Background: an optimization exercise with open tools, aiming at small area. Do not read the settings as production practice.
The RTL was checked by simulation tests, not by an equivalence proof against the original design.
Not every run is shown, and edits may drop behaviour that the tests do not exercise.

run_1/clock_wires.png
Drawn at 4 px/um.
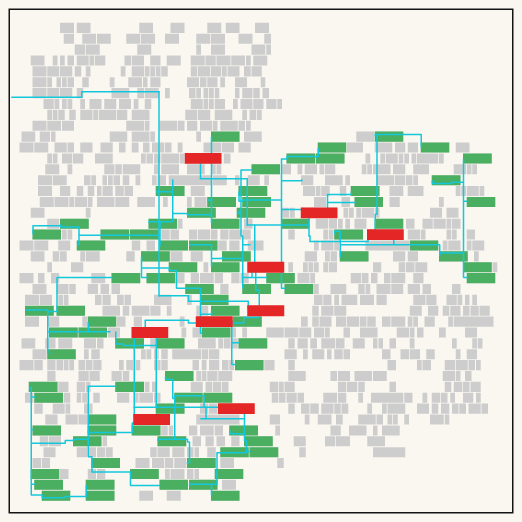
run_1/ff_map.png
Drawn at 3 px/um. Other sequential cells in the stronger gray, the rest of the logic in the fainter gray.
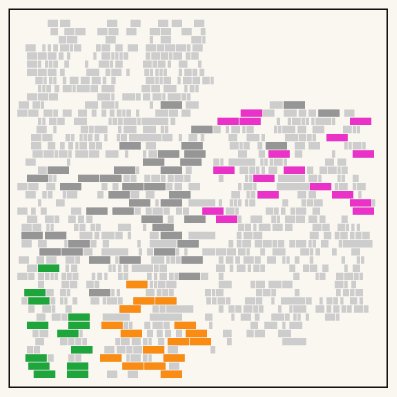
run_1/congestion_map.png
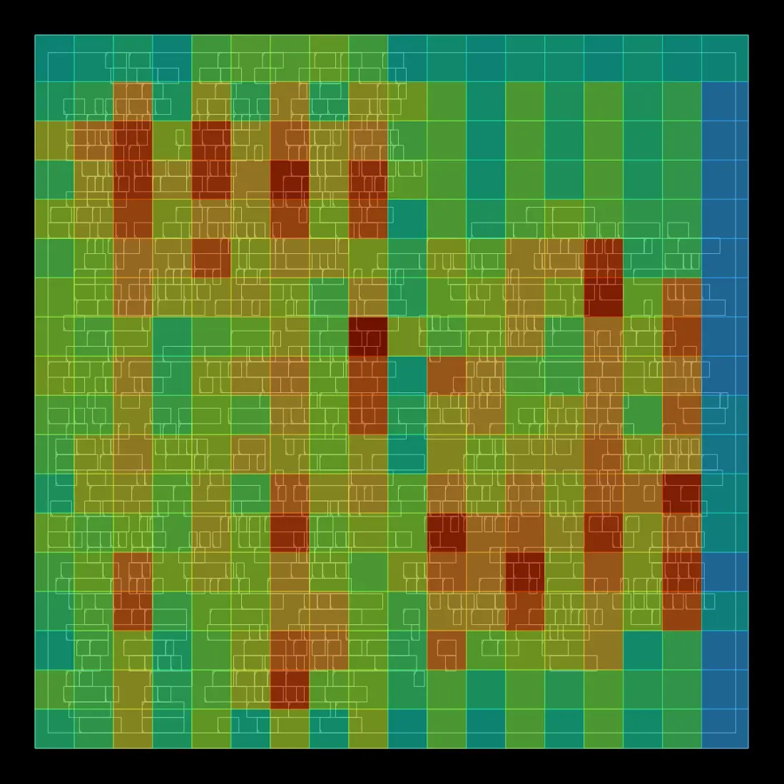
`config.mk`:
```
export PLATFORM = sky130hd
export DESIGN_NAME = finalproject
export DESIGN_NICKNAME = finalproject
export VERILOG_FILES = /design/flow/design.v
export SDC_FILE = /design/flow/constraint.sdc
export NUM_CORES = 4
export LEC_CHECK = 0
export CAP_MARGIN = 20
export CORE_MARGIN = 2
export CORE_UTILIZATION = 40
export SLEW_MARGIN = 20
```
`design.v`:
```
module finalproject(clk, rst, rows, LEDs, columns, signalout, ss1, ss2, ss3, ss4, ss5, ss6);
input clk;
input rst;
input [3:0] rows;
output [9:0] LEDs;
output [3:0] columns;
output signalout;
output [6:0] ss1, ss2, ss3, ss4, ss5, ss6;
wire [3:0] tone;
keypadwithtones kwt(.clk(clk), .rst(rst), .rows(rows), .LEDs(LEDs), .columns(columns), .tone(tone));
toneprocessor tp(.clk(clk), .rst(rst), .tone(tone), .signalout(signalout));
rotatingdisplay rd(.clk(clk), .rst(rst), .ss1(ss1), .ss2(ss2), .ss3(ss3), .ss4(ss4), .ss5(ss5), .ss6(ss6));
endmodule
module keypadwithtones(clk, rst, rows, LEDs, columns, tone);
input clk;
input rst;
input [3:0] rows;
output reg [9:0] LEDs;
output [3:0] columns;
output reg [3:0] tone;    
localparam SA = 3'd0, WB = 3'd1, SB = 3'd2, CK2 = 3'd3, WC = 3'd4, SC = 3'd5, CK4 = 3'd6;
reg [2:0] st;
reg [12:0] c;
reg [15:0] button;
reg m;
wire sa = (st == SA), wb = (st == WB), sb = (st == SB), ck2 = (st == CK2);
wire wc = (st == WC), sc = (st == SC), ck4 = (st == CK4);
wire scan = sa | sb | sc;
assign columns[0] = scan & c[0];
assign columns[1] = ~(scan & c[0] & ~c[1]);
assign columns[2] = ~(scan & c[1] & ~c[2]);
assign columns[3] = ~(scan & c[2]);
wire scan_end = scan & c[2];
wire wb_end = wb & c[0] & ~c[1] & c[6] & ~c[8] & c[9] & ~c[11] & ~c[12];
wire wc_end = wc & ~c[0] & c[1] & c[2] & c[3] & c[4] & ~c[5] & c[6] & ~c[7] & ~c[8] & ~c[9] & ~c[11];
wire [12:0] c_step = {c[11:0], ~(c[12] ^ c[11] ^ c[9] ^ c[8])};
wire c_clr = rst | scan_end | wb_end | wc_end | ck2 | ck4;
wire [3:0] val = ~rows;
wire eq = (val == button[11:8]);
wire [15:0] b = {button[11:0], button[15:12]};
wire [3:0] k1, k0;
assign k1[0] = b[0] | b[2] | b[5] | b[8] | b[10] | b[11] | b[13] | b[15];
assign k0[0] = b[1] | b[3] | b[4] | b[6] | b[7] | b[9] | b[12] | b[14];
assign k1[1] = b[2] | b[3] | b[4] | b[8] | b[9] | b[11] | b[12] | b[13];
assign k0[1] = b[0] | b[1] | b[5] | b[6] | b[7] | b[10] | b[14] | b[15];
assign k1[2] = b[1] | b[2] | b[3] | b[5] | b[9] | b[11] | b[14] | b[15];
assign k0[2] = b[0] | b[4] | b[6] | b[7] | b[8] | b[10] | b[12] | b[13];
assign k1[3] = b[3] | b[6] | b[10] | b[11] | b[12] | b[13] | b[14] | b[15];
assign k0[3] = b[0] | b[1] | b[2] | b[4] | b[5] | b[7] | b[8] | b[9];
wire nz = k1[0] | k0[0];
wire multi = |(k1 & k0);
wire take = ck2 & ~m & ~multi;
wire [3:0] addk = take ? k1 : 4'd0;
always @(posedge clk) begin
  if (rst) begin
    LEDs <= 10'd0;
    tone <= 4'd0;
  end else begin
    LEDs <= LEDs + addk;
    if (take & nz) tone <= k1;
    else if (ck4 & ~nz) tone <= 4'd0;
  end
end
always @(posedge clk) begin
  if (rst) st <= SA;
  else case (st)
    SA:  if (scan_end) st <= WB;
    WB:  if (wb_end) st <= SB;
    SB:  if (scan_end) st <= CK2;
    CK2: st <= (nz & ~m) ? WC : SA;
    WC:  if (wc_end) st <= SC;
    SC:  if (scan_end) st <= CK4;
    CK4: st <= nz ? WC : SA;
    default: ;
  endcase
end
always @(posedge clk) begin
  c <= c_clr ? 13'd0 : c_step;
  button <= {button[11:0], (sa | sc) ? val : button[15:12]};
  m <= (m & ~sa) | (sb & ~eq);
end
endmodule
module toneprocessor(clk, rst, tone, signalout);
input clk;
input rst;
input [3:0] tone;
output reg signalout;
reg [16:0] mc;
reg [1:0] region;
localparam [16*17-1:0] LTAB = {17'd11943, 17'd12650, 17'd14203, 17'd15942, 17'd17895, 17'd18959, 17'd21281, 17'd23888, 17'd25389, 17'd28408, 17'd31887, 17'd35802, 17'd37920, 17'd42564, 17'd47754, 17'd1135};
localparam [16*17-1:0] HTAB = {17'd23888, 17'd25302, 17'd28408, 17'd31886, 17'd35792, 17'd37920, 17'd42563, 17'd47777, 17'd50618, 17'd56817, 17'd63775, 17'd71605, 17'd75841, 17'd85130, 17'd95509, 17'd2271};
wire [16:0] lm1 = LTAB[tone*17 +: 17];
wire [16:0] hm1 = HTAB[tone*17 +: 17];
function lt17;
  input [16:0] x, y;
  integer i;
  reg cy;
  begin
    cy = 1'b0;
    for (i = 0; i < 17; i = i + 1)
      cy = (~x[i] & y[i]) | (~x[i] & cy) | (y[i] & cy);
    lt17 = cy;
  end
endfunction
wire a = lt17(mc, lm1);    
wire b = lt17(mc, hm1);    
always @(posedge clk) begin
  if (rst) begin
    signalout <= 1'b0;
    mc <= 17'd0;
    region <= 2'd0;
  end else begin
    case (region)
    2'd0: begin
      mc <= mc + 1'b1;
      if (a) signalout <= 1'b0; else region <= 2'd1;
    end
    2'd1: begin
      mc <= mc + 1'b1;
      if (!a && b) signalout <= 1'b1; else region <= 2'd2;
    end
    2'd2: begin
      if (!b) begin signalout <= 1'b0; mc <= 17'd0; end
      else begin region <= 2'd0; mc <= mc + 1'b1; end
    end
    default: ;
    endcase
  end
end
endmodule
module rotatingdisplay(clk, rst, ss1, ss2, ss3, ss4, ss5, ss6);
input clk;
input rst;
output [6:0] ss1, ss2, ss3, ss4, ss5, ss6;
reg [15:0] counter;
reg [3:0] idx;    
reg full;         
wire step = counter[0] & counter[1] & counter[2] & ~counter[3] & ~counter[4] & ~counter[5] & ~counter[6] & counter[7]
          & ~counter[8] & ~counter[9] & ~counter[11] & counter[12] & ~counter[14] & counter[15];
always @(posedge clk) begin
  counter <= (rst | step) ? 16'd0 : {counter[14:0], ~(counter[15] ^ counter[14] ^ counter[12] ^ counter[3])};
  if (rst) begin
    idx <= 4'd0;
    full <= 1'b0;
  end else if (step) begin
    idx <= idx + 1'b1;
    if (idx == 4'd5) full <= 1'b1;
  end
end
function [6:0] text;
  input [3:0] p;
  case (p)
  4'd0:  text = 7'b0010000;  
  4'd1:  text = 7'b0000110;  
  4'd2:  text = 7'b1001110;  
  4'd3:  text = 7'b1001110;  
  4'd4:  text = 7'b1111001;  
  4'd5:  text = 7'b0001110;  
  4'd6:  text = 7'b1000000;  
  4'd7:  text = 7'b0001001;  
  4'd8:  text = 7'b0001110;  
  4'd9:  text = 7'b0001000;  
  4'd10: text = 7'b1000111;  
  4'd11: text = 7'b1000111;  
  4'd12: text = 7'b0100100;  
  4'd13: text = 7'b1000000;  
  4'd14: text = 7'b0100100;  
  default: text = 7'b1000000;  
  endcase
endfunction
assign ss1 = (!full && idx < 4'd1) ? 7'h7F : text(idx - 4'd1);
assign ss2 = (!full && idx < 4'd2) ? 7'h7F : text(idx - 4'd2);
assign ss3 = (!full && idx < 4'd3) ? 7'h7F : text(idx - 4'd3);
assign ss4 = (!full && idx < 4'd4) ? 7'h7F : text(idx - 4'd4);
assign ss5 = (!full && idx < 4'd5) ? 7'h7F : text(idx - 4'd5);
assign ss6 = (!full && idx < 4'd6) ? 7'h7F : text(idx - 4'd6);
endmodule
```
`constraint.sdc`:
```
create_clock -name core_clock -period 10.0 [get_ports {clk}]
set_input_delay 2.0000 -clock core_clock [delete_from_list [all_inputs] [get_ports {clk}]]
set_output_delay 2.0000 -clock core_clock [all_outputs]
set_load 0.01 [all_outputs]
```
`run.sh`:
```
#!/bin/bash
# synth_recipe.tcl (not shown) runs the flow's synth.tcl, then flattens the netlist and writes it again
# the make line also repeats each setting of config.mk as NAME=value (left out here)
make -C /OpenROAD-flow-scripts/flow DESIGN_CONFIG=/design/flow/config.mk WORK_HOME=/design/flow/orfs CLKGATE_MAP_FILE= SYNTH_SCRIPT=/design/flow/synth_recipe.tcl finish
```
==> results list, run 1 <==
* Final slew viol count: 0
- Critical path endpoint category: output port
* Proportion of synthesized area in mux cells: 0.0180
- Routed length on met1: a little under 7000 um
- The via count of the first global-routing pass came to about 5100.
- After detailed routing, the met3 layer carries between 600 and 700 um of wire.
- In this run, the number of DRC markers left after iteration 0 of detailed routing was between 400 and 500.
* Filler Cells Inserted: 1437
- Post-Syn Instances: between 700 and 800
- Total inserted antenna cells: 0
- Adder-cell share of the synthesized area: 0.0843
* Final cell area excluding filler cells: slightly below 7000 um^2
* TritonCTS clock tree: built
- Floorplan core area: 14500 um^2
- Number of buffers created by CTS: 9
* Placed Area: 6570 um^2
- Synth Register Bits: 88
- Fin Clk Skew: around 0.0088 ns
- Of the total synthesized cell area, the portion taken by AND, OR, NAND and NOR gates is 0.256.
- Amount of wire on met2 after detailed routing: about 7000 um
- Clock-pin slew on the worst setup and hold paths: approximately 0.060 ns
- Worst-Margin Slew: 0.845 ns
* Total of buffers placed on input and output ports: 62
- The mapped netlist covers a little under 6000 um^2.
- The worst hold path belongs to the class register to register.
- Cells after DPL: between 900 and 1000
- The highest metal layer carrying signal wires in the routed design is met4.
- In this run, synthesis inferred 0 flip-flops with an integrated enable.
- Counting every sink on the clock net gives roughly 90.
- No sink is reached through more buffers than the 2 on the longest clock path.
* Final count of negative-setup-slack endpoints: 0
* Post-detail-place hpwl: 10700 um
- Most used routing layer: met2
- The compound-gate portion of the synthesized area was 0.219.
* Number of H-tree branching levels: 3
- The first global-routing pass estimated 24700 um of wire.
- The number of hold-slack violations in the final timing report came to 0.
* Proportion of netlist area held by the largest area contributor: 0.298
* Via count: 5443
- Final-stage net count: around 820
* Top cell type by total area after synthesis: dfxtp_1
- For this configuration, the core starts out at a cell density of 0.408.
- Minimum clock period after layout: ~5.6 ns
* Setup repair after global routing missed its margin: false
* Run status: complete, no violations
- Entering global routing, the biggest net connects between 50 and 60 pins.
- In this run the tightest slew margin relative to its limit is 0.433.
- Routability-driven placement finished with a final weighted congestion of around 0.9.
* Final antenna-violating net count: 0
* Routed wire length: 14700 um
- Ranked by total cell area, the synthesized netlist is headed by dfxtp_1 (30%), ha_1 (7.2%), nor2_1 (5.8%).
* Data required time at the worst endpoint: about 8.0 ns
* Share of the synthesized netlist area taken by xor and xnor gates: 0.0682
* Asr flop ratio synth: 0
- From bottom edge to top edge, the die measures between 100 and 150 um.
* I/O pin count: 63
* Type of element launching the critical path: register
* Synth cell count leaders: nor2_1 (91), dfxtp_1 (88), nand2_1 (72)
- Dividing the detail-routed wire length by the instance count gives 15.2 um.
* Yosys synthesis warning count: 3
- In this run the post-CTS setup repair buffer count came out at 0.
- Cell with the most instances after synthesis: nor2_1
- Antenna violations before repair: 0
- Worst Path Class, Setup: register to output port
- Detailed-router iteration count before antenna repair: 5
* Number of gates given a new drive strength after cts: 0
- Static timing analysis puts the maximum clock frequency at around 180 MHz.
* Critical Path Fanout Max: 14
- Die width: ~130 um
* Finished Layout Cells: 967
* Fraction of final layout cells sized beyond drive strength 1: 0.0575
- Synthesis instantiated 84 different standard cells from the library.
- Each instance of the synthesized netlist takes up on average ~8 um^2.
- Max Cap Violations: 0
- The share of the Yosys chip area taken by registers is 0.298.
* Hold Buf Count CTS: 0
* Cell Rows: 44
- For this run the aggregate overflow at the end of global routing stands at 0.
* Most used flip-flop cell after synthesis: dfxtp_1
About clock_wires.png:
legend:
  clock wires:
    color: cyan
    length: 1070 um
  clock-net drivers:
    color: red
    count: 9
  flip-flops:
    color: green
    count: 88
routed clock nets: 10

About ff_map.png:
legend:
  tp.mc:
    color: magenta
    flops: 17
  kwt.c:
    color: green
    flops: 13
    where: lower left
  kwt.button:
    color: orange
    flops: 16
not colored: 42
storage element area: 1760 um^2
share of the core filled with cells: 0.478
register share of the cell area: 0.255

About congestion_map.png:
met2 Track Usage GR: 0.306
met3 global-route usage: 0.0351
met1 Use GR: 0.248

run 1: path summary, 6_finish.rpt:
| path | startpoint | end | slack (ns) | depth (start not counted) |
|---|---|---|---|---|
| max | rd.idx[2] | ss1[2] | 4.43 | 8 |
| min reg2reg | kwt.button[7] | kwt.button[11] | 0.37 | 0 |
| min | kwt.button[7] | kwt.button[11] | 0.37 | 0 |
| max reg2reg | kwt.tone[1] | tp.region[0] | 6.13 | 10 |
run 1: through the flow:
step                      utilization  worst slack [ns]  hold WS (ns)
after CTS                       0.478              4.45         0.369
final                           0.478              4.43         0.370
after detailed placement        0.453              4.85         0.361
after global placement          0.453              5.03         0.359
after floorplan                     -              5.44         0.350
after global routing            0.478              4.15         0.377
run 1: cell families (layout without fill, tap and decap cells):
group | Yosys count | in the layout
DFF | 88 | 88
xor gates and xnor gates | 46 | 46
AOI/OAI and AO/OA | 188 | 188
and+or+nand+nor | 302 | 302
adders and majority gates | 40 | 40
buffers and inverters | 65 | 111
muxes | 8 | 8
run 1: state kept, by name (all words and copies together) (netlist names):
name and flops:
tp.signalout 1, kwt.m 1, rd.idx 4, kwt.LEDs 10, kwt.c 13, kwt.button 16, rd.counter 16, kwt.st 3
kwt.tone 4, tp.mc 17, rd.full 1, tp.region 2
run 1: placed cells by master, fill, tap and decap left out, types with 19 or more instances in the layout:
cell type        instances
nor2_1                  91
dfxtp_1                 88
nand2_1                 72
clkdlybuf4s50_1         62
a21oi_1                 46
o21ai_0                 35
ha_1                    34
xnor2_1                 29
inv_1                   27
and2_1                  26
nor2b_1                 19
run 1: worst max-delay path, cell delays in order, from the launching register on:
cell	delay (ns)
dfxtp_1	0.66
inv_1	0.38
ha_1	0.33
a21boi_0	0.18
xnor2_1	0.58
o21ai_0	0.19
o311ai_0	0.19
o21bai_1	0.18
clkdlybuf4s50_1	0.55
run 1: final cells by class:
class / instances / area (um^2) / area share
clock inverters: 7 / 128 / 0.0184
clock buffers: 9 / 225 / 0.0326
inverters: 28 / 105 / 0.0152
multi-input cells: 584 / 3810 / 0.551
repair buffers: 67 / 658 / 0.0951
flip-flops and latches: 88 / 1760 / 0.255
well taps: 184 / 230 / 0.0333
run_1/util_map.png
Drawn at 3 px/um. The die is cut into 13 by 13 equal tiles; dark purple is low, yellow is high, 0 to 100% covered.
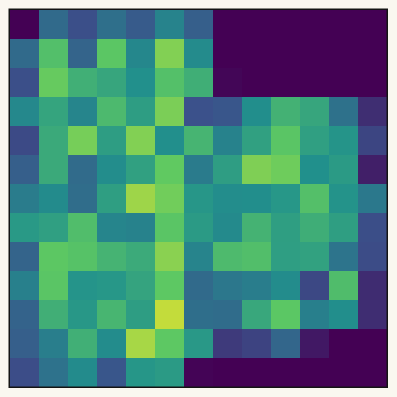

==> inputs of run 2 (changes only) <==
==> flow/run.sh (new file) <==
#!/bin/bash
# Layout flow: the standard synthesis, then the combinational logic between
# the flip-flops is re-mapped for area with ABC (flip-flops untouched), then
# the standard layout from floorplan to finish on the re-mapped netlist.
set -euo pipefail
HERE=$(pwd)
FLOWDIR=$HERE/flow
PLAT=${FLOW_PLATFORM:-sky130hd}
LIB=$FLOW_HOME/platforms/$PLAT/lib/sky130_fd_sc_hd__tt_025C_1v80.lib
RES=$HERE/orfs/results/$PLAT/finalproject/base
YOSYS=$(command -v yosys || echo "$FLOW_HOME/../tools/install/yosys/bin/yosys")

# 1. standard synthesis
bash standard.sh synth > "$HERE/log_1_synth.txt" 2>&1

# 2. re-map the logic
cp "$RES/1_2_yosys.v" "$HERE/std_1_2_yosys.v"
python3 "$FLOWDIR/mkcells.py" "$LIB" "$HERE/cells_comb.v" > "$HERE/log_2_mkcells.txt" 2>&1
DONTUSE=""
for c in $(grep -o 'cell *( *"\?sky130_fd_sc_hd__\(lpflow_[a-z0-9_]*\|probec\?_p_8\)' "$LIB" | sed 's/.*sky130/sky130/' | sort -u); do
  DONTUSE="$DONTUSE -dont_use $c"
done
sed -e "s#LIBFILE#$LIB#g" -e "s#CELLFILE#$HERE/cells_comb.v#" -e "s#INFILE#$HERE/std_1_2_yosys.v#" \
    -e "s#TOPNAME#$FLOW_TOP#" -e "s#DONTUSE#$DONTUSE#" -e "s#ABCSCRIPT#$FLOWDIR/area.abc#" \
    -e "s#STATFILE#$HERE/resyn_stat.txt#" -e "s#OUTFILE#$HERE/resyn.v#" "$FLOWDIR/resyn.ys" > "$HERE/resyn_run.ys"
"$YOSYS" -l "$HERE/log_2_resyn.txt" -q "$HERE/resyn_run.ys" > /dev/null 2>&1
cp "$HERE/resyn.v" "$RES/1_2_yosys.v"
touch "$RES/1_2_yosys.v"

# 3. standard layout on the re-mapped netlist (1_synth.odb is rebuilt from it)
bash standard.sh > "$HERE/log_3_layout.txt" 2>&1
==> flow/area.abc (new file) <==
strash
&get -n
&deepsyn -T 20
&put
dch -f
map -a
==> flow/mkcells.py (new file) <==
import re
import sys
t=open(sys.argv[1]).read()
out=[]
for m in re.finditer(r'\n\s*cell\s*\(\s*"?(\w+)"?\s*\)\s*\{', t):
    name=m.group(1)
    start=m.end(); depth=1; i=start
    while depth:
        if t[i]=='{': depth+=1
        elif t[i]=='}': depth-=1
        i+=1
    body=t[start:i]
    if re.search(r'\b(ff|latch|statetable)\s*\(', body): continue
    pins=[]; funcs={}
    for pm in re.finditer(r'\n\s*pin\s*\(\s*"?(\w+)"?\s*\)\s*\{', body):
        pn=pm.group(1); s=pm.end(); d=1; j=s
        while d:
            if body[j]=='{': d+=1
            elif body[j]=='}': d-=1
            j+=1
        pb=body[s:j]
        dirm=re.search(r'direction\s*:\s*"?(\w+)"?',pb)
        # only top-level attributes: strip nested groups
        top=re.sub(r'\{[^{}]*\}','',pb)
        while re.search(r'\{[^{}]*\}',top): top=re.sub(r'\{[^{}]*\}','',top)
        fm=re.search(r'\bfunction\s*:\s*"([^"]*)"',top)
        pins.append((pn,dirm.group(1) if dirm else None))
        if fm: funcs[pn]=fm.group(1)
    outs=[p for p,d in pins if d=='output']
    if not outs or any(o not in funcs for o in outs): continue
    ins=[p for p,d in pins if d=='input']
    v=f"module {name}({', '.join(ins+outs)});\n"
    for p in ins: v+=f"  input {p};\n"
    for p in outs:
        f=funcs[p].replace('!','~')
        f=re.sub(r'\)\s*\(', ')&(', f)
        f=re.sub(r'(\w)\s+(\w)', r'\1&\2', f)
        f=re.sub(r'(\w)\s+(\w)', r'\1&\2', f)
        v+=f"  output {p};\n  assign {p} = {f};\n"
    v+="endmodule\n"
    out.append(v)
open(sys.argv[2],'w').write("".join(out))
==> flow/resyn.ys (new file) <==
# Re-map the combinational logic of the standard synthesis netlist for area.
# The flip-flops stay exactly as standard synthesis made them (same instances,
# names and cell types); only the logic between them is re-synthesized.
read_liberty -lib LIBFILE
read_verilog -overwrite CELLFILE
read_verilog INFILE
hierarchy -top TOPNAME
flatten
rename -hide w:_*_.*
techmap
opt -purge
abc -liberty LIBFILE DONTUSE -script ABCSCRIPT
opt_clean -purge
hilomap -singleton -hicell sky130_fd_sc_hd__conb_1 HI -locell sky130_fd_sc_hd__conb_1 LO
insbuf -buf sky130_fd_sc_hd__buf_4 A X
splitnets
opt_clean -purge
check
tee -o STATFILE stat -liberty LIBFILE
write_verilog -noattr -noexpr -nohex -nodec OUTFILE
==> standard.sh (new file) <==
#!/bin/bash
# synth_recipe.tcl (not shown) runs the flow's synth.tcl, then flattens the netlist and writes it again
# the make line also repeats each setting of config.mk as NAME=value (left out here)
make -C /OpenROAD-flow-scripts/flow DESIGN_CONFIG=/design/flow/config.mk WORK_HOME=/design/flow/orfs CLKGATE_MAP_FILE= SYNTH_SCRIPT=/design/flow/synth_recipe.tcl "${@:-finish}"
removed: run.sh
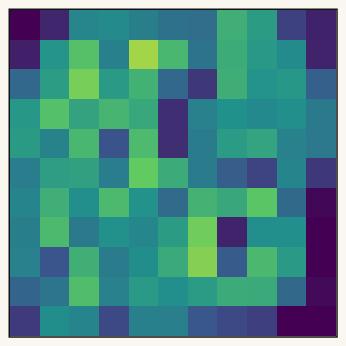
run_2/util_map.png
Drawn at 3 px/um. The die is cut into 11 by 11 equal tiles; dark purple is low, yellow is high, 0 to 100% covered.
fullest tile: 86%
emptiest ninth of the die: lower right
mean over tiles: 44%

==> run 2 against run 1 <==
Compared with the run above:
- wire length shrank 24%
- first-iteration DRC count shrank 53%
- non-clock buffer count shrank 3
- cell area shrank 22%
- hold slack gained 0.0067 ns
- critical path depth is the same
- global-route usage grew 1.6 points
- critical endpoint is now ss6[2]
==> results list, run 2 <==
* Leading cell type in the layout, fill and taps excluded: nor2_1
- The startpoint identified for the worst hold timing path is kwt.button[6].
* Worst-Margin Slew: 0.637 ns (-0.208 ns)
* Largest reg by FF count: tp.mc
- Critical path endpoint category: output port
- The netlist area before placement was 4390 um^2 (-26%).
- The final-stage net count came to 755 (-7.8%).
- Clock tree synthesis selected as its root buffer the cell clkbuf_8.
- Hold Fails Final Rpt: 0 (unchanged)
- TritonCTS built the clock tree.
* Post-Syn Instances: 674 (-8.5%)
- The initial antenna violation count was 0 (unchanged).
- Sum Neg Setup Slack: 0 ns
- Final cell area excluding filler cells: 5380 um^2 (-22%)
- Final worst path period share: 0.499
- The least setup slack across all paths after layout was 5.01 ns (+0.580 ns).
- Hold Buf Count CTS: 0 (unchanged)
- The depth of the CTS H-tree is 3 (unchanged).
- Routed wire length per instance: 12.5 um (-18%)
* Min-delay worst type: register to register
* Final weighted congestion in routability-driven placement: 0.965 (+6.8%)
- The number of flip-flops under the largest register name came to 17 (unchanged).
* Setup repair after global routing missed its margin: false
* Via count: 4617 (-15%)
* Routed wire length: 11200 um (-24%)
- The sum of overflow across all layers after global routing is 0 (unchanged).
- Initial core utilization: 0.407 (-0.00120)
- For the worst-skew pair, the clock arrives at the later sink with an insertion delay of about 0.36 ns.
- Total inserted antenna cells: 0 (unchanged)
- Number of buffers created by CTS: 9 (unchanged)
- Number of gates given a new drive strength after cts: 0 (unchanged)
* Data arrival, critical path: 2.99 ns
- The logic depth of the worst register-to-register path is 21 (+11).
- Clock-pin slew on the worst setup and hold paths: 0.09 ns (+0.03 ns)
- STA classifies the critical path startpoint as a register.
- Critical Path Fanout Max: 11 (-3)
- The half-perimeter wire length of the detailed placement result is 8840 um (-18%).
- Clock tree sinks: 88 (unchanged)
- Floorplan core area: 10800 um^2 (-25%)
* Max Cap Violations: 0 (unchanged)
* Via count of the first global-routing pass: 4254 (-17%)
- Die width: 109 um (-13%)
- Post-route DRC: 0
- In the routed layout, each cell is associated on average with a via count of around 5.2.
- Finished Layout Cells: 894 (-7.5%)
- The worst-case setup slack after placement is 5.47 ns (+0.628 ns).
- The post-CTS setup buffer count was 0 (unchanged).
- Fin Clk Skew: 0.00878 ns (-0.0000386 ns)
* Highest-count cells in the layout ignoring fill and taps: nor2_1 (161), clkinv_1 (125), nand2_1 (94)
- The area growth from synthesis to layout is 22.5%.
- The synthesized area per cell is 6.51 um^2 (-19%).
- The warning count from the yosys run came to 3 (unchanged).
- Data required time at the worst endpoint: 8.00 ns (about the same)
- The number of port buffers is 62 (unchanged).
* Number of stages on the worst hold path: 0 (unchanged)
- Fraction of final layout cells sized beyond drive strength 1: 0.0252 (-0.0323)
- The post-placement cell count is 878 (-7.7%).
- The run finished with no timing, DRC or antenna violations.
- The path with the worst hold slack has its endpoint at kwt.button[10].
- The max-slew violation count is 0 (unchanged).
- I/O pin count: 63 (unchanged)
* CTS max path bufs: 2 (unchanged)
- Final count of negative-setup-slack endpoints: 0 (unchanged)
* Capture instance of the worst register-to-register path: tp.signalout
* Violation count after the first detailed-routing iteration: 191 (-53%)
* Minimum clock period after layout: 4.99 ns (-0.580 ns)
- Worst Path Class, Setup: register to output port
- The minimum setup slack among reg-to-reg paths is 6.05 ns (-0.08 ns).
- The die covers ~12000 um^2.
* Cell Rows: 38 (-14%)
- Tightest slew margin relative to the limit: 0.571 (+0.139)
- Placed Area: 5200 um^2 (-21%)
- Registers with the most flip-flops: tp.mc x17, kwt.button x16, rd.counter x16
- Net count of the mapped netlist: 680
- The achievable frequency came to 200 MHz (+12%).
- The number of detailed-routing iterations run before antenna repair came to 5 (unchanged).
* Global-route wire length before repair: 19000 um (-23%)
* Filler Cells Inserted: 1107 (-23%)
* Die H: 109 um (-13%)
* GRT Resource Usage Total: 0.201
- The remaining number of nets flagged by the antenna check after routing was 0 (unchanged).
* Startpoint of the worst-slack reg-to-reg timing path: kwt.tone[2]
- The pin count of the biggest net entering global routing is 24 (-55%).
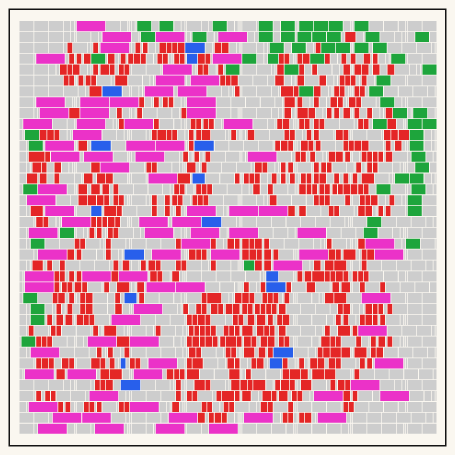
run_2/class_map.png
Drawn at 4 px/um. Fill, decap, tap and diode cells in gray.
legend:
  registers:
    color: magenta
    cells: 88
    share_of_their_area: 34%
  clock drivers and dummy loads:
    color: blue
    cells: 16
    share_of_their_area: 3.4%
  remaining logic cells:
    color: red
    cells: 586
    share_of_their_area: 51%
  remaining buffers and delay cells:
    color: green
    cells: 64
    share_of_their_area: 12%

[run 2: metrics by stage]
stage / utilization / hold slack, ns
after floorplan: - / 0.350
after global placement: 0.482 / 0.361
after detailed placement: 0.482 / 0.365
after CTS: 0.498 / 0.378
after global routing: 0.498 / 0.383
final: 0.498 / 0.376
[run 2: worst max-delay path: stages (launching register included)]
cell and delay [ns]:
dfxtp_1 0.49, clkinv_1 0.36, nor2_1 0.36, nor2_1 0.12, o32ai_1 0.39, nand2_1 0.13
nand3_1 0.12, o21bai_1 0.11, clkdlybuf4s50_1 0.54
[run 2: how the worst max path moves through the flow]
stage,from,end,depth (start not counted)
after floorplan,kwt.tone[2],tp.signalout,20
after global placement,rd.idx[0],ss6[2],8
after detailed placement,rd.idx[2],ss2[0],11
after CTS,rd.idx[2],ss2[0],11
after global routing,rd.idx[2],ss2[0],11
final,rd.idx[0],ss6[2],8
[run 2: layout make-up]
cell class                      count  area [um^2]  share of cell area
Clock buffer                       10          128              0.0237
Clock inverter                      6         50.0             0.00931
Inverter                          125          469              0.0872
Multi-Input combinational cell    461         2160               0.401
Sequential cell                    88         1760               0.328
Tap cell                          140          175              0.0326
Timing Repair Buffer               64          636               0.118
[run 2: routing by layer]
| metal | track usage | vias to the layer above | part of all wire |
|---|---|---|---|
| li1 | - | 2366 | - |
| met1 | 0.256 | 2102 | 0.45 |
| met2 | 0.329 | 129 | 0.47 |
| met3 | 0.0359 | 20 | 0.055 |
| met4 | 0.0952 | 0 | 0.021 |
| met5 | 0 | - | 0 |
run_2/cts.png
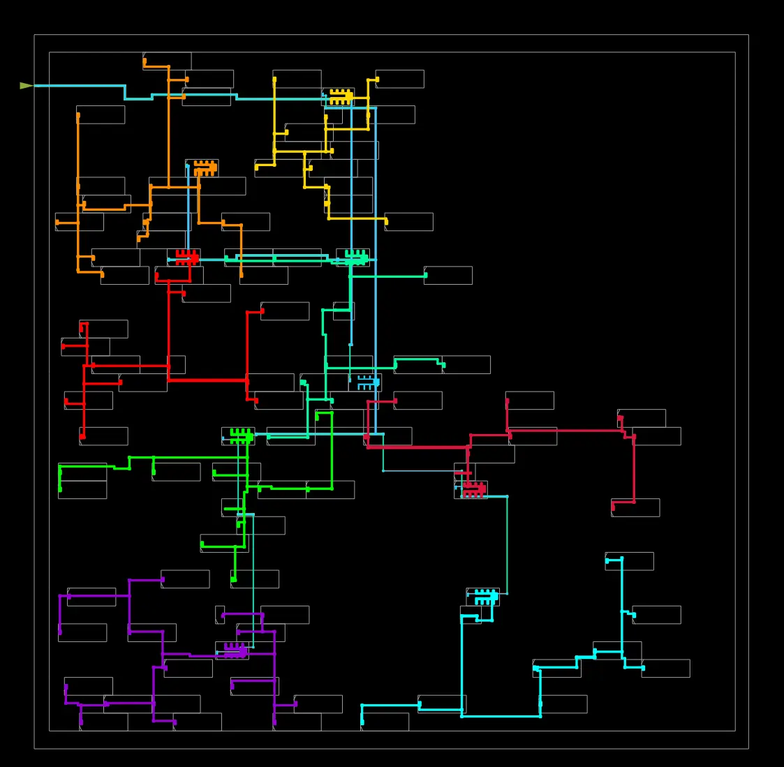

==> inputs of run 3 (changes only) <==
--- a/flow/run.sh
+++ b/flow/run.sh
@@ -9,6 +9,9 @@
 LIB=$FLOW_HOME/platforms/$PLAT/lib/sky130_fd_sc_hd__tt_025C_1v80.lib
 RES=$HERE/orfs/results/$PLAT/finalproject/base
 YOSYS=$(command -v yosys || echo "$FLOW_HOME/../tools/install/yosys/bin/yosys")
+
+# Port buffers: the smallest buffer cell.
+export BUFFER_PORTS_ARGS="-buffer_cell sky130_fd_sc_hd__buf_1"
 
 # 1. standard synthesis
 bash standard.sh synth > "$HERE/log_1_synth.txt" 2>&1
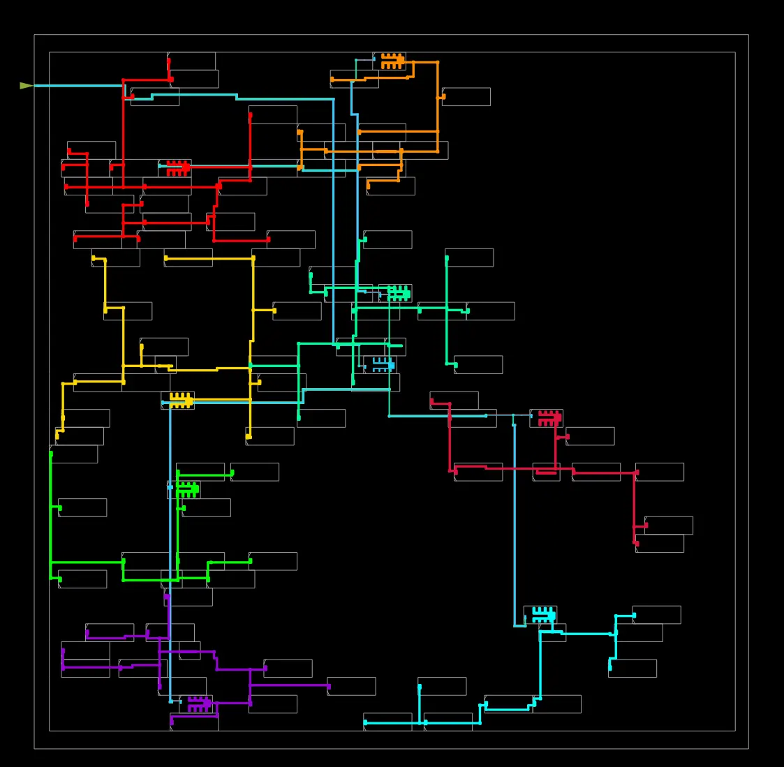
run_3/cts.png
number of H-tree branching levels: 3
number of flip-flops and latches: 88
clock tree sinks: 88
clock tree root driver cell: clkbuf_8

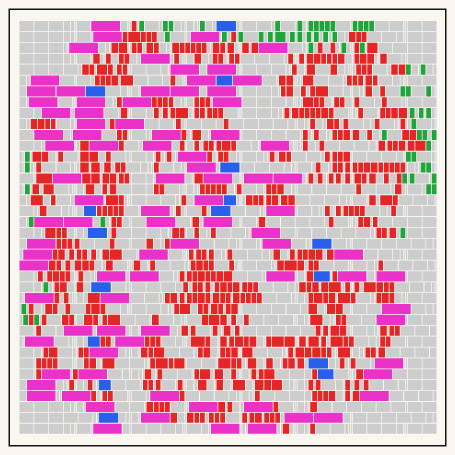
run_3/class_map.png
Drawn at 4 px/um. Fill, decap, tap and diode cells in gray.
legend:
  clock drivers and dummy loads:
    color: blue
    cells: 16
    share_of_their_area: 4.0%
  registers:
    color: magenta
    cells: 88
    share_of_their_area: 37%
  remaining logic cells:
    color: red
    cells: 586
    share_of_their_area: 55%
  remaining buffers and delay cells:
    color: green
    cells: 63
    share_of_their_area: 5.0%
floorplan core area: 10800 um^2
register share of the cell area: 0.352

==> run 3 against run 2 <==
Compared with the run above:
- still clean on timing, DRC and antenna
- critical path depth stayed put
- global-route usage fell by 0.36 points
- die area unchanged
- clock skew grew 0.0038 ns
- non-clock buffer count fell by 1
- register-to-register slack worse by 0.25 ns
- clock-buffer cell count decreased by 1
- critical endpoint unchanged
==> results list, run 3 <==
* I/O pin count: 63 (unchanged)
- Via count of the first global-routing pass: 4133 (-2.8%)
- The largest registers in the layout are tp.mc x17, kwt.button x16, rd.counter x16.
- The number of flip-flops under the largest register name came to 17 (unchanged).
* Worst Path Class, Setup: register to output port
* Overall die area: 11800 um^2 (unchanged)
- Synthesized area per cell: 6.51 um^2 (unchanged)
- The max-capacitance violation count was 0 (unchanged).
- The final-stage net count is 754 (-0.13%).
- Post-Syn Instances: 674 (unchanged)
- The fraction of the core area covered by cells at the end of the flow was 0.463 (-0.0349).
* Critical Path Fanout Max: 11 (unchanged)
- CTS max path bufs: 2 (unchanged)
- The portion of the clock cycle consumed by the worst path in the final layout is 0.474 (-0.0255).
- The tightest slew margin relative to the limit was 0.492 (-0.0793).
- Highest routing layer actually used: met4
- The slew of the pin with the lowest slew margin was 0.762 ns (+0.125 ns).
- The final antenna diode count came to 0 (unchanged).
- Detailed-router iteration count before antenna repair: 5 (unchanged)
- The total negative slack is 0 ns (unchanged).
- The data required time at the worst endpoint came to 8.00 ns (about the same).
* Leading cell type in the layout, fill and taps excluded: nor2_1
- Insertion delay to the later sink of the worst-skew pair: 0.38 ns (+0.02 ns)
- Min-delay worst type: register to register
- The number of hold-slack violations in the final timing report came to 0 (unchanged).
- Minimum clock period after layout: 4.74 ns (-0.255 ns)
- The remaining number of nets flagged by the antenna check after routing is 0 (unchanged).
* Number of gates given a new drive strength after cts: 0 (unchanged)
- The die boundary width is 109 um (unchanged).
- The pin count of the biggest net entering global routing came to 24 (unchanged).
- Setup repair after global routing missed its margin: false
* Number of buffers created by CTS: 9 (unchanged)
- The half-perimeter wire length of the detailed placement result is 8620 um (-2.5%).
- The final RePlAce weighted congestion was 0.955 (-0.95%).
* Run status: complete, no violations
- The die extent in y came to 109 um (unchanged).
- The post-CTS setup buffer count came to 0 (unchanged).
- Type of element launching the critical path: register
- Routed length on met1: 5250 um (+3.3%)
- Routed wire length: 11200 um (about the same)
- The met2 layer wire length in the routed design is 5070 um (-3.8%).
- Fraction of final layout cells sized beyond drive strength 1: 0.0266 (+0.00136)
- Met3 wire length: 555 um (-9.2%)
- Hold Buf Count CTS: 0 (unchanged)
- Total of buffers placed on input and output ports: 62 (unchanged)
- The standard cell area after detailed placement was 4810 um^2 (-7.5%).
* Gr ovfl total: 0 (unchanged)
==> run 3: changes by cell type in the layout (fill, tap and decap cells not counted), moves of 2 or more <==
cell             previous run  this run
buf_1                       0        62
inv_8                       0         3
clkdlybuf4s50_1            62         0
clkinvlp_4                  2         0
==> run 3: worst paths after layout <==
kind	startpoint	endpoint	slack (ns)	depth (start not counted)
max	rd.idx[0]	ss6[2]	5.26	8
min	kwt.button[6]	kwt.button[10]	0.38	0
max reg2reg	kwt.tone[2]	tp.signalout	5.80	20
min reg2reg	kwt.button[6]	kwt.button[10]	0.38	0
==> run 3: cell type report <==
cell class              instances  area, um^2  share of cell area
multi-input cells             461        2160               0.432
clock buffers                   9         124              0.0248
inverters                     125         469              0.0938
repair buffers                 63         240              0.0480
clock inverters                 7        68.8              0.0138
flip-flops and latches         88        1760               0.352
well taps                     140         175              0.0350
==> run 3: metrics by stage <==
step | setup WS (ns) | hold slack, ns
after floorplan | 6.11 | 0.350
after global placement | 5.64 | 0.360
after detailed placement | 5.68 | 0.366
after CTS | 5.25 | 0.380
after global routing | 4.98 | 0.395
final | 5.26 | 0.378
==> run 3: critical path, cell delays in order, from the launching register on <==
cell	delay [ns]
dfxtp_1	0.54
clkinv_1	0.40
nor2_1	0.37
nor2_1	0.13
o32ai_1	0.40
nand2_1	0.13
nand3_1	0.12
o21bai_1	0.11
buf_1	0.16
==> run 3: metal layers <==
metal,GRT usage,up-vias
li1,-,2373
met1,0.253,2008
met2,0.314,131
met3,0.0400,30
met4,0.101,0
met5,0,-
run_3/congestion_map.png
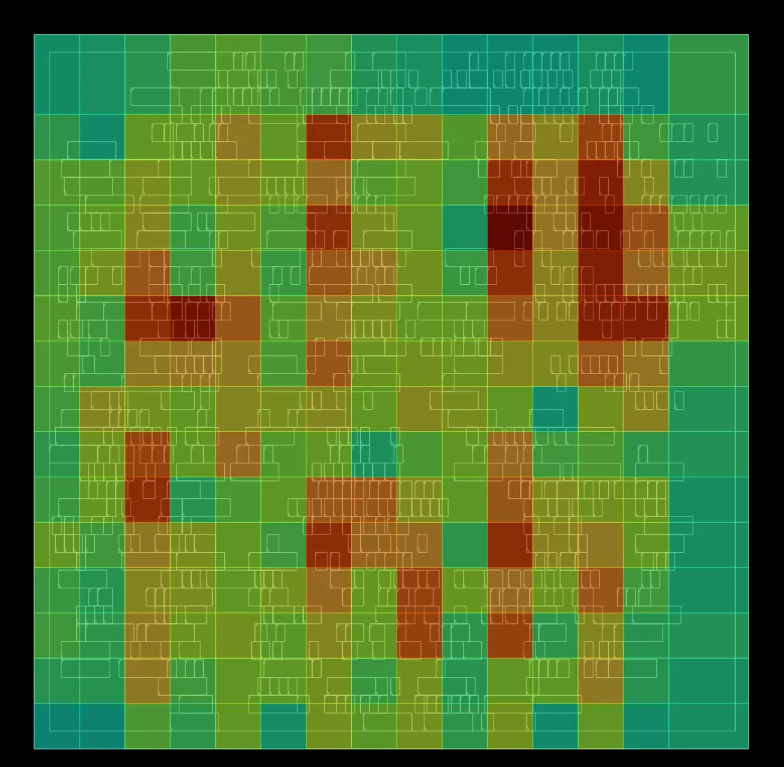

==> inputs of run 4 (changes only) <==
--- a/flow/run.sh
+++ b/flow/run.sh
@@ -12,6 +12,8 @@
 
 # Port buffers: the smallest buffer cell.
 export BUFFER_PORTS_ARGS="-buffer_cell sky130_fd_sc_hd__buf_1"
+
+export CTS_ARGS="-sink_clustering_enable -repair_clock_nets -dont_use_dummy_load -sink_clustering_size 25 -buf_list sky130_fd_sc_hd__clkbuf_8"
 
 # 1. standard synthesis
 bash standard.sh synth > "$HERE/log_1_synth.txt" 2>&1
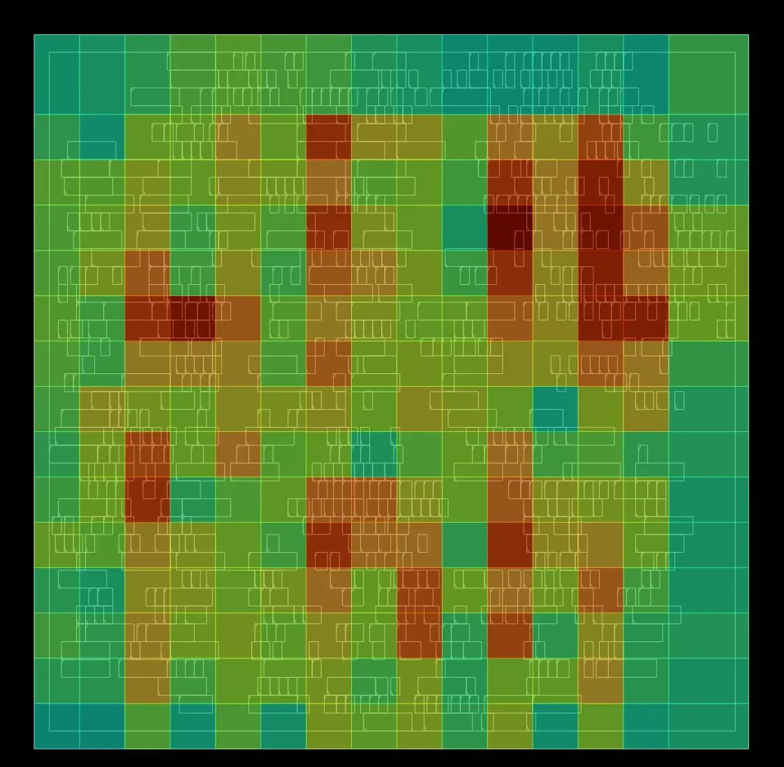
run_4/congestion_map.png
met3 global-route usage: 0.0400
most used routing layer: met2
GRT Resource Usage Total: 0.197
met1 Use GR: 0.252

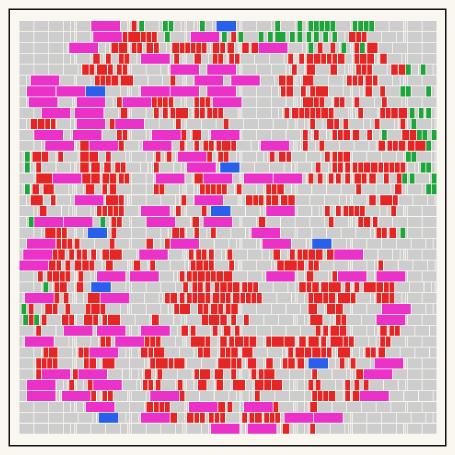
run_4/class_map.png
Drawn at 4 px/um. Fill, decap, tap and diode cells in gray.
legend:
  remaining logic cells:
    color: red
    cells: 586
    share_of_their_area: 55%
  remaining buffers and delay cells:
    color: green
    cells: 63
    share_of_their_area: 5.0%
  clock-net drivers:
    color: blue
    cells: 9
    share_of_their_area: 2.6%
  registers:
    color: magenta
    cells: 88
    share_of_their_area: 37%
share of the core filled with cells: 0.457
register share of the cell area: 0.357

==> run 4 against run 3 <==
Compared with the run above:
- still clean on timing, DRC and antenna
- register-to-register slack is essentially flat
- first-iteration DRC count shrank 2.5%
- final cell count shrank 0.78%
==> results list, run 4 <==
- The slew of the pin with the lowest slew margin was 0.760 ns (-0.00206 ns).
- Number of H-tree branching levels: 3 (unchanged)
- Number of stages on the worst hold path: 0 (unchanged)
* Total of buffers placed on input and output ports: 62 (unchanged)
- Clock tree root driver cell: clkbuf_8
* Tightest slew margin relative to the limit: 0.494 (+0.00138)
- The max-capacitance violation count is 0 (unchanged).
- The top-level port count was 63 (unchanged).
* Overall die area: 11800 um^2 (unchanged)
- Run status: complete, no violations
- Setup slack, reg-to-reg: 5.81 ns (about the same)
- Die width: 109 um (unchanged)
- Detailed-router iteration count before antenna repair: 5 (unchanged)
* Net count of the mapped netlist: 680
- Post-CTS Setup Repair Bufs: 0 (unchanged)
- Startpoint of the tightest hold check path: kwt.button[6]
- Startpoint of the worst-slack reg-to-reg timing path: kwt.tone[2]
* Capture instance of the worst register-to-register path: tp.signalout
- Data required time at the worst endpoint: 8.00 ns (about the same)
- The final RePlAce weighted congestion was 0.955 (unchanged).
- The final antenna diode count came to 0 (unchanged).
- The final critical-path required period was 4.70 ns (-0.0354 ns).
- Floorplan core area: 10800 um^2 (unchanged)
* Setup repair after global routing missed its margin: false
* Hold Fails Final Rpt: 0 (unchanged)
- The min-delay analysis places its worst path in the category register to register.
- Number of cells on the worst reg-to-reg path: 20 (unchanged)
- Leading cell type in the layout, fill and taps excluded: nor2_1
- Post-detail-place hpwl: 8620 um (unchanged)
- The worst setup path is of the register to output port kind.
* Placed Area: 4810 um^2 (unchanged)
* Fraction of final layout cells sized beyond drive strength 1: 0.0174 (-0.00913)
* Final-stage net count: 754 (unchanged)
* Type of element launching the critical path: register
- The pin count of the biggest net entering global routing is 24 (unchanged).
* Die H: 109 um (unchanged)
* Registers with the most flip-flops: tp.mc x17, kwt.button x16, rd.counter x16
- Number of gates given a new drive strength after cts: 0 (unchanged)
* Final worst path period share: 0.470 (-0.00354)
* Clock tree sinks: 88 (unchanged)
* Hold Buf Count CTS: 0 (unchanged)
* Post-Syn Instances: 674 (unchanged)
- Synthesized area per cell: 6.51 um^2 (unchanged)
* Sum Neg Setup Slack: 0 ns (unchanged)
- The number of buffers on the longest clock path is 2 (unchanged).
* Routed wire length: 11100 um (-0.76%)
* Largest register FFs: 17 (unchanged)
- Worst Hold Path EP: kwt.button[10]
* Via count of the first global-routing pass: 4131 (-0.048%)
* Critical Path Fanout Max: 11 (unchanged)
* Insertion delay to the later sink of the worst-skew pair: 0.38 ns (about the same)
* Gr ovfl total: 0 (unchanged)
## run 4: worst max path at each step
stage,from,endpoint,slack [ns],cells after the start
floorplan,kwt.tone[2],tp.signalout,6.11,20
global placement,kwt.tone[2],tp.signalout,5.64,20
detailed placement,rd.idx[0],ss6[2],5.68,8
CTS,rd.idx[0],ss6[2],5.27,8
global route,rd.idx[0],ss6[2],5.00,8
finish,rd.idx[0],ss6[2],5.30,8
## run 4: layer usage
metal / vias up / global-route usage / share of wire
met3: 26 / 0.0400 / 0.050
met1: 2001 / 0.252 / 0.47
met5: - / 0 / 0
li1: 2358 / - / -
met4: 0 / 0.101 / 0.028
met2: 128 / 0.313 / 0.45
## run 4: through the flow
stage                     hold slack, ns  worst slack [ns]  instances
after detailed placement           0.366              5.68        877
after floorplan                    0.350              6.11        674
after global routing               0.395              5.00        886
final                              0.376              5.30        886
after global placement             0.360              5.64        877
after CTS                          0.379              5.27        886
## run 4: area by class of cell
type                    count  area, um^2
multi-input cells         461        2160
well taps                 140         175
flip-flops and latches     88        1760
repair buffers             63         240
clock buffers               9         124
inverters                 125         469
fillers                  1150        5860
## run 4: critical path, stage by stage (launching register included)
cell and delay, ns:
dfxtp_1 0.53, clkinv_1 0.39, nor2_1 0.36, nor2_1 0.13
o32ai_1 0.40, nand2_1 0.13, nand3_1 0.12, o21bai_1 0.11
buf_1 0.16
==> inputs of run 5 (changes only) <==
--- a/flow/run.sh
+++ b/flow/run.sh
@@ -13,7 +13,7 @@
 # Port buffers: the smallest buffer cell.
 export BUFFER_PORTS_ARGS="-buffer_cell sky130_fd_sc_hd__buf_1"
 
-export CTS_ARGS="-sink_clustering_enable -repair_clock_nets -dont_use_dummy_load -sink_clustering_size 25 -buf_list sky130_fd_sc_hd__clkbuf_8"
+export CTS_ARGS="-sink_clustering_enable -repair_clock_nets -dont_use_dummy_load"
 
 # 1. standard synthesis
 bash standard.sh synth > "$HERE/log_1_synth.txt" 2>&1
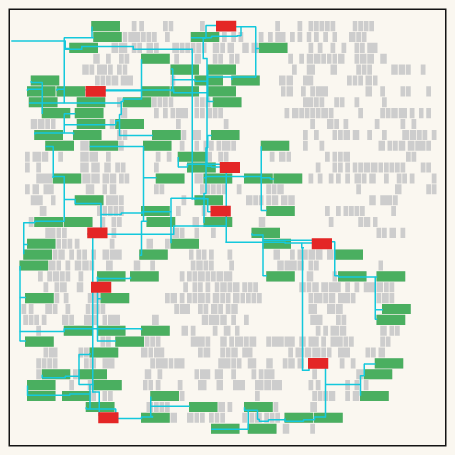
run_5/clock_wires.png
Drawn at 4 px/um.
legend:
  flip-flops:
    color: green
    count: 88
  clock-net drivers:
    color: red
    count: 9
  clock wires:
    color: cyan
    length: 1070 um
routed clock nets: 10

==> run 5 against run 4 <==
Compared with the run above:
- still clean on timing, DRC and antenna
- register-to-register slack about the same
- synthesized cell count unchanged
- cell area unchanged
- global-route usage unchanged
- critical path depth unchanged
- die area unchanged
- non-clock buffer count unchanged
- via count unchanged
- largest cell class unchanged
==> results list, run 5 <==
- Run status: complete, no violations
* Synthesized area per cell: 6.51 um^2 (unchanged)
- The initial antenna violation count was 0.
- Yosys synthesis warning count: 3
- Total inserted antenna cells: 0 (unchanged)
* Sum Neg Setup Slack: 0 ns (unchanged)
- Max Cap Violations: 0 (unchanged)
* Via count: roughly 4500
- STA puts the critical path data arrival time at roughly 2.7 ns.
- Initial core utilization: 0.407
- In the layout the commonest cells are nor2_1 (161), clkinv_1 (125), nand2_1 (94).
- The number of clock sinks was 88 (unchanged).
- Minimum clock period after layout: 4.70 ns (unchanged)
* Layout overhead on the synthesized area: 12.4%
* Global-route wire length before repair: roughly 19000 um
- The library cell used most frequently in the layout, excluding fill and tap cells, is nor2_1.
- Die width: 109 um (unchanged)
- Cell Rows: 38
- STA classifies the critical path endpoint as an output port.
* Insertion delay to the later sink of the worst-skew pair: 0.38 ns (about the same)
* Registers with the most flip-flops: tp.mc x17, kwt.button x16, rd.counter x16
- The number of detailed-routing iterations run before antenna repair came to 5 (unchanged).
* Final weighted congestion in routability-driven placement: 0.955 (unchanged)
* Met3 wire length: 553 um (unchanged)
- For this run, the top clock speed supported by timing is about 210 MHz.
- Type of element launching the critical path: register
* Post-detail-place hpwl: 8620 um (unchanged)
* Number of gates given a new drive strength after cts: 0 (unchanged)
* Clock-pin slew on the worst setup and hold paths: ~0.080 ns
- The post-detailed-routing wire length was 11100 um (unchanged).
- Violation count after the first detailed-routing iteration: 348
- Die H: 109 um (unchanged)
- After detailed routing, the number of remaining DRC violations is 0.
- The number of buffers inserted for hold repair after clock tree synthesis is 0 (unchanged).
* Total of buffers placed on input and output ports: 62 (unchanged)
* Worst Path Class, Setup: register to output port
- CTS max path bufs: 2 (unchanged)
* Tightest slew margin relative to the limit: 0.494 (unchanged)
- TritonCTS built the clock tree.
- Hold Fails Final Rpt: 0 (unchanged)
* Overall die area: 11800 um^2 (unchanged)
- Via count of the first global-routing pass: 4131 (unchanged)
- The data required time at the worst endpoint came to 8.00 ns (about the same).
- The area of the core region was 10800 um^2 (unchanged).
- The number of fill cells in the layout is 1150 (unchanged).
- Min-delay worst type: register to register
- Final antenna-violating net count: 0
- The sum of overflow across all layers after global routing came to 0 (unchanged).
- Final worst path period share: 0.470 (unchanged)
* Routed length on met1: 5210 um (unchanged)
* GRT Resource Usage Total: 0.197 (unchanged)
* Clock tree root driver cell: clkbuf_8
- Number of H-tree branching levels: 3 (unchanged)
- The instance count of the mapped netlist came to 674 (unchanged).
- The filler-free cell count of the finished design is 886 (unchanged).
- The top-level port count came to 63 (unchanged).
- Worst-Margin Slew: 0.760 ns (unchanged)
- Final slew viol count: 0
* Largest register FFs: 17 (unchanged)
- The post-synthesis net count was 680 (unchanged).
- The pin count of the biggest net entering global routing came to 24 (unchanged).
- Amount of wire on met2 after detailed routing: 5050 um (unchanged)
- The final-stage net count came to 754 (unchanged).
* Critical Path Fanout Max: 11 (unchanged)
- Final count of negative-setup-slack endpoints: 0
- The post-placement cell count was 877 (unchanged).
- Routed signal wires occupy layers up through met4.
- The fraction of final layout cells with drive strength greater than 1 is 0.0174 (unchanged).
- Setup repair after global routing missed its margin: false
- Post-CTS Setup Repair Bufs: 0 (unchanged)
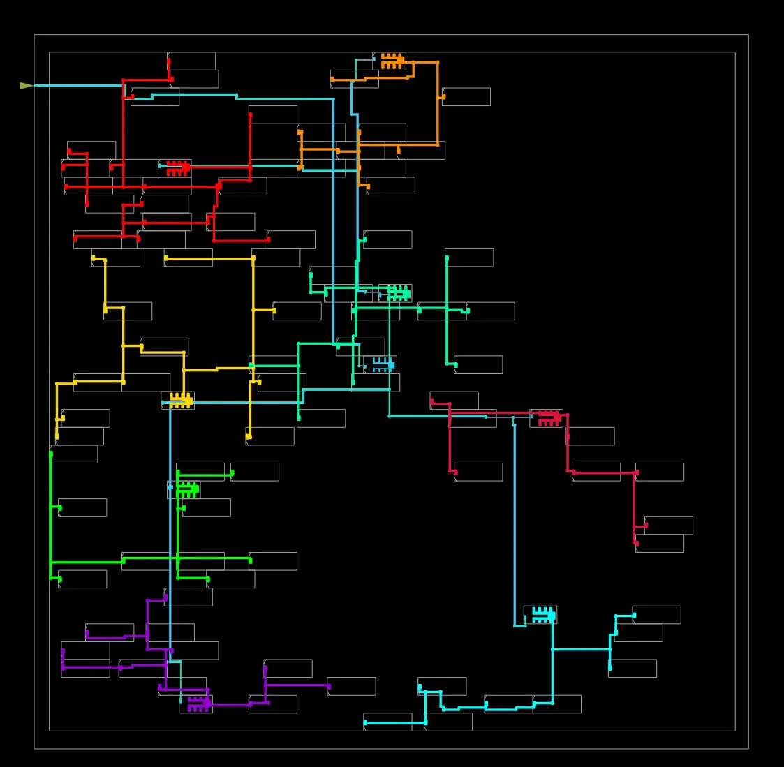
run_5/cts.png
number of buffers created by CTS: 9

-- run 5: final cells by class --
cell class	instances	area [um^2]	area share
Sequential cell	88	1760	0.357
Multi-Input combinational cell	461	2160	0.438
Clock buffer	9	124	0.0251
Inverter	125	469	0.0951
Timing Repair Buffer	63	240	0.0487
Tap cell	140	175	0.0355
-- run 5: critical path, cell delays in order (launching register included) --
cell and delay, ns:
dfxtp_1 0.53, clkinv_1 0.39, nor2_1 0.36, nor2_1 0.13
o32ai_1 0.40, nand2_1 0.13, nand3_1 0.12, o21bai_1 0.11
buf_1 0.16
-- run 5: path summary, 6_finish.rpt --
check | startpoint | end | slack [ns] | cells past startpoint
max | rd.idx[0] | ss6[2] | 5.30 | 8
min | kwt.button[6] | kwt.button[10] | 0.38 | 0
max reg2reg | kwt.tone[2] | tp.signalout | 5.81 | 20
min reg2reg | kwt.button[6] | kwt.button[10] | 0.38 | 0
-- run 5: metrics by stage --
step / hold WS (ns) / util / instance area (um^2) / worst slack, ns
final: 0.376 / 0.457 / 4930 / 5.30
after global routing: 0.395 / 0.457 / 4930 / 5.00
after CTS: 0.379 / 0.457 / 4930 / 5.27
after detailed placement: 0.366 / 0.446 / 4810 / 5.68
after global placement: 0.360 / 0.445 / 4800 / 5.64
after floorplan: 0.350 / - / 4390 / 6.11
-- run 5: layer usage --
layer / GRT usage / up-vias
li1: - / 2358
met1: 0.252 / 2001
met2: 0.313 / 128
met3: 0.0400 / 26
met4: 0.101 / 0
met5: 0 / -
run_5/ff_map.png
Drawn at 3 px/um. Other sequential cells in the stronger gray, the rest of the logic in the fainter gray.
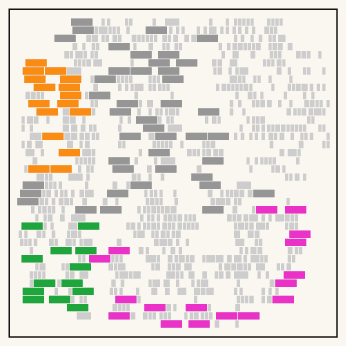

==> inputs of run 6 (changes only) <==
--- a/config.mk
+++ b/config.mk
@@ -7,5 +7,6 @@
 export LEC_CHECK = 0
 export CAP_MARGIN = 20
 export CORE_MARGIN = 2
-export CORE_UTILIZATION = 40
+export CORE_UTILIZATION = 70
+export PLACE_DENSITY = 0.8
 export SLEW_MARGIN = 20
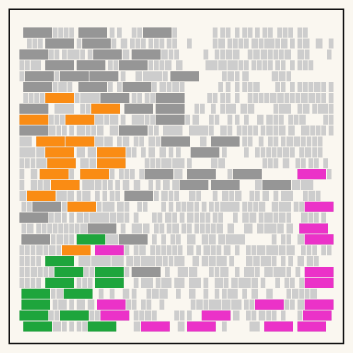
run_6/ff_map.png
Drawn at 4 px/um. Other sequential cells in the stronger gray, the rest of the logic in the fainter gray.
legend:
  kwt.button:
    color: orange
    flops: 16
    where: middle left
  tp.mc:
    color: magenta
    flops: 17
  kwt.c:
    color: green
    flops: 13
    where: lower left

==> run 6 against run 5 <==
Compared with the run above:
- sequential cell count is the same
- clock skew shrank 0.010 ns
- first-iteration DRC count grew 22%
- still clean on timing, DRC and antenna
- final cell count shrank 7.2%
- critical endpoint unchanged
- hold slack lost 0.0019 ns
- global-route usage grew 13 points
- highest routed layer unchanged
- via count grew 6.7%
- cell area shrank 1.6%
- maximum frequency grew 5.6%
==> results list, run 6 <==
- Post-detail-place hpwl: 8450 um (-2.0%)
- STA classifies the critical path startpoint as a register.
- Total inserted antenna cells: 0 (unchanged)
- The post-CTS setup buffer count is 0 (unchanged).
- Yosys synthesis warning count: 3 (unchanged)
- Minimum clock period after layout: 4.45 ns (-0.250 ns)
- Floorplan core area: 5990 um^2 (-44%)
- The critical path arrival came to 2.45 ns (-0.25 ns).
- The largest registers in the layout are tp.mc x17, kwt.button x16, rd.counter x16.
* Net count of the mapped netlist: 680 (unchanged)
- The number of port buffers was 62 (unchanged).
* Share of the core filled with cells: 0.810 (+0.353)
- Most numerous cell on the critical path: nor2_1
- Insertion delay to the later sink of the worst-skew pair: 0.35 ns (-0.03 ns)
* Startpoint of the worst-slack reg-to-reg timing path: kwt.tone[2]
* Amount of wire on met2 after detailed routing: 5280 um (+4.6%)
- The final RePlAce weighted congestion was 1.05 (+9.9%).
* Sum Neg Setup Slack: 0 ns (unchanged)
- TritonCTS built the clock tree.
* CTS max path bufs: 2 (unchanged)
- The number of gates given a new drive strength after cts is 0 (unchanged).
- The standard cell area after detailed placement was 4730 um^2 (-1.6%).
- The slew of the pin with the lowest slew margin came to 0.757 ns (-0.00218 ns).
- The total routing usage reported by global routing was 0.326 (+0.130).
- The site row count was 28 (-26%).
- Clock tree root driver cell: clkbuf_8
- Min-delay worst type: register to register
* Number of cells on the worst reg-to-reg path: 21 (+5.0%)
- The flow ran to the end and the layout has no timing, DRC or antenna violations.
- The sum of met3 wire segment lengths after detailed routing was 914 um (+65%).
- Tightest slew margin relative to the limit: 0.490 (-0.00314)
* Highest-count cells in the layout ignoring fill and taps: nor2_1 (161), clkinv_1 (125), nand2_1 (94)
- Max Cap Violations: 0 (unchanged)
* Crit path largest cell delay: 0.48 ns (-0.05 ns)
- The critical path ends at ss6[2].
- STA classifies the critical path endpoint as an output port.
- Routed length on met1: 4900 um (-6.0%)
* I/O pin count: 63 (unchanged)
- Die width: 83.2 um (-24%)
- Setup repair after global routing missed its margin: false
* Worst Path Class, Setup: register to output port
- Final count of negative-setup-slack endpoints: 0 (unchanged)
- Capture instance of the worst register-to-register path: tp.signalout
- The depth of the CTS H-tree came to 3 (unchanged).
- Number of buffers created by CTS: 9 (unchanged)
- The DRC violations left was 0 (unchanged).
- Final worst path period share: 0.445 (-0.0250)
- The post-route standard cell area excluding fillers is 4850 um^2 (-1.6%).
- Routed wire length: 11400 um (+2.2%)
- The filler-free cell count of the finished design is 822 (-7.2%).
- The sum of overflow across all layers after global routing came to 0 (unchanged).
- Setup slack, reg-to-reg: 5.87 ns (+0.06 ns)
* Die H: 83.2 um (-24%)
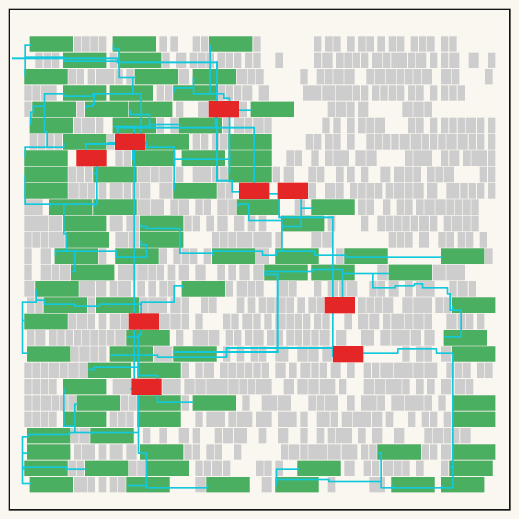
run_6/clock_wires.png
Drawn at 6 px/um.
legend:
  clock wires:
    color: cyan
    length: 903 um
  flip-flops:
    color: green
    count: 88
  clock-net drivers:
    color: red
    count: 9
flops lie: spread over the die
routed clock nets: 10

-- run 6: layer usage --
metal,vias up,track usage
li1,2356,-
met1,2173,0.415
met2,251,0.555
met3,36,0.0636
met4,0,0.112
met5,-,0
-- run 6: stage by stage --
stage | setup slack (ns) | hold slack (ns)
after floorplan | 6.11 | 0.350
after global placement | 6.03 | 0.357
after detailed placement | 5.97 | 0.361
after CTS | 5.61 | 0.371
after global routing | 5.29 | 0.376
final | 5.55 | 0.374
-- run 6: worst max-delay path, delay by kind of cell, from the launching register on --
family | cells | cell delay [ns]
AOI/OAI and AO/OA | 2 | 0.44
buffers and inverters | 2 | 0.49
DFF | 1 | 0.48
and+or+nand+nor | 4 | 0.70
-- run 6: cell type report --
type	count	area, um^2
inverter	125	469
tap	75	93.8
fill	414	1140
multi-input combinational	461	2160
clock buffer	9	124
sequential	88	1760
timing repair buffer	64	248
-- run 6: worst min-delay path by stage --
stage / from / end / slack (ns) / cells past startpoint
floorplan: kwt.button[2] / kwt.button[6] / 0.35 / 0
global placement: kwt.button[1] / kwt.button[5] / 0.36 / 0
detailed placement: kwt.button[7] / kwt.button[11] / 0.36 / 0
CTS: kwt.button[4] / kwt.button[8] / 0.37 / 0
global route: kwt.button[1] / kwt.button[5] / 0.38 / 0
finish: kwt.button[7] / kwt.button[11] / 0.37 / 0
run_6/util_map.png
Drawn at 4 px/um. The die is cut into 8 by 8 equal tiles; dark purple is low, yellow is high, 0 to 100% covered.
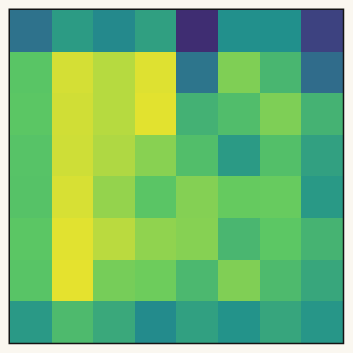

==> inputs of run 7 (changes only) <==
--- a/flow/run.sh
+++ b/flow/run.sh
@@ -13,7 +13,7 @@
 # Port buffers: the smallest buffer cell.
 export BUFFER_PORTS_ARGS="-buffer_cell sky130_fd_sc_hd__buf_1"
 
-export CTS_ARGS="-sink_clustering_enable -repair_clock_nets -dont_use_dummy_load"
+export CTS_ARGS="-sink_clustering_enable -repair_clock_nets -dont_use_dummy_load -root_buf sky130_fd_sc_hd__clkbuf_8 -buf_list sky130_fd_sc_hd__clkbuf_4"
 
 # 1. standard synthesis
 bash standard.sh synth > "$HERE/log_1_synth.txt" 2>&1
--- a/config.mk
+++ b/config.mk
@@ -7,6 +7,5 @@
 export LEC_CHECK = 0
 export CAP_MARGIN = 20
 export CORE_MARGIN = 2
-export CORE_UTILIZATION = 70
-export PLACE_DENSITY = 0.8
+export CORE_UTILIZATION = 40
 export SLEW_MARGIN = 20
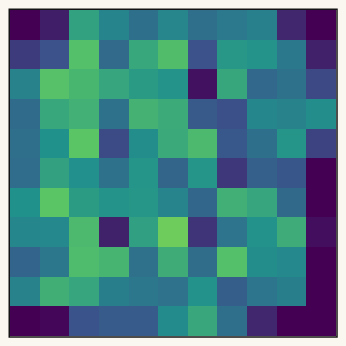
run_7/util_map.png
Drawn at 3 px/um. The die is cut into 11 by 11 equal tiles; dark purple is low, yellow is high, 0 to 100% covered.
mean over tiles: 40%
emptiest ninth of the die: lower right
tiles over 75% full: 0.80%
fullest tile: 77%
nearly empty tiles: 8.3%

==> run 7 against run 6 <==
Compared with the run above:
- sequential share of layout area down 0.57 points
- maximum frequency fell by 5.3%
- critical path depth did not move
- setup slack worse by 0.25 ns
- utilization decreased by 35 points
- hold slack gained 0.0019 ns
==> results list, run 7 <==
- Run status: complete, no violations
- The critical path arrival came to 2.70 ns (+0.25 ns).
- For hold timing, the worst endpoint is kwt.button[10].
- Filler Cells Inserted: 1150 (+180%)
- The tightest min-delay check is of the register to register type.
- The site row count is 38 (+36%).
- Final count of negative-setup-slack endpoints: 0 (unchanged)
* Setup repair after global routing missed its margin: false
* Routed wire length: 11100 um (-2.1%)
- The minimum setup slack among reg-to-reg paths came to 5.81 ns (-0.06 ns).
- Number of stages on the worst hold path: 0 (unchanged)
- The worst path buffer plus inverter count was 2 (unchanged).
* Number of buffers created by CTS: 9 (unchanged)
- The filler-free cell count of the finished design was 886 (+7.8%).
- Yosys synthesis warning count: 3 (unchanged)
- Startpoint of the worst-slack reg-to-reg timing path: kwt.tone[2]
* Die H: 109 um (+31%)
- Sum Neg Setup Slack: 0 ns (unchanged)
* Clock tree root driver cell: clkbuf_8
- Tightest slew margin relative to the limit: 0.494 (+0.00314)
* Die width: 109 um (+31%)
- Total of buffers placed on input and output ports: 62 (unchanged)
- The sum of overflow across all layers after global routing was 0 (unchanged).
- The kind of cell with the highest combined delay along the critical path is simple AND/OR/NAND/NOR gates.
* Storage element area: 1760 um^2 (unchanged)
- Post-CTS Setup Repair Bufs: 0 (unchanged)
- Worst Path Class, Setup: register to output port
- The most numerous cell type found on the critical path is nor2_1.
- The portion of the clock cycle consumed by the worst path in the final layout is 0.470 (+0.0250).
- The max-capacitance violation count came to 0 (unchanged).
- Highest-count cells in the layout ignoring fill and taps: nor2_1 (161), clkinv_1 (125), nand2_1 (94)
- STA classifies the critical path endpoint as an output port.
- The worst setup path is launched from a register.
- The insertion delay to the later sink of the worst-skew pair came to 0.38 ns (+0.03 ns).
* TritonCTS clock tree: built
- Minimum clock period after layout: 4.70 ns (+0.250 ns)
* Post-Place Setup Slack: 5.68 ns (-0.294 ns)
* I/O pin count: 63 (unchanged)
-- run 7: changes by cell type in the layout (fill, tap and decap cells not counted), sizes merged --
cell  before  now
buf       64   63
-- run 7: final cells by class --
class                      count  area share
clock buffer                   9      0.0251
inverter                     125      0.0951
multi-input combinational    461       0.438
sequential                    88       0.357
tap                          140      0.0355
timing repair buffer          63      0.0487
-- run 7: routing by layer --
metal  part of all wire  up-vias  wire length, um  global-route usage
met5                  0        -                0                   0
met4              0.028        0              307               0.101
met3              0.050       26              553              0.0400
met2               0.45      128             5050               0.313
met1               0.47     2001             5210               0.252
li1                   -     2358                -                   -
-- run 7: per-stage QoR --
step / area [um^2] / hold WS [ns] / util
final: 4930 / 0.376 / 0.457
after global routing: 4930 / 0.395 / 0.457
after CTS: 4930 / 0.379 / 0.457
after floorplan: 4390 / 0.350 / -
after global placement: 4800 / 0.360 / 0.445
after detailed placement: 4810 / 0.366 / 0.446
-- run 7: worst max path at each step --
stage,start,endpoint,slack [ns],cells after the start
final,rd.idx[0],ss6[2],5.30,8
after CTS,rd.idx[0],ss6[2],5.27,8
after global placement,kwt.tone[2],tp.signalout,5.64,20
after global routing,rd.idx[0],ss6[2],5.00,8
after floorplan,kwt.tone[2],tp.signalout,6.11,20
after detailed placement,rd.idx[0],ss6[2],5.68,8
==> inputs of run 8 (changes only) <==
--- a/design.v
+++ b/design.v
@@ -87,23 +87,26 @@
 output reg signalout;
 reg [16:0] mc;
 reg [1:0] region;
-localparam [16*17-1:0] LTAB = {17'd11943, 17'd12650, 17'd14203, 17'd15942, 17'd17895, 17'd18959, 17'd21281, 17'd23888, 17'd25389, 17'd28408, 17'd31887, 17'd35802, 17'd37920, 17'd42564, 17'd47754, 17'd1135};
-localparam [16*17-1:0] HTAB = {17'd23888, 17'd25302, 17'd28408, 17'd31886, 17'd35792, 17'd37920, 17'd42563, 17'd47777, 17'd50618, 17'd56817, 17'd63775, 17'd71605, 17'd75841, 17'd85130, 17'd95509, 17'd2271};
-wire [16:0] lm1 = LTAB[tone*17 +: 17];
-wire [16:0] hm1 = HTAB[tone*17 +: 17];
-function lt17;
-  input [16:0] x, y;
+localparam [255:0] LM1 = {16'd11943, 16'd12650, 16'd14203, 16'd15942, 16'd17895, 16'd18959, 16'd21281, 16'd23888, 16'd25389, 16'd28408, 16'd31887, 16'd35802, 16'd37920, 16'd42564, 16'd47754, 16'd1135};
+localparam [255:0] HB = {16'd11943, 16'd12650, 16'd14203, 16'd15942, 16'd17895, 16'd18959, 16'd21281, 16'd23888, 16'd25308, 16'd28408, 16'd31887, 16'd35802, 16'd37920, 16'd42564, 16'd47754, 16'd1135};
+localparam [15:0] DT = 16'hfc84;
+wire [15:0] lm1 = LM1[tone*16 +: 16];
+wire [15:0] hb = HB[tone*16 +: 16];
+wire d = DT[tone];
+function ltc;
+  input [15:0] x, y;
+  input cin;
   integer i;
   reg cy;
   begin
-    cy = 1'b0;
-    for (i = 0; i < 17; i = i + 1)
+    cy = cin;
+    for (i = 0; i < 16; i = i + 1)
       cy = (~x[i] & y[i]) | (~x[i] & cy) | (y[i] & cy);
-    lt17 = cy;
+    ltc = cy;
   end
 endfunction
-wire a = lt17(mc, lm1);    
-wire b = lt17(mc, hm1);    
+wire a = ~mc[16] & ltc(mc[15:0], lm1, 1'b0);    
+wire b = ltc(mc[16:1], hb, d | ~mc[0]);         
 always @(posedge clk) begin
   if (rst) begin
     signalout <= 1'b0;
==> flow/run.sh (replaced) <==
#!/bin/bash
# Layout flow: the standard synthesis, then the combinational logic between
# the flip-flops is re-mapped for area with ABC (flip-flops untouched: same
# instances, names and cell types), then the standard layout from
# floorplan to finish on the re-mapped netlist.
set -euo pipefail
HERE=$(pwd)
FLOWDIR=$HERE/flow
PLAT=${FLOW_PLATFORM:-sky130hd}
LIB=$FLOW_HOME/platforms/$PLAT/lib/sky130_fd_sc_hd__tt_025C_1v80.lib
RES=$HERE/orfs/results/$PLAT/finalproject/base
YOSYS=$(command -v yosys || echo "$FLOW_HOME/../tools/install/yosys/bin/yosys")

# Port buffers: the smallest buffer cell.
export BUFFER_PORTS_ARGS="-buffer_cell sky130_fd_sc_hd__buf_1"
# Clock tree without dummy load cells.
export CTS_ARGS="-repair_clock_nets -dont_use_dummy_load"

# 1. standard synthesis
bash standard.sh synth > "$HERE/log_1_synth.txt" 2>&1

# 2. re-map the logic: several ABC runs (random seeds of &deepsyn), keep the smallest
cp "$RES/1_2_yosys.v" "$HERE/std_1_2_yosys.v"
python3 "$FLOWDIR/mkcells.py" "$LIB" "$HERE/cells_comb.v" > "$HERE/log_2_mkcells.txt" 2>&1
DONTUSE=""
for c in $(grep -o 'cell *( *"\?sky130_fd_sc_hd__\(lpflow_[a-z0-9_]*\|probec\?_p_8\)' "$LIB" | sed 's/.*sky130/sky130/' | sort -u); do
  DONTUSE="$DONTUSE -dont_use $c"
done
run_one() {
  local s=$1 d=$HERE/resyn_$1
  mkdir -p "$d"
  sed -e "s/SEED/$s/" "$FLOWDIR/area.abc" > "$d/area.abc"
  sed -e "s#LIBFILE#$LIB#g" -e "s#CELLFILE#$HERE/cells_comb.v#" -e "s#INFILE#$HERE/std_1_2_yosys.v#" \
      -e "s#TOPNAME#$FLOW_TOP#" -e "s#DONTUSE#$DONTUSE#" -e "s#ABCSCRIPT#$d/area.abc#" \
      -e "s#STATFILE#$d/stat.txt#" -e "s#OUTFILE#$d/resyn.v#" "$FLOWDIR/resyn.ys" > "$d/resyn.ys"
  "$YOSYS" -l "$d/log.txt" -q "$d/resyn.ys" > /dev/null 2>&1 || true
}
SEEDS="0 1 2 3 4 5 6 7"
for s in $SEEDS; do
  run_one $s &
  while [ "$(jobs -r | wc -l)" -ge "${NUM_CORES:-4}" ]; do sleep 1; done
done
wait
BEST=""; BESTA=""
for s in $SEEDS; do
  f=$HERE/resyn_$s/stat.txt
  [ -f "$f" ] && [ -f "$HERE/resyn_$s/resyn.v" ] || continue
  a=$(grep "Chip area for module" "$f" | awk '{print $NF}')
  echo "seed $s area $a" >> "$HERE/log_2_resyn_summary.txt"
  if [ -z "$BEST" ] || awk "BEGIN{exit !($a < $BESTA)}"; then BEST=$s; BESTA=$a; fi
done
echo "chosen seed $BEST area $BESTA" >> "$HERE/log_2_resyn_summary.txt"
if [ -n "$BEST" ]; then
  cp "$HERE/resyn_$BEST/resyn.v" "$RES/1_2_yosys.v"
  touch "$RES/1_2_yosys.v"
fi

# 3. standard layout on the re-mapped netlist (1_synth.odb is rebuilt from it)
bash standard.sh > "$HERE/log_3_layout.txt" 2>&1
==> flow/area.abc (replaced) <==
strash
&get -n
&deepsyn -T 20 -S SEED
&put
dch -f
amap
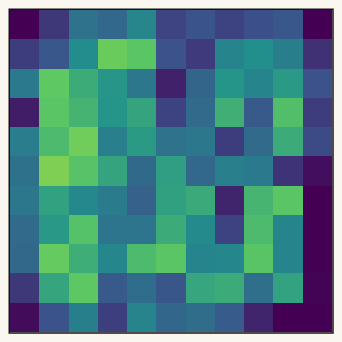
run_8/util_map.png
Drawn at 3 px/um. The die is cut into 11 by 11 equal tiles; dark purple is low, yellow is high, 0 to 100% covered.
emptiest ninth of the die: lower right
mean over tiles: 40%
fullest tile: 80%
share of the core filled with cells: 0.464
floorplan core area: 10400 um^2

==> run 8 against run 7 <==
Compared with the run above:
- final cell count down 8.9%
- die area down 2.4%
- highest routed layer unchanged
- still clean on timing, DRC and antenna
- utilization increased by 0.72 points
==> results list, run 8 <==
- The post-detailed-routing wire length came to 11100 um (-0.22%).
- Overall die area: around 12000 um^2
- Min-delay worst type: register to register
- The count of nets left with antenna violations once routing finished came out at 0.
- Timing-limited maximum frequency: slightly below 200 MHz
* Largest reg by FF count: tp.mc
- Max Cap Violations: 0 (unchanged)
* Hold Fails Final Rpt: 0
- Number of buffers created by CTS: 9 (unchanged)
- Clock tree sinks: 88
* Setup repair after global routing missed its margin: false
* Storage element area: 1760 um^2 (unchanged)
* Synthesized area per cell: 7.14 um^2
- In this run, post-CTS hold repair placed 0 buffers.
- Minimum clock period after layout: 5.15 ns (+0.448 ns)
* Antenna violations before repair: 0
* Number of gates given a new drive strength after cts: 0
- I/O pin count: 63 (unchanged)
* Pin count of the biggest net entering global routing: 26
- STA puts the critical path data required time at around 8.0 ns.
- Area of the mapped netlist: 4280 um^2
* Worst Slack Setup Final: between 4 and 5 ns
- The post-CTS setup buffer count was 0 (unchanged).
- Total inserted antenna cells: 0
- The congestion estimate from routability-driven global placement came to 0.973.
- Cell Rows: 37 (-2.6%)
- Post-detailed-route via-to-cell ratio: roughly 5.5
- In this run the number of H-tree levels came out at 3.
* Worst Path Class, Setup: register to output port
* Initial core utilization: 0.413
* Total of buffers placed on input and output ports: 62 (unchanged)
- For this block, the initial DRC count from the detailed router was around 220.
* Run status: complete, no violations
* Data arrival, critical path: 3.15 ns (+0.45 ns)
- The total negative slack came to 0 ns (unchanged).
* Gr ovfl total: 0 (unchanged)
- Via count: 4435
- Layout overhead on the synthesized area: 12.5%
- Largest register FFs: 17
- The die extent in y was 107 um (-1.2%).
- The total setup violations reported at the end of the flow was 0 (unchanged).
- After detailed routing, the number of remaining DRC violations is 0.
- Clock-pin slew on the worst setup and hold paths: around 0.090 ns
- Summing all multi-input logic gate instances after layout gives between 2000 and 2500 um^2.
- Critical path endpoint category: output port
- Post-Syn Instances: roughly 600
- The warning count from the yosys run is 3 (unchanged).
* Final worst path period share: 0.515 (+0.0448)
- In the final layout, the registers with the most flip-flops are tp.mc x17, kwt.button x16, rd.counter x16.
- Net count of the mapped netlist: just over 600
- Global-route wire length before repair: 18700 um
- For this run, the total global-route usage over all layers was measured as 0.199.
* Type of element launching the critical path: register
- Filler Cells Inserted: 1094 (-4.9%)
* Post-Place Setup Slack: 5.24 ns (-0.439 ns)
- Fraction of final layout cells sized beyond drive strength 1: 0.0149
* TritonCTS clock tree: built
- Die width: 107 um (-1.2%)
- CTS max path bufs: 2
- At the pin with the least slew margin, the transition time is roughly 0.96 ns.
- For this run, the detailed router's first-pass iteration total came to 7.
- The library cells used most frequently in the layout, excluding fill and tap cells, are nor2_1 (148), dfxtp_1 (88), clkinv_1 (71).
- Across the routed clock network, the largest skew measured is 0.0236 ns.
* Routed wire length per instance: 13.8 um
- Summed over all nets, the half-perimeter wirelength after detailed placement is 8420 um.
* Tightest slew margin relative to the limit: 0.354 (-0.139)
* Final slew viol count: 0
- The net count of the finished layout is 679.
* Clock tree root driver cell: clkbuf_8
- Leading cell type in the layout, fill and taps excluded: nor2_1
- Insertion delay to the later sink of the worst-skew pair: 0.35 ns (-0.03 ns)
- The via count of the first global-routing pass was between 4000 and 5000.
- In this run the worst path has a maximum fanout of 13.
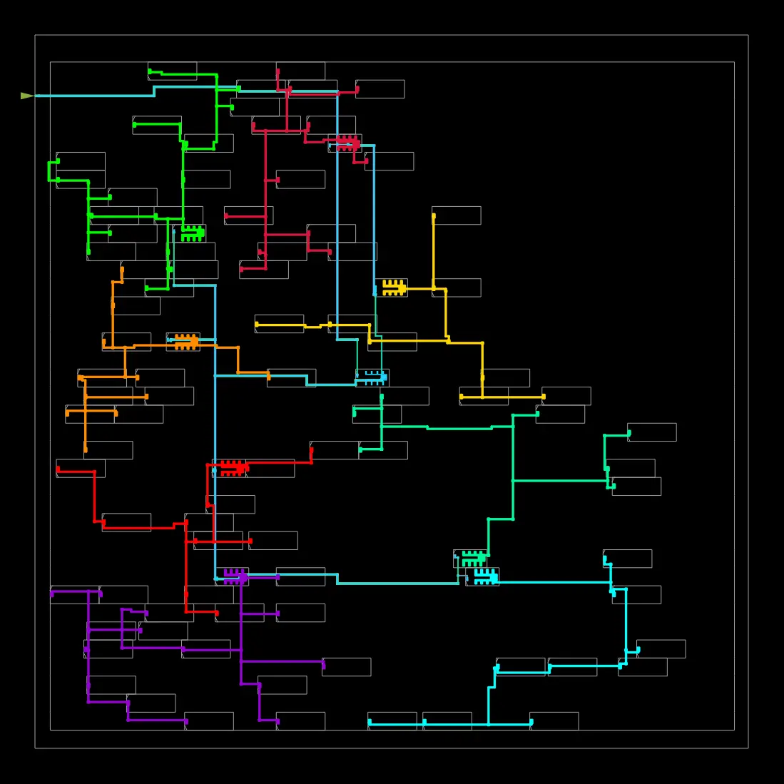
run_8/cts.png

==> run 8: critical path, cell delays in order, from the launching register on <==
cell	delay, ns
dfxtp_1	0.65
clkinv_1	0.45
nor2_1	0.25
clkinv_1	0.11
a211oi_1	0.32
nor2_1	0.07
a2111oi_0	0.45
nor2b_1	0.23
a21o_1	0.14
buf_1	0.14
==> run 8: final timing paths <==
path / startpoint / endpoint / slack, ns / cells past startpoint
setup / recovery: rd.idx[0] / ss1[5] / 4.85 / 9
hold reg to reg: kwt.button[4] / kwt.button[8] / 0.35 / 0
hold / removal: kwt.button[4] / kwt.button[8] / 0.35 / 0
setup reg to reg: kwt.tone[2] / tp.mc[14] / 5.24 / 21
==> run 8: area by class of cell <==
type | count | share of cell area
clock buffer | 9 | 0.0257
inverter | 71 | 0.0554
multi-input combinational | 440 | 0.468
sequential | 88 | 0.366
tap | 136 | 0.0354
timing repair buffer | 63 | 0.0499
==> run 8: metrics by stage <==
step | instance area (um^2) | std cells | hold WS [ns] | util
6_report | 4810 | 807 | 0.350 | 0.464
5_1_grt | 4810 | 807 | 0.358 | 0.464
4_1_cts | 4810 | 807 | 0.346 | 0.464
3_5_place_dp | 4690 | 798 | 0.357 | 0.452
3_3_place_gp | 4690 | 798 | 0.361 | 0.452
2_1_floorplan | 4280 | 599 | 0.350 | -
==> run 8: routing by layer <==
layer	routed length, um	GRT usage
met5	0	0
met2	5000	0.325
met1	5260	0.258
met4	192	0.0751
met3	646	0.0424
run_8/congestion_map.png
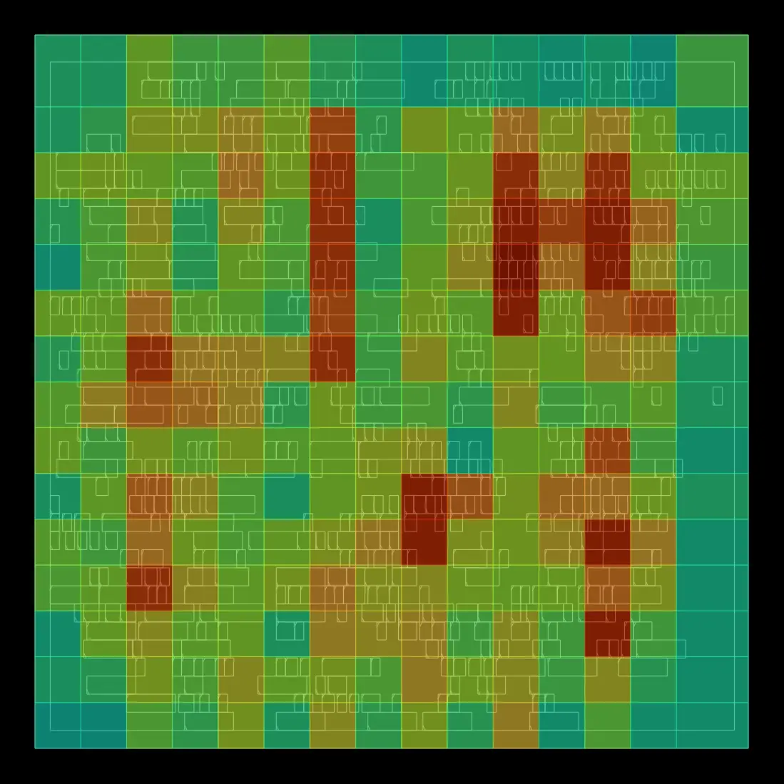

==> inputs of run 9 (changes only) <==
--- a/flow/run.sh
+++ b/flow/run.sh
@@ -14,7 +14,7 @@
 # Port buffers: the smallest buffer cell.
 export BUFFER_PORTS_ARGS="-buffer_cell sky130_fd_sc_hd__buf_1"
 # Clock tree without dummy load cells.
-export CTS_ARGS="-repair_clock_nets -dont_use_dummy_load"
+export CTS_ARGS="-sink_clustering_enable -repair_clock_nets -dont_use_dummy_load -buf_list sky130_fd_sc_hd__clkbuf_16"
 
 # 1. standard synthesis
 bash standard.sh synth > "$HERE/log_1_synth.txt" 2>&1
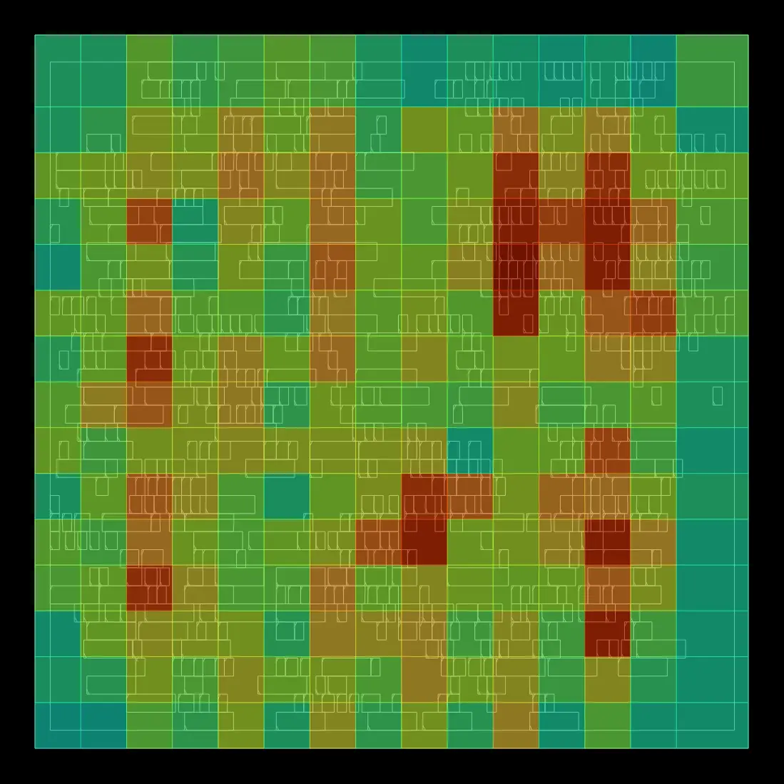
run_9/congestion_map.png
met3 global-route usage: 0.0406
GRT Resource Usage Total: 0.199

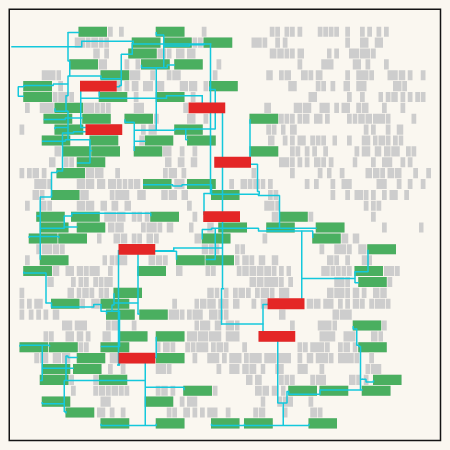
run_9/clock_wires.png
Drawn at 4 px/um.
legend:
  clock-net drivers:
    color: red
    count: 9
  flip-flops:
    color: green
    count: 88
  clock wires:
    color: cyan
    length: 1060 um
routed clock nets: 10
flops lie: spread over the die

==> run 9 against run 8 <==
Compared with the run above:
- critical path depth did not move
- sequential cell count unchanged
- synthesized cell count did not move
- final cell count unchanged
- wire length increased by 0.41%
- die area unchanged
- hold slack better by 0.0037 ns
- utilization up 0.98 points
- via count decreased by 0.43%
==> results list, run 9 <==
- Run status: complete, no violations
- Kind of cell adding the most delay to the critical path: compound AO/OA/AOI/OAI gates
* Min-delay worst type: register to register
- From synthesis to final layout, the design area changed by 14.9%.
- Registers with the most flip-flops: tp.mc x17, kwt.button x16, rd.counter x16
- Crit path largest cell delay: 0.64 ns (about the same)
* Final worst path period share: 0.514 (-0.000931)
- Total inserted antenna cells: 0 (unchanged)
- Final-stage net count: 679 (unchanged)
- Insertion delay to the later sink of the worst-skew pair: 0.34 ns (about the same)
* Final weighted congestion in routability-driven placement: 0.973 (unchanged)
- The synthesized area per cell was 7.14 um^2 (unchanged).
* Clock-pin slew on the worst setup and hold paths: 0.07 ns (-0.02 ns)
- Routed wire length per instance: 13.8 um (+0.41%)
- Via count of the first global-routing pass: 4062 (+0.37%)
- The critical path arrival came to 3.14 ns (about the same).
- Post-Syn Instances: 599 (unchanged)
- The post-synthesis net count came to 605 (unchanged).
* Setup repair after global routing missed its margin: false
* Final cell area excluding filler cells: 4910 um^2 (+2.1%)
- Overall die area: 11500 um^2 (unchanged)
- The signal on the critical path passes through clkinv_1, nor2_1, clkinv_1, a211oi_1, nor2_1, a2111oi_0, nor2b_1, a21o_1, buf_1.
* Via count: 4416 (-0.43%)
* Detailed-router iteration count before antenna repair: 6 (-1)
- The max-capacitance violation count was 0 (unchanged).
- Post-CTS Setup Repair Bufs: 0 (unchanged)
* Worst-Margin Slew: 0.954 ns (-0.00784 ns)
* Cell Rows: 37 (unchanged)
- Counting flops per register, the top entry is tp.mc.
- The number of clock sinks came to 88 (unchanged).
- The depth of the CTS H-tree is 3 (unchanged).
* Antenna violations before repair: 0 (unchanged)
- Initial core utilization: 0.413 (unchanged)
- The warning count from the yosys run came to 3 (unchanged).
* Final slew viol count: 0 (unchanged)
- Final antenna-violating net count: 0 (unchanged)
- The slowest stage of the critical path belongs to the cell dfxtp_1.
* Timing-limited maximum frequency: 195 MHz (+0.18%)
* Total buffers and inverters traversed by the critical path: 3 (unchanged)
- Area of the mapped netlist: 4280 um^2 (unchanged)
- The number of flip-flops under the largest register name came to 17 (unchanged).
* Worst Path Class, Setup: register to output port
- Post-detail-place hpwl: 8420 um (unchanged)
* Post-detailed-route via-to-cell ratio: 5.47 (-0.43%)
- Final count of negative-setup-slack endpoints: 0 (unchanged)
- The pin count of the biggest net entering global routing is 26 (unchanged).
- The DRC violations left came to 0 (unchanged).
- The final critical-path required period is 5.14 ns (-0.00931 ns).
* Violation count after the first detailed-routing iteration: 205 (-8.5%)
- Leading cell type in the layout, fill and taps excluded: nor2_1
- Type of element launching the critical path: register
* Clock tree root driver cell: clkbuf_16
* Routed wire length: 11100 um (+0.41%)
- The number of hold-slack violations in the final timing report was 0 (unchanged).
- Critical path endpoint category: output port
- The data required time at the worst endpoint came to 8.00 ns (about the same).
- The tightest slew margin relative to the limit was 0.359 (+0.00527).
* TritonCTS clock tree: built
* Global-route wire length before repair: 18700 um (-0.19%)
- The number of gates given a new drive strength after cts is 0 (unchanged).
- Floorplan core area: 10400 um^2 (unchanged)
- The standard cell area after detailed placement was 4690 um^2 (unchanged).
- The fraction of the core area covered by cells at the end of the flow is 0.474 (+0.00977).
- Die width: 107 um (unchanged)
* Fin Clk Skew: 0.0188 ns (-0.00484 ns)
- The number of buffers inserted for hold repair after clock tree synthesis was 0 (unchanged).
- The number of buffers created by CTS is 9 (unchanged).
- The die extent in y is 107 um (unchanged).
* Fraction of final layout cells sized beyond drive strength 1: 0.0149 (unchanged)
- The sum of overflow across all layers after global routing was 0 (unchanged).
* Total of buffers placed on input and output ports: 62 (unchanged)
* Critical Path Fanout Max: 13 (unchanged)
* I/O pin count: 63 (unchanged)
* Sum Neg Setup Slack: 0 ns (unchanged)
* CTS max path bufs: 2 (unchanged)
run 9: stage by stage:
stage	instances	hold slack (ns)	setup WS [ns]
after floorplan	599	0.350	5.48
after global placement	798	0.361	5.20
after detailed placement	798	0.357	5.24
after CTS	807	0.352	4.87
after global routing	807	0.371	4.51
final	807	0.354	4.86
run 9: cell type report:
| class | instances | area, um^2 |
|---|---|---|
| Fill cell | 1083 | 5460 |
| Sequential cell | 88 | 1760 |
| Clock buffer | 9 | 225 |
| Multi-Input combinational cell | 440 | 2250 |
| Inverter | 71 | 267 |
| Tap cell | 136 | 170 |
| Timing Repair Buffer | 63 | 240 |
run 9: worst register-to-register path: cells and delay by family, from the launching register on:
family          cells  cell delay (ns)
buf+inv             5             1.07
simple gates        5             0.99
compound gates     11             2.19
flops               1             0.37
run 9: path summary, 6_finish.rpt:
kind / startpoint / endpoint / slack (ns) / cells past startpoint
worst min-delay path: kwt.button[4] / kwt.button[8] / 0.35 / 0
worst min register to register: kwt.button[4] / kwt.button[8] / 0.35 / 0
worst max-delay path: rd.idx[0] / ss1[5] / 4.86 / 9
worst max register to register: kwt.tone[2] / tp.mc[14] / 5.26 / 21
run 9: per-layer routing:
layer / routed length (um) / vias up / GRT usage
met4: 145 / 0 / 0.0751
met3: 646 / 18 / 0.0406
li1: - / 2264 / -
met1: 5240 / 1994 / 0.256
met5: 0 / - / 0
met2: 5120 / 140 / 0.327
run_9/ff_map.png
Drawn at 3 px/um. Other sequential cells in the stronger gray, the rest of the logic in the fainter gray.
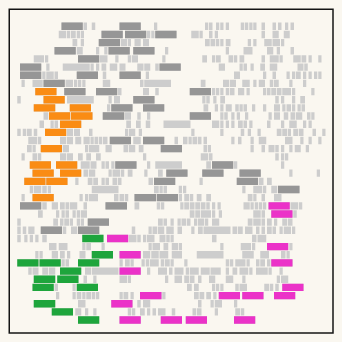

==> inputs of run 10 (changes only) <==
--- a/flow/run.sh
+++ b/flow/run.sh
@@ -14,7 +14,7 @@
 # Port buffers: the smallest buffer cell.
 export BUFFER_PORTS_ARGS="-buffer_cell sky130_fd_sc_hd__buf_1"
 # Clock tree without dummy load cells.
-export CTS_ARGS="-sink_clustering_enable -repair_clock_nets -dont_use_dummy_load -buf_list sky130_fd_sc_hd__clkbuf_16"
+export CTS_ARGS="-sink_clustering_enable -repair_clock_nets -dont_use_dummy_load"
 
 # 1. standard synthesis
 bash standard.sh synth > "$HERE/log_1_synth.txt" 2>&1
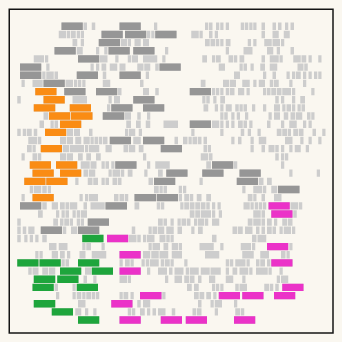
run_10/ff_map.png
Drawn at 3 px/um. Other sequential cells in the stronger gray, the rest of the logic in the fainter gray.
legend:
  kwt.c:
    color: green
    flops: 13
    where: lower left
  kwt.button:
    color: orange
    flops: 16
    where: middle left
  tp.mc:
    color: magenta
    flops: 17
not colored: 42

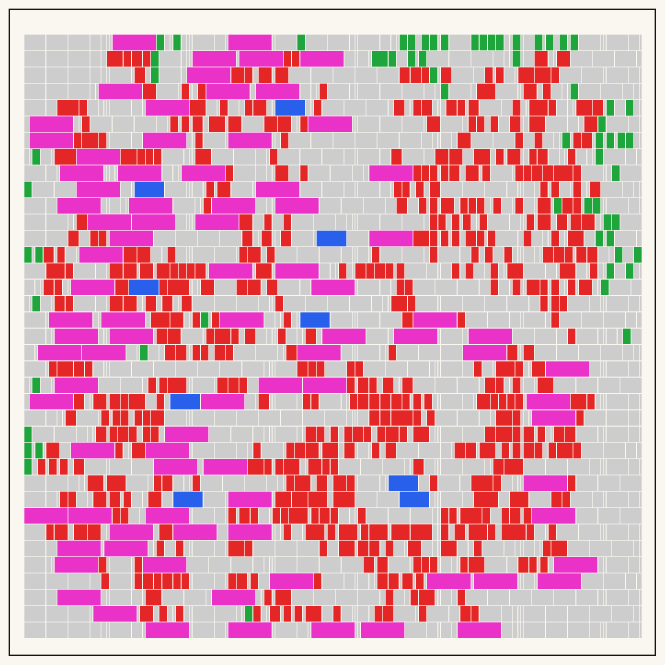
run_10/class_map.png
Drawn at 6 px/um. Fill, decap, tap and diode cells in gray.
legend:
  clock-net drivers:
    color: blue
    cells: 9
    share_of_their_area: 2.7%
  registers:
    color: magenta
    cells: 88
    share_of_their_area: 38%
  remaining buffers and delay cells:
    color: green
    cells: 63
    share_of_their_area: 5.2%
  remaining logic cells:
    color: red
    cells: 511
    share_of_their_area: 54%
register share of the cell area: 0.366
final cell area excluding filler cells: 4810 um^2
Cell Rows: 37

==> run 10 against run 9 <==
Compared with the run above:
- via count up 0.43%
- register-to-register slack got worse by 0.02 ns
- sequential share of layout area increased by 0.75 points
- clock-buffer cell count did not move
- highest routed layer unchanged
- sequential cell count is the same
- non-clock buffer count is the same
==> results list, run 10 <==
- The area enclosed by the die boundary is 11500 um^2 (unchanged).
* Data arrival, critical path: 3.15 ns (about the same)
- The slew of the pin with the lowest slew margin came to 0.961 ns (+0.00784 ns).
* Timing-limited maximum frequency: 194 MHz (-0.18%)
- Largest register FFs: 17 (unchanged)
- The warning count from the yosys run is 3 (unchanged).
- Violation count after the first detailed-routing iteration: 224 (+9.3%)
* Floorplan core area: 10400 um^2 (unchanged)
* Leading cell type in the layout, fill and taps excluded: nor2_1
* Insertion delay to the later sink of the worst-skew pair: 0.35 ns (about the same)
- The critical path is of the register to output port type.
- Antenna violations before repair: 0 (unchanged)
* Total of buffers placed on input and output ports: 62 (unchanged)
- The fraction of final layout cells with drive strength greater than 1 came to 0.0149 (unchanged).
* Final antenna-violating net count: 0 (unchanged)
* Area of the mapped netlist: 4280 um^2 (unchanged)
- Clock-pin slew on the worst setup and hold paths: 0.09 ns (+0.02 ns)
- The largest fanout on the critical path came to 13 (unchanged).
- Clock tree synthesis selected as its root buffer the cell clkbuf_8.
* TritonCTS clock tree: built
- The number of buffers inserted for hold repair after clock tree synthesis is 0 (unchanged).
- Number of gates given a new drive strength after cts: 0 (unchanged)
- The total setup violations reported at the end of the flow was 0 (unchanged).
- Global-route wire length before repair: 18700 um (+0.19%)
* Data required time at the worst endpoint: 8.00 ns (about the same)
- The clock skew is 0.0236 ns (+0.00484 ns).
- The total negative slack was 0 ns (unchanged).
- Number of buffers created by CTS: 9 (unchanged)
- Total inserted antenna cells: 0 (unchanged)
- The max-capacitance violation count is 0 (unchanged).
* Finished Layout Cells: 807 (unchanged)
* CP Cell Sequence: clkinv_1, nor2_1, clkinv_1, a211oi_1, nor2_1, a2111oi_0, nor2b_1, a21o_1, buf_1
* Critical path endpoint category: output port
- The die boundary width is 107 um (unchanged).
* Initial core utilization: 0.413 (unchanged)
- STA classifies the critical path startpoint as a register.
- Post-detailed-route via-to-cell ratio: 5.50 (+0.43%)
* Die H: 107 um (unchanged)
- The post-placement cell count is 798 (unchanged).
- The half-perimeter wire length of the detailed placement result is 8420 um (unchanged).
* CTS max path bufs: 2 (unchanged)
* Minimum clock period after layout: 5.15 ns (+0.00931 ns)
* Post-CTS Setup Repair Bufs: 0 (unchanged)
- The DRC violations left is 0 (unchanged).
- Among all stages on the critical path, the largest delay is contributed by dfxtp_1.
* Via count of the first global-routing pass: 4047 (-0.37%)
- Detailed-router iteration count before antenna repair: 7 (+1)
- The average wire length per cell after detail routing came to 13.8 um (-0.41%).
* Final worst path period share: 0.515 (+0.000931)
- Highest-count cells in the layout ignoring fill and taps: nor2_1 (148), dfxtp_1 (88), clkinv_1 (71)
- Final-stage net count: 679 (unchanged)
* Placed Area: 4690 um^2 (unchanged)
* Run status: complete, no violations
- The sum of overflow across all layers after global routing is 0 (unchanged).
- Relative to the synthesized area, the layout overhead comes to 12.5%.
- Net count of the mapped netlist: 605 (unchanged)
* Met2 Track Usage GR: 0.325 (-0.00181)
- Tightest slew margin relative to the limit: 0.354 (-0.00527)
* I/O pin count: 63 (unchanged)
- Via count: 4435 (+0.43%)
- met2 is the most crowded layer.
- Crit path largest cell delay: 0.65 ns (about the same)
- Final weighted congestion in routability-driven placement: 0.973 (unchanged)
* Post-Syn Instances: 599 (unchanged)
- The post-detailed-routing wire length is 11100 um (-0.41%).
- The number of hold-slack violations in the final timing report is 0 (unchanged).
- The depth of the CTS H-tree came to 3 (unchanged).
* Setup repair after global routing missed its margin: false
* Synthesized area per cell: 7.14 um^2 (unchanged)
* GRT Resource Usage Total: 0.199 (+0.000511)
- Met1 Use GR: 0.258 (+0.00187)
* Pin count of the biggest net entering global routing: 26 (unchanged)
- The number of clock sinks is 88 (unchanged).
- Registers with the most flip-flops: tp.mc x17, kwt.button x16, rd.counter x16
- Met3 global-route usage: 0.0424 (+0.00182)
- Final slew viol count: 0 (unchanged)
- Largest reg by FF count: tp.mc
- In this run the worst hold path is classified as register to register.
## run 10: final timing paths
check                                   start       endpoint  slack (ns)  depth (start not counted)
worst max-delay path                rd.idx[0]         ss1[5]        4.85                          9
worst min-delay path            kwt.button[4]  kwt.button[8]        0.35                          0
worst max register to register    kwt.tone[2]      tp.mc[14]        5.24                         21
worst min register to register  kwt.button[4]  kwt.button[8]        0.35                          0
## run 10: final cells by class
class,instances,area (um^2)
clock buffers,9,124
fillers,1094,5560
inverters,71,267
multi-input cells,440,2250
flip-flops and latches,88,1760
well taps,136,170
repair buffers,63,240
## run 10: through the flow
stage           util  hold slack (ns)  worst slack (ns)
3_3_place_gp   0.452            0.361              5.20
2_1_floorplan      -            0.350              5.48
4_1_cts        0.464            0.346              4.84
3_5_place_dp   0.452            0.357              5.24
6_report       0.464            0.350              4.85
5_1_grt        0.464            0.358              4.50
## run 10: routing by layer
layer  up-vias  wire (um)  share of wire
li1       2256          -              -
met1      2015       5260           0.47
met2       140       5000           0.45
met3        24        646          0.058
met4         0        192          0.017
met5         -          0              0
## run 10: critical path: cells and delay by family (launching register included)
kind / cells / cell delay, ns
AND/OR/NAND/NOR: 3 / 0.55
flip-flops: 1 / 0.65
buffers and inverters: 3 / 0.70
AO/OA/AOI/OAI: 3 / 0.91
run_10/clock_wires.png
Drawn at 4 px/um.
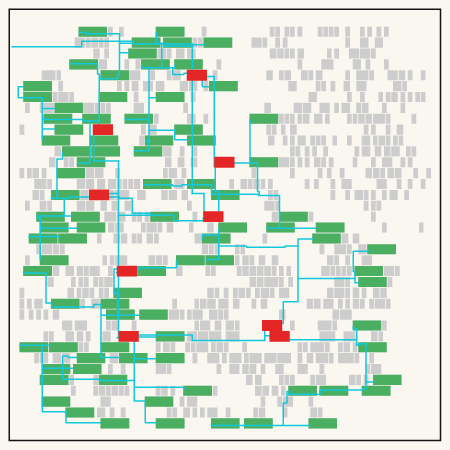

==> inputs of run 11 (changes only) <==
--- a/design.v
+++ b/design.v
@@ -136,45 +136,65 @@
 input rst;
 output [6:0] ss1, ss2, ss3, ss4, ss5, ss6;
 reg [15:0] counter;
-reg [3:0] idx;    
-reg full;         
+reg [3:0] idx;
+reg full;
+wire [3:0] idx_next;
+assign idx_next[0] = 16'h82cf >> idx;
+assign idx_next[1] = 16'h33d4 >> idx;
+assign idx_next[2] = 16'hd4d2 >> idx;
+assign idx_next[3] = 16'h1f8a >> idx;
 wire step = counter[0] & counter[1] & counter[2] & ~counter[3] & ~counter[4] & ~counter[5] & ~counter[6] & counter[7]
           & ~counter[8] & ~counter[9] & ~counter[11] & counter[12] & ~counter[14] & counter[15];
 always @(posedge clk) begin
   counter <= (rst | step) ? 16'd0 : {counter[14:0], ~(counter[15] ^ counter[14] ^ counter[12] ^ counter[3])};
   if (rst) begin
-    idx <= 4'd0;
+    idx <= 4'd8;
     full <= 1'b0;
   end else if (step) begin
-    idx <= idx + 1'b1;
-    if (idx == 4'd5) full <= 1'b1;
-  end
-end
-function [6:0] text;
-  input [3:0] p;
-  case (p)
-  4'd0:  text = 7'b0010000;  
-  4'd1:  text = 7'b0000110;  
-  4'd2:  text = 7'b1001110;  
-  4'd3:  text = 7'b1001110;  
-  4'd4:  text = 7'b1111001;  
-  4'd5:  text = 7'b0001110;  
-  4'd6:  text = 7'b1000000;  
-  4'd7:  text = 7'b0001001;  
-  4'd8:  text = 7'b0001110;  
-  4'd9:  text = 7'b0001000;  
-  4'd10: text = 7'b1000111;  
-  4'd11: text = 7'b1000111;  
-  4'd12: text = 7'b0100100;  
-  4'd13: text = 7'b1000000;  
-  4'd14: text = 7'b0100100;  
-  default: text = 7'b1000000;  
-  endcase
-endfunction
-assign ss1 = (!full && idx < 4'd1) ? 7'h7F : text(idx - 4'd1);
-assign ss2 = (!full && idx < 4'd2) ? 7'h7F : text(idx - 4'd2);
-assign ss3 = (!full && idx < 4'd3) ? 7'h7F : text(idx - 4'd3);
-assign ss4 = (!full && idx < 4'd4) ? 7'h7F : text(idx - 4'd4);
-assign ss5 = (!full && idx < 4'd5) ? 7'h7F : text(idx - 4'd5);
-assign ss6 = (!full && idx < 4'd6) ? 7'h7F : text(idx - 4'd6);
-endmodule
+    idx <= idx_next;
+    if (idx == 4'd6) full <= 1'b1;
+  end
+end
+assign ss1[0] = 32'h20642164 >> {full, idx};
+assign ss1[1] = 32'h70957195 >> {full, idx};
+assign ss1[2] = 32'h789d799d >> {full, idx};
+assign ss1[3] = 32'h40f341f3 >> {full, idx};
+assign ss1[4] = 32'h04400540 >> {full, idx};
+assign ss1[5] = 32'h08480948 >> {full, idx};
+assign ss1[6] = 32'he354e354 >> {full, idx};
+assign ss2[0] = 32'h008d058d >> {full, idx};
+assign ss2[1] = 32'hc05ec55e >> {full, idx};
+assign ss2[2] = 32'hc35ec75e >> {full, idx};
+assign ss2[3] = 32'ha0d3a5d3 >> {full, idx};
+assign ss2[4] = 32'h10801580 >> {full, idx};
+assign ss2[5] = 32'h03800780 >> {full, idx};
+assign ss2[6] = 32'h0cfc0dfc >> {full, idx};
+assign ss3[0] = 32'h820a970a >> {full, idx};
+assign ss3[1] = 32'h22f837f8 >> {full, idx};
+assign ss3[2] = 32'h2ef83ff8 >> {full, idx};
+assign ss3[3] = 32'ha0e6b5e6 >> {full, idx};
+assign ss3[4] = 32'hc000d500 >> {full, idx};
+assign ss3[5] = 32'h8c009d00 >> {full, idx};
+assign ss3[6] = 32'h93c997c9 >> {full, idx};
+assign ss4[0] = 32'h2a207f20 >> {full, idx};
+assign ss4[1] = 32'h8ac5dfc5 >> {full, idx};
+assign ss4[2] = 32'h9bc5dfc5 >> {full, idx};
+assign ss4[3] = 32'ha0adf5ad >> {full, idx};
+assign ss4[4] = 32'h00305530 >> {full, idx};
+assign ss4[5] = 32'h11205520 >> {full, idx};
+assign ss4[6] = 32'hcea2dfa2 >> {full, idx};
+assign ss5[0] = 32'h09055d15 >> {full, idx};
+assign ss5[1] = 32'h89aaddba >> {full, idx};
+assign ss5[2] = 32'hcdaaddba >> {full, idx};
+assign ss5[3] = 32'h822fd73f >> {full, idx};
+assign ss5[4] = 32'h00415551 >> {full, idx};
+assign ss5[5] = 32'h44015511 >> {full, idx};
+assign ss5[6] = 32'hb931fd31 >> {full, idx};
+assign ss6[0] = 32'h050a555a >> {full, idx};
+assign ss6[1] = 32'ha721f771 >> {full, idx};
+assign ss6[2] = 32'hb731f771 >> {full, idx};
+assign ss6[3] = 32'h2a2b7f7b >> {full, idx};
+assign ss6[4] = 32'h008255d2 >> {full, idx};
+assign ss6[5] = 32'h10125552 >> {full, idx};
+assign ss6[6] = 32'h45675577 >> {full, idx};
+endmodule
--- a/flow/run.sh
+++ b/flow/run.sh
@@ -19,7 +19,8 @@
 # 1. standard synthesis
 bash standard.sh synth > "$HERE/log_1_synth.txt" 2>&1
 
-# 2. re-map the logic: several ABC runs (random seeds of &deepsyn), keep the smallest
+# 2. re-map the logic: several ABC runs (random seeds of &deepsyn), keep the
+#    smallest; then again from that one
 cp "$RES/1_2_yosys.v" "$HERE/std_1_2_yosys.v"
 python3 "$FLOWDIR/mkcells.py" "$LIB" "$HERE/cells_comb.v" > "$HERE/log_2_mkcells.txt" 2>&1
 DONTUSE=""
@@ -27,29 +28,46 @@
   DONTUSE="$DONTUSE -dont_use $c"
 done
 run_one() {
-  local s=$1 d=$HERE/resyn_$1
+  local s=$1 in=$2 d=$HERE/resyn_$1
   mkdir -p "$d"
   sed -e "s/SEED/$s/" "$FLOWDIR/area.abc" > "$d/area.abc"
-  sed -e "s#LIBFILE#$LIB#g" -e "s#CELLFILE#$HERE/cells_comb.v#" -e "s#INFILE#$HERE/std_1_2_yosys.v#" \
+  sed -e "s#LIBFILE#$LIB#g" -e "s#CELLFILE#$HERE/cells_comb.v#" -e "s#INFILE#$in#" \
       -e "s#TOPNAME#$FLOW_TOP#" -e "s#DONTUSE#$DONTUSE#" -e "s#ABCSCRIPT#$d/area.abc#" \
       -e "s#STATFILE#$d/stat.txt#" -e "s#OUTFILE#$d/resyn.v#" "$FLOWDIR/resyn.ys" > "$d/resyn.ys"
   "$YOSYS" -l "$d/log.txt" -q "$d/resyn.ys" > /dev/null 2>&1 || true
 }
-SEEDS="0 1 2 3 4 5 6 7"
-for s in $SEEDS; do
-  run_one $s &
-  while [ "$(jobs -r | wc -l)" -ge "${NUM_CORES:-4}" ]; do sleep 1; done
+# best of a set of seeds: prints "seed area"
+best_of() {
+  local best="" besta=""
+  for s in "$@"; do
+    local f=$HERE/resyn_$s/stat.txt
+    [ -f "$f" ] && [ -s "$HERE/resyn_$s/resyn.v" ] || continue
+    local a
+    a=$(grep "Chip area for module" "$f" | awk '{print $NF}')
+    echo "seed $s area $a" >> "$HERE/log_2_resyn_summary.txt"
+    if [ -z "$best" ] || awk "BEGIN{exit !($a < $besta)}"; then best=$s; besta=$a; fi
+  done
+  echo "$best $besta"
+}
+run_pass() {
+  local in=$1; shift
+  for s in "$@"; do
+    run_one $s "$in" &
+    while [ "$(jobs -r | wc -l)" -ge "${NUM_CORES:-4}" ]; do sleep 1; done
+  done
+  wait
+}
+PASSES=("0 1 2 3 4 5 6 7 8 9 10 11" "20 21 22 23 24 25 26 27 28 29 30 31" "40 41 42 43 44 45 46 47")
+IN="$HERE/std_1_2_yosys.v"
+BEST=""; BESTA=""
+for P in "${PASSES[@]}"; do
+  run_pass "$IN" $P
+  read B A < <(best_of $P)
+  echo "pass from $IN: seed $B area $A" >> "$HERE/log_2_resyn_summary.txt"
+  if [ -n "$B" ] && { [ -z "$BEST" ] || awk "BEGIN{exit !($A < $BESTA)}"; }; then BEST=$B; BESTA=$A; fi
+  [ -n "$BEST" ] && IN="$HERE/resyn_$BEST/resyn.v"
 done
-wait
-BEST=""; BESTA=""
-for s in $SEEDS; do
-  f=$HERE/resyn_$s/stat.txt
-  [ -f "$f" ] && [ -f "$HERE/resyn_$s/resyn.v" ] || continue
-  a=$(grep "Chip area for module" "$f" | awk '{print $NF}')
-  echo "seed $s area $a" >> "$HERE/log_2_resyn_summary.txt"
-  if [ -z "$BEST" ] || awk "BEGIN{exit !($a < $BESTA)}"; then BEST=$s; BESTA=$a; fi
-done
-echo "chosen seed $BEST area $BESTA" >> "$HERE/log_2_resyn_summary.txt"
+echo "chosen seed $BEST" >> "$HERE/log_2_resyn_summary.txt"
 if [ -n "$BEST" ]; then
   cp "$HERE/resyn_$BEST/resyn.v" "$RES/1_2_yosys.v"
   touch "$RES/1_2_yosys.v"
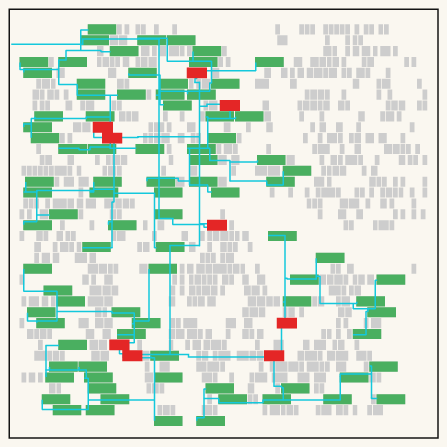
run_11/clock_wires.png
Drawn at 4 px/um.
legend:
  flip-flops:
    color: green
    count: 88
  clock wires:
    color: cyan
    length: 1010 um
  clock-net drivers:
    color: red
    count: 9
flops lie: spread over the die
insertion delay to the later sink of the worst-skew pair: 0.36 ns
Fin Clk Skew: 0.0235 ns

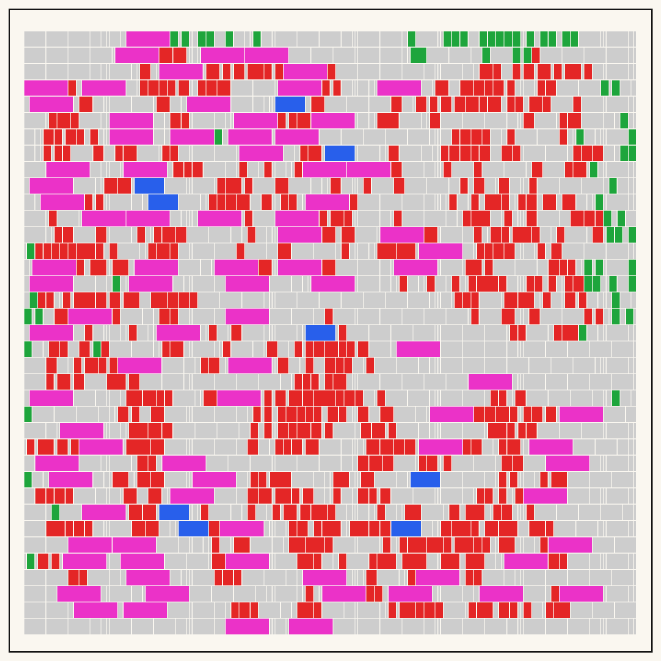
run_11/class_map.png
Drawn at 6 px/um. Fill, decap, tap and diode cells in gray.
legend:
  remaining logic cells:
    color: red
    cells: 502
    share_of_their_area: 54%
  registers:
    color: magenta
    cells: 88
    share_of_their_area: 38%
  clock-net drivers:
    color: blue
    cells: 9
    share_of_their_area: 2.7%
  remaining buffers and delay cells:
    color: green
    cells: 63
    share_of_their_area: 5.2%

==> run 11 against run 10 <==
Compared with the run above:
- clock skew about the same
- final cell count down 1.1%
- sequential share of layout area up 0.35 points
- first-iteration DRC count up 33%
- setup slack worse by 0.47 ns
- wire length down 0.32%
- clock-buffer cell count unchanged
- die area down 1.1%
- via count down 2.2%
- critical endpoint is now ss6[2]
==> results list, run 11 <==
* Floorplan core area: 10300 um^2 (-0.89%)
* Data required time at the worst endpoint: 8.00 ns (about the same)
- Cell Rows: 37 (unchanged)
- The run finished with no timing, DRC or antenna violations.
* Critical path endpoint category: output port
- The number of detailed-routing iterations run before antenna repair was 5 (-2).
- The die boundary width is 107 um (-0.55%).
* Critical Path Fanout Max: 12 (-1)
* Highest-count cells in the layout ignoring fill and taps: nor2_1 (143), dfxtp_1 (88), clkinv_1 (73)
* Filler Cells Inserted: 1094 (unchanged)
* Final antenna-violating net count: 0 (unchanged)
* Pin count of the biggest net entering global routing: 27 (+3.8%)
- Setup repair after global routing missed its margin: false
- Routed wire length per instance: 13.9 um (+0.80%)
- The clock transition at the registers of the reported paths is 0.07 ns (-0.02 ns).
* Worst Path Class, Setup: register to output port
* Startpoint of the tightest hold check path: kwt.button[2]
* Post-Syn Instances: 590 (-1.5%)
- Via count: 4337 (-2.2%)
- The final antenna diode count was 0 (unchanged).
- The startpoint identified for the worst register-to-register timing path is kwt.tone[3].
- Number of H-tree branching levels: 3 (unchanged)
- Capture instance of the worst register-to-register path: tp.mc[3]
* Number of gates given a new drive strength after cts: 0 (unchanged)
* Share of the core filled with cells: 0.464 (about the same)
- Number of cells on the worst reg-to-reg path: 22 (+4.8%)
* Setup slack, reg-to-reg: 5.14 ns (-0.10 ns)
- Fraction of final layout cells sized beyond drive strength 1: 0.0166 (+0.00171)
- Hold Fails Final Rpt: 0 (unchanged)
- Number of stages on the worst hold path: 0 (unchanged)
- The half-perimeter wire length of the detailed placement result came to 8420 um (about the same).
* Clock tree sinks: 88 (unchanged)
- Post-CTS Setup Repair Bufs: 0 (unchanged)
- Via count of the first global-routing pass: 4080 (+0.82%)
- Final-stage net count: 670 (-1.3%)
- Highest routing layer actually used: met4
- The number of buffers inserted for hold repair after clock tree synthesis was 0 (unchanged).
- Worst setup startpoint: rd.idx[3]
- Violation count after the first detailed-routing iteration: 298 (+33%)
- The initial core utilization came to 0.412 (-0.00103).
* Area of the mapped netlist: 4230 um^2 (-1.1%)
- The max-slew violation count is 0 (unchanged).
- The final critical-path required period is 5.62 ns (+0.471 ns).
* Sum Neg Setup Slack: 0 ns (unchanged)
- The tightest min-delay check is of the register to register type.
- Die H: 107 um (-0.55%)
- Global-route wire length before repair: 18900 um (+0.92%)
- The achievable frequency was 178 MHz (-8.4%).
* Post-route DRC: 0 (unchanged)
run 11: layer usage:
layer / global-route usage / vias up
met5: 0 / -
met4: 0.0742 / 0
met3: 0.0419 / 19
met2: 0.341 / 142
met1: 0.263 / 1955
li1: - / 2221
run 11: worst max path at each step:
stage / to / slack [ns] / cells after the start
after floorplan: tp.mc[3] / 5.49 / 22
after global placement: ss6[2] / 4.64 / 11
after detailed placement: ss6[2] / 4.79 / 11
after CTS: ss6[2] / 4.39 / 11
after global routing: ss6[2] / 4.00 / 11
final: ss6[2] / 4.38 / 11
run 11: final cells by class:
class,instances,area (um^2),share of cell area
multi-input combinational,429,2200,0.461
timing repair buffer,63,240,0.0504
inverter,73,274,0.0575
sequential,88,1760,0.369
tap,136,170,0.0357
clock buffer,9,124,0.0260
run 11: stage by stage:
stage	std cells	area [um^2]	worst slack (ns)
after floorplan	590	4230	5.49
final	798	4770	4.38
after global routing	798	4770	4.00
after global placement	789	4640	4.64
after CTS	798	4760	4.39
after detailed placement	789	4640	4.79
run 11: critical path, stage by stage, from the launching register on:
cell      delay (ns)
dfxtp_1         0.47
clkinv_1        0.38
nor2_1          0.48
clkinv_1        0.34
o221ai_1        0.38
nor2_1          0.16
nor2_1          0.19
nor3_1          0.11
nor3_1          0.31
or2_0           0.18
o21bai_1        0.11
buf_1           0.17

==> layout pictures side by side <==
Routing congestion.
picture 1
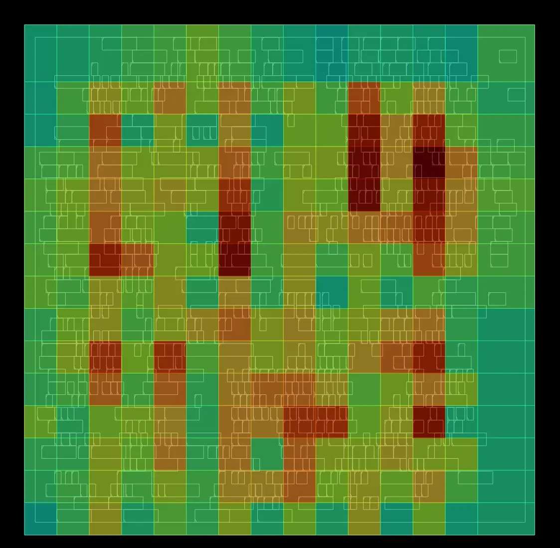
picture 2
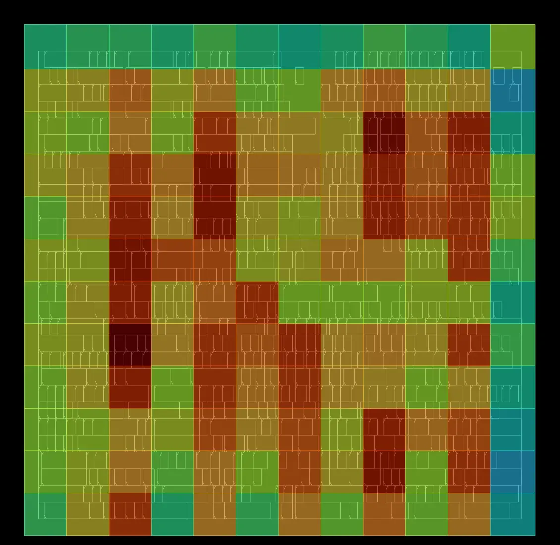
Of these, highest utilization: picture 2
Of these, highest track usage: picture 2
Picture 1 comes from run 2.
Picture 2 comes from run 6.


==> notes/layouts.md <==
Pictures saved along the way, in no particular order.

Cell density map.
shot_01.png
Drawn at 3 px/um. The die is cut into 11 by 11 equal tiles; dark purple is low, yellow is high, 0 to 100% covered.
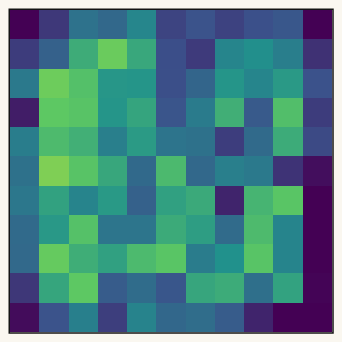
shot_02.png
Drawn at 4 px/um. The die is cut into 11 by 11 equal tiles; dark purple is low, yellow is high, 0 to 100% covered.
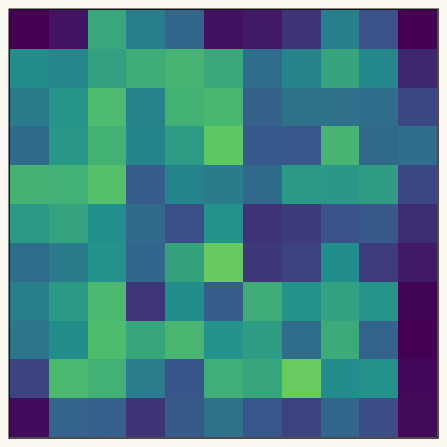
shot_03.png
Drawn at 3 px/um. The die is cut into 11 by 11 equal tiles; dark purple is low, yellow is high, 0 to 100% covered.
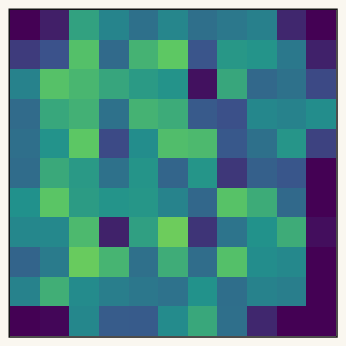
run 9: shot_01.png
run 11: shot_02.png
run 3: shot_03.png

Key to shot_01.png:
tiles over 75% full: 3.3%
mean over tiles: 41%
nearly empty tiles: 6.6%
densest ninth of the die: middle left

-- what the ideal ports hide --
Ports are ideal in the flow. The routed layouts listed here were re-timed in OpenROAD.
Step 1 sets driving cells, clkbuf_16 on the clock port and buf_2 on the other inputs (assumed; they add their load-dependent delay and slew).
Step 2, shift: input delay + t, output delay - t, t = (earliest + latest rising clock arrival at the registers) / 2. This alone moves slack from input paths to output paths.
a / b / c = no drivers / after step 1 / after step 2; a / b = the first two.
run	t (ns)	slack for setup (ns)	latest minus earliest clock arrival (ns)	worst slew at a driven data input, ns
run 1	0.372	4.428 / 4.386 / 4.758	0.009 / 0.009	0.03
run 2	0.391	5.008 / 4.975 / 5.366	0.010 / 0.010	0.03
run 3	0.408	5.263 / 5.230 / 5.638	0.014 / 0.014	0.03
run 4	0.396	5.298 / 5.265 / 5.661	0.036 / 0.036	0.03
run 5	0.396	5.298 / 5.265 / 5.661	0.036 / 0.036	0.03
run 6	0.368	5.548 / 5.519 / 5.865	0.025 / 0.025	0.03
run 7	0.396	5.298 / 5.265 / 5.661	0.036 / 0.036	0.03
run 8	0.377	4.850 / 4.817 / 5.193	0.025 / 0.025	0.03
run 9	0.363	4.859 / 4.823 / 5.186	0.020 / 0.019	0.03
run 10	0.377	4.850 / 4.817 / 5.193	0.025 / 0.025	0.03
run 11	0.378	4.379 / 4.346 / 4.724	0.023 / 0.024	0.03
After both steps every run listed still meets setup and hold.
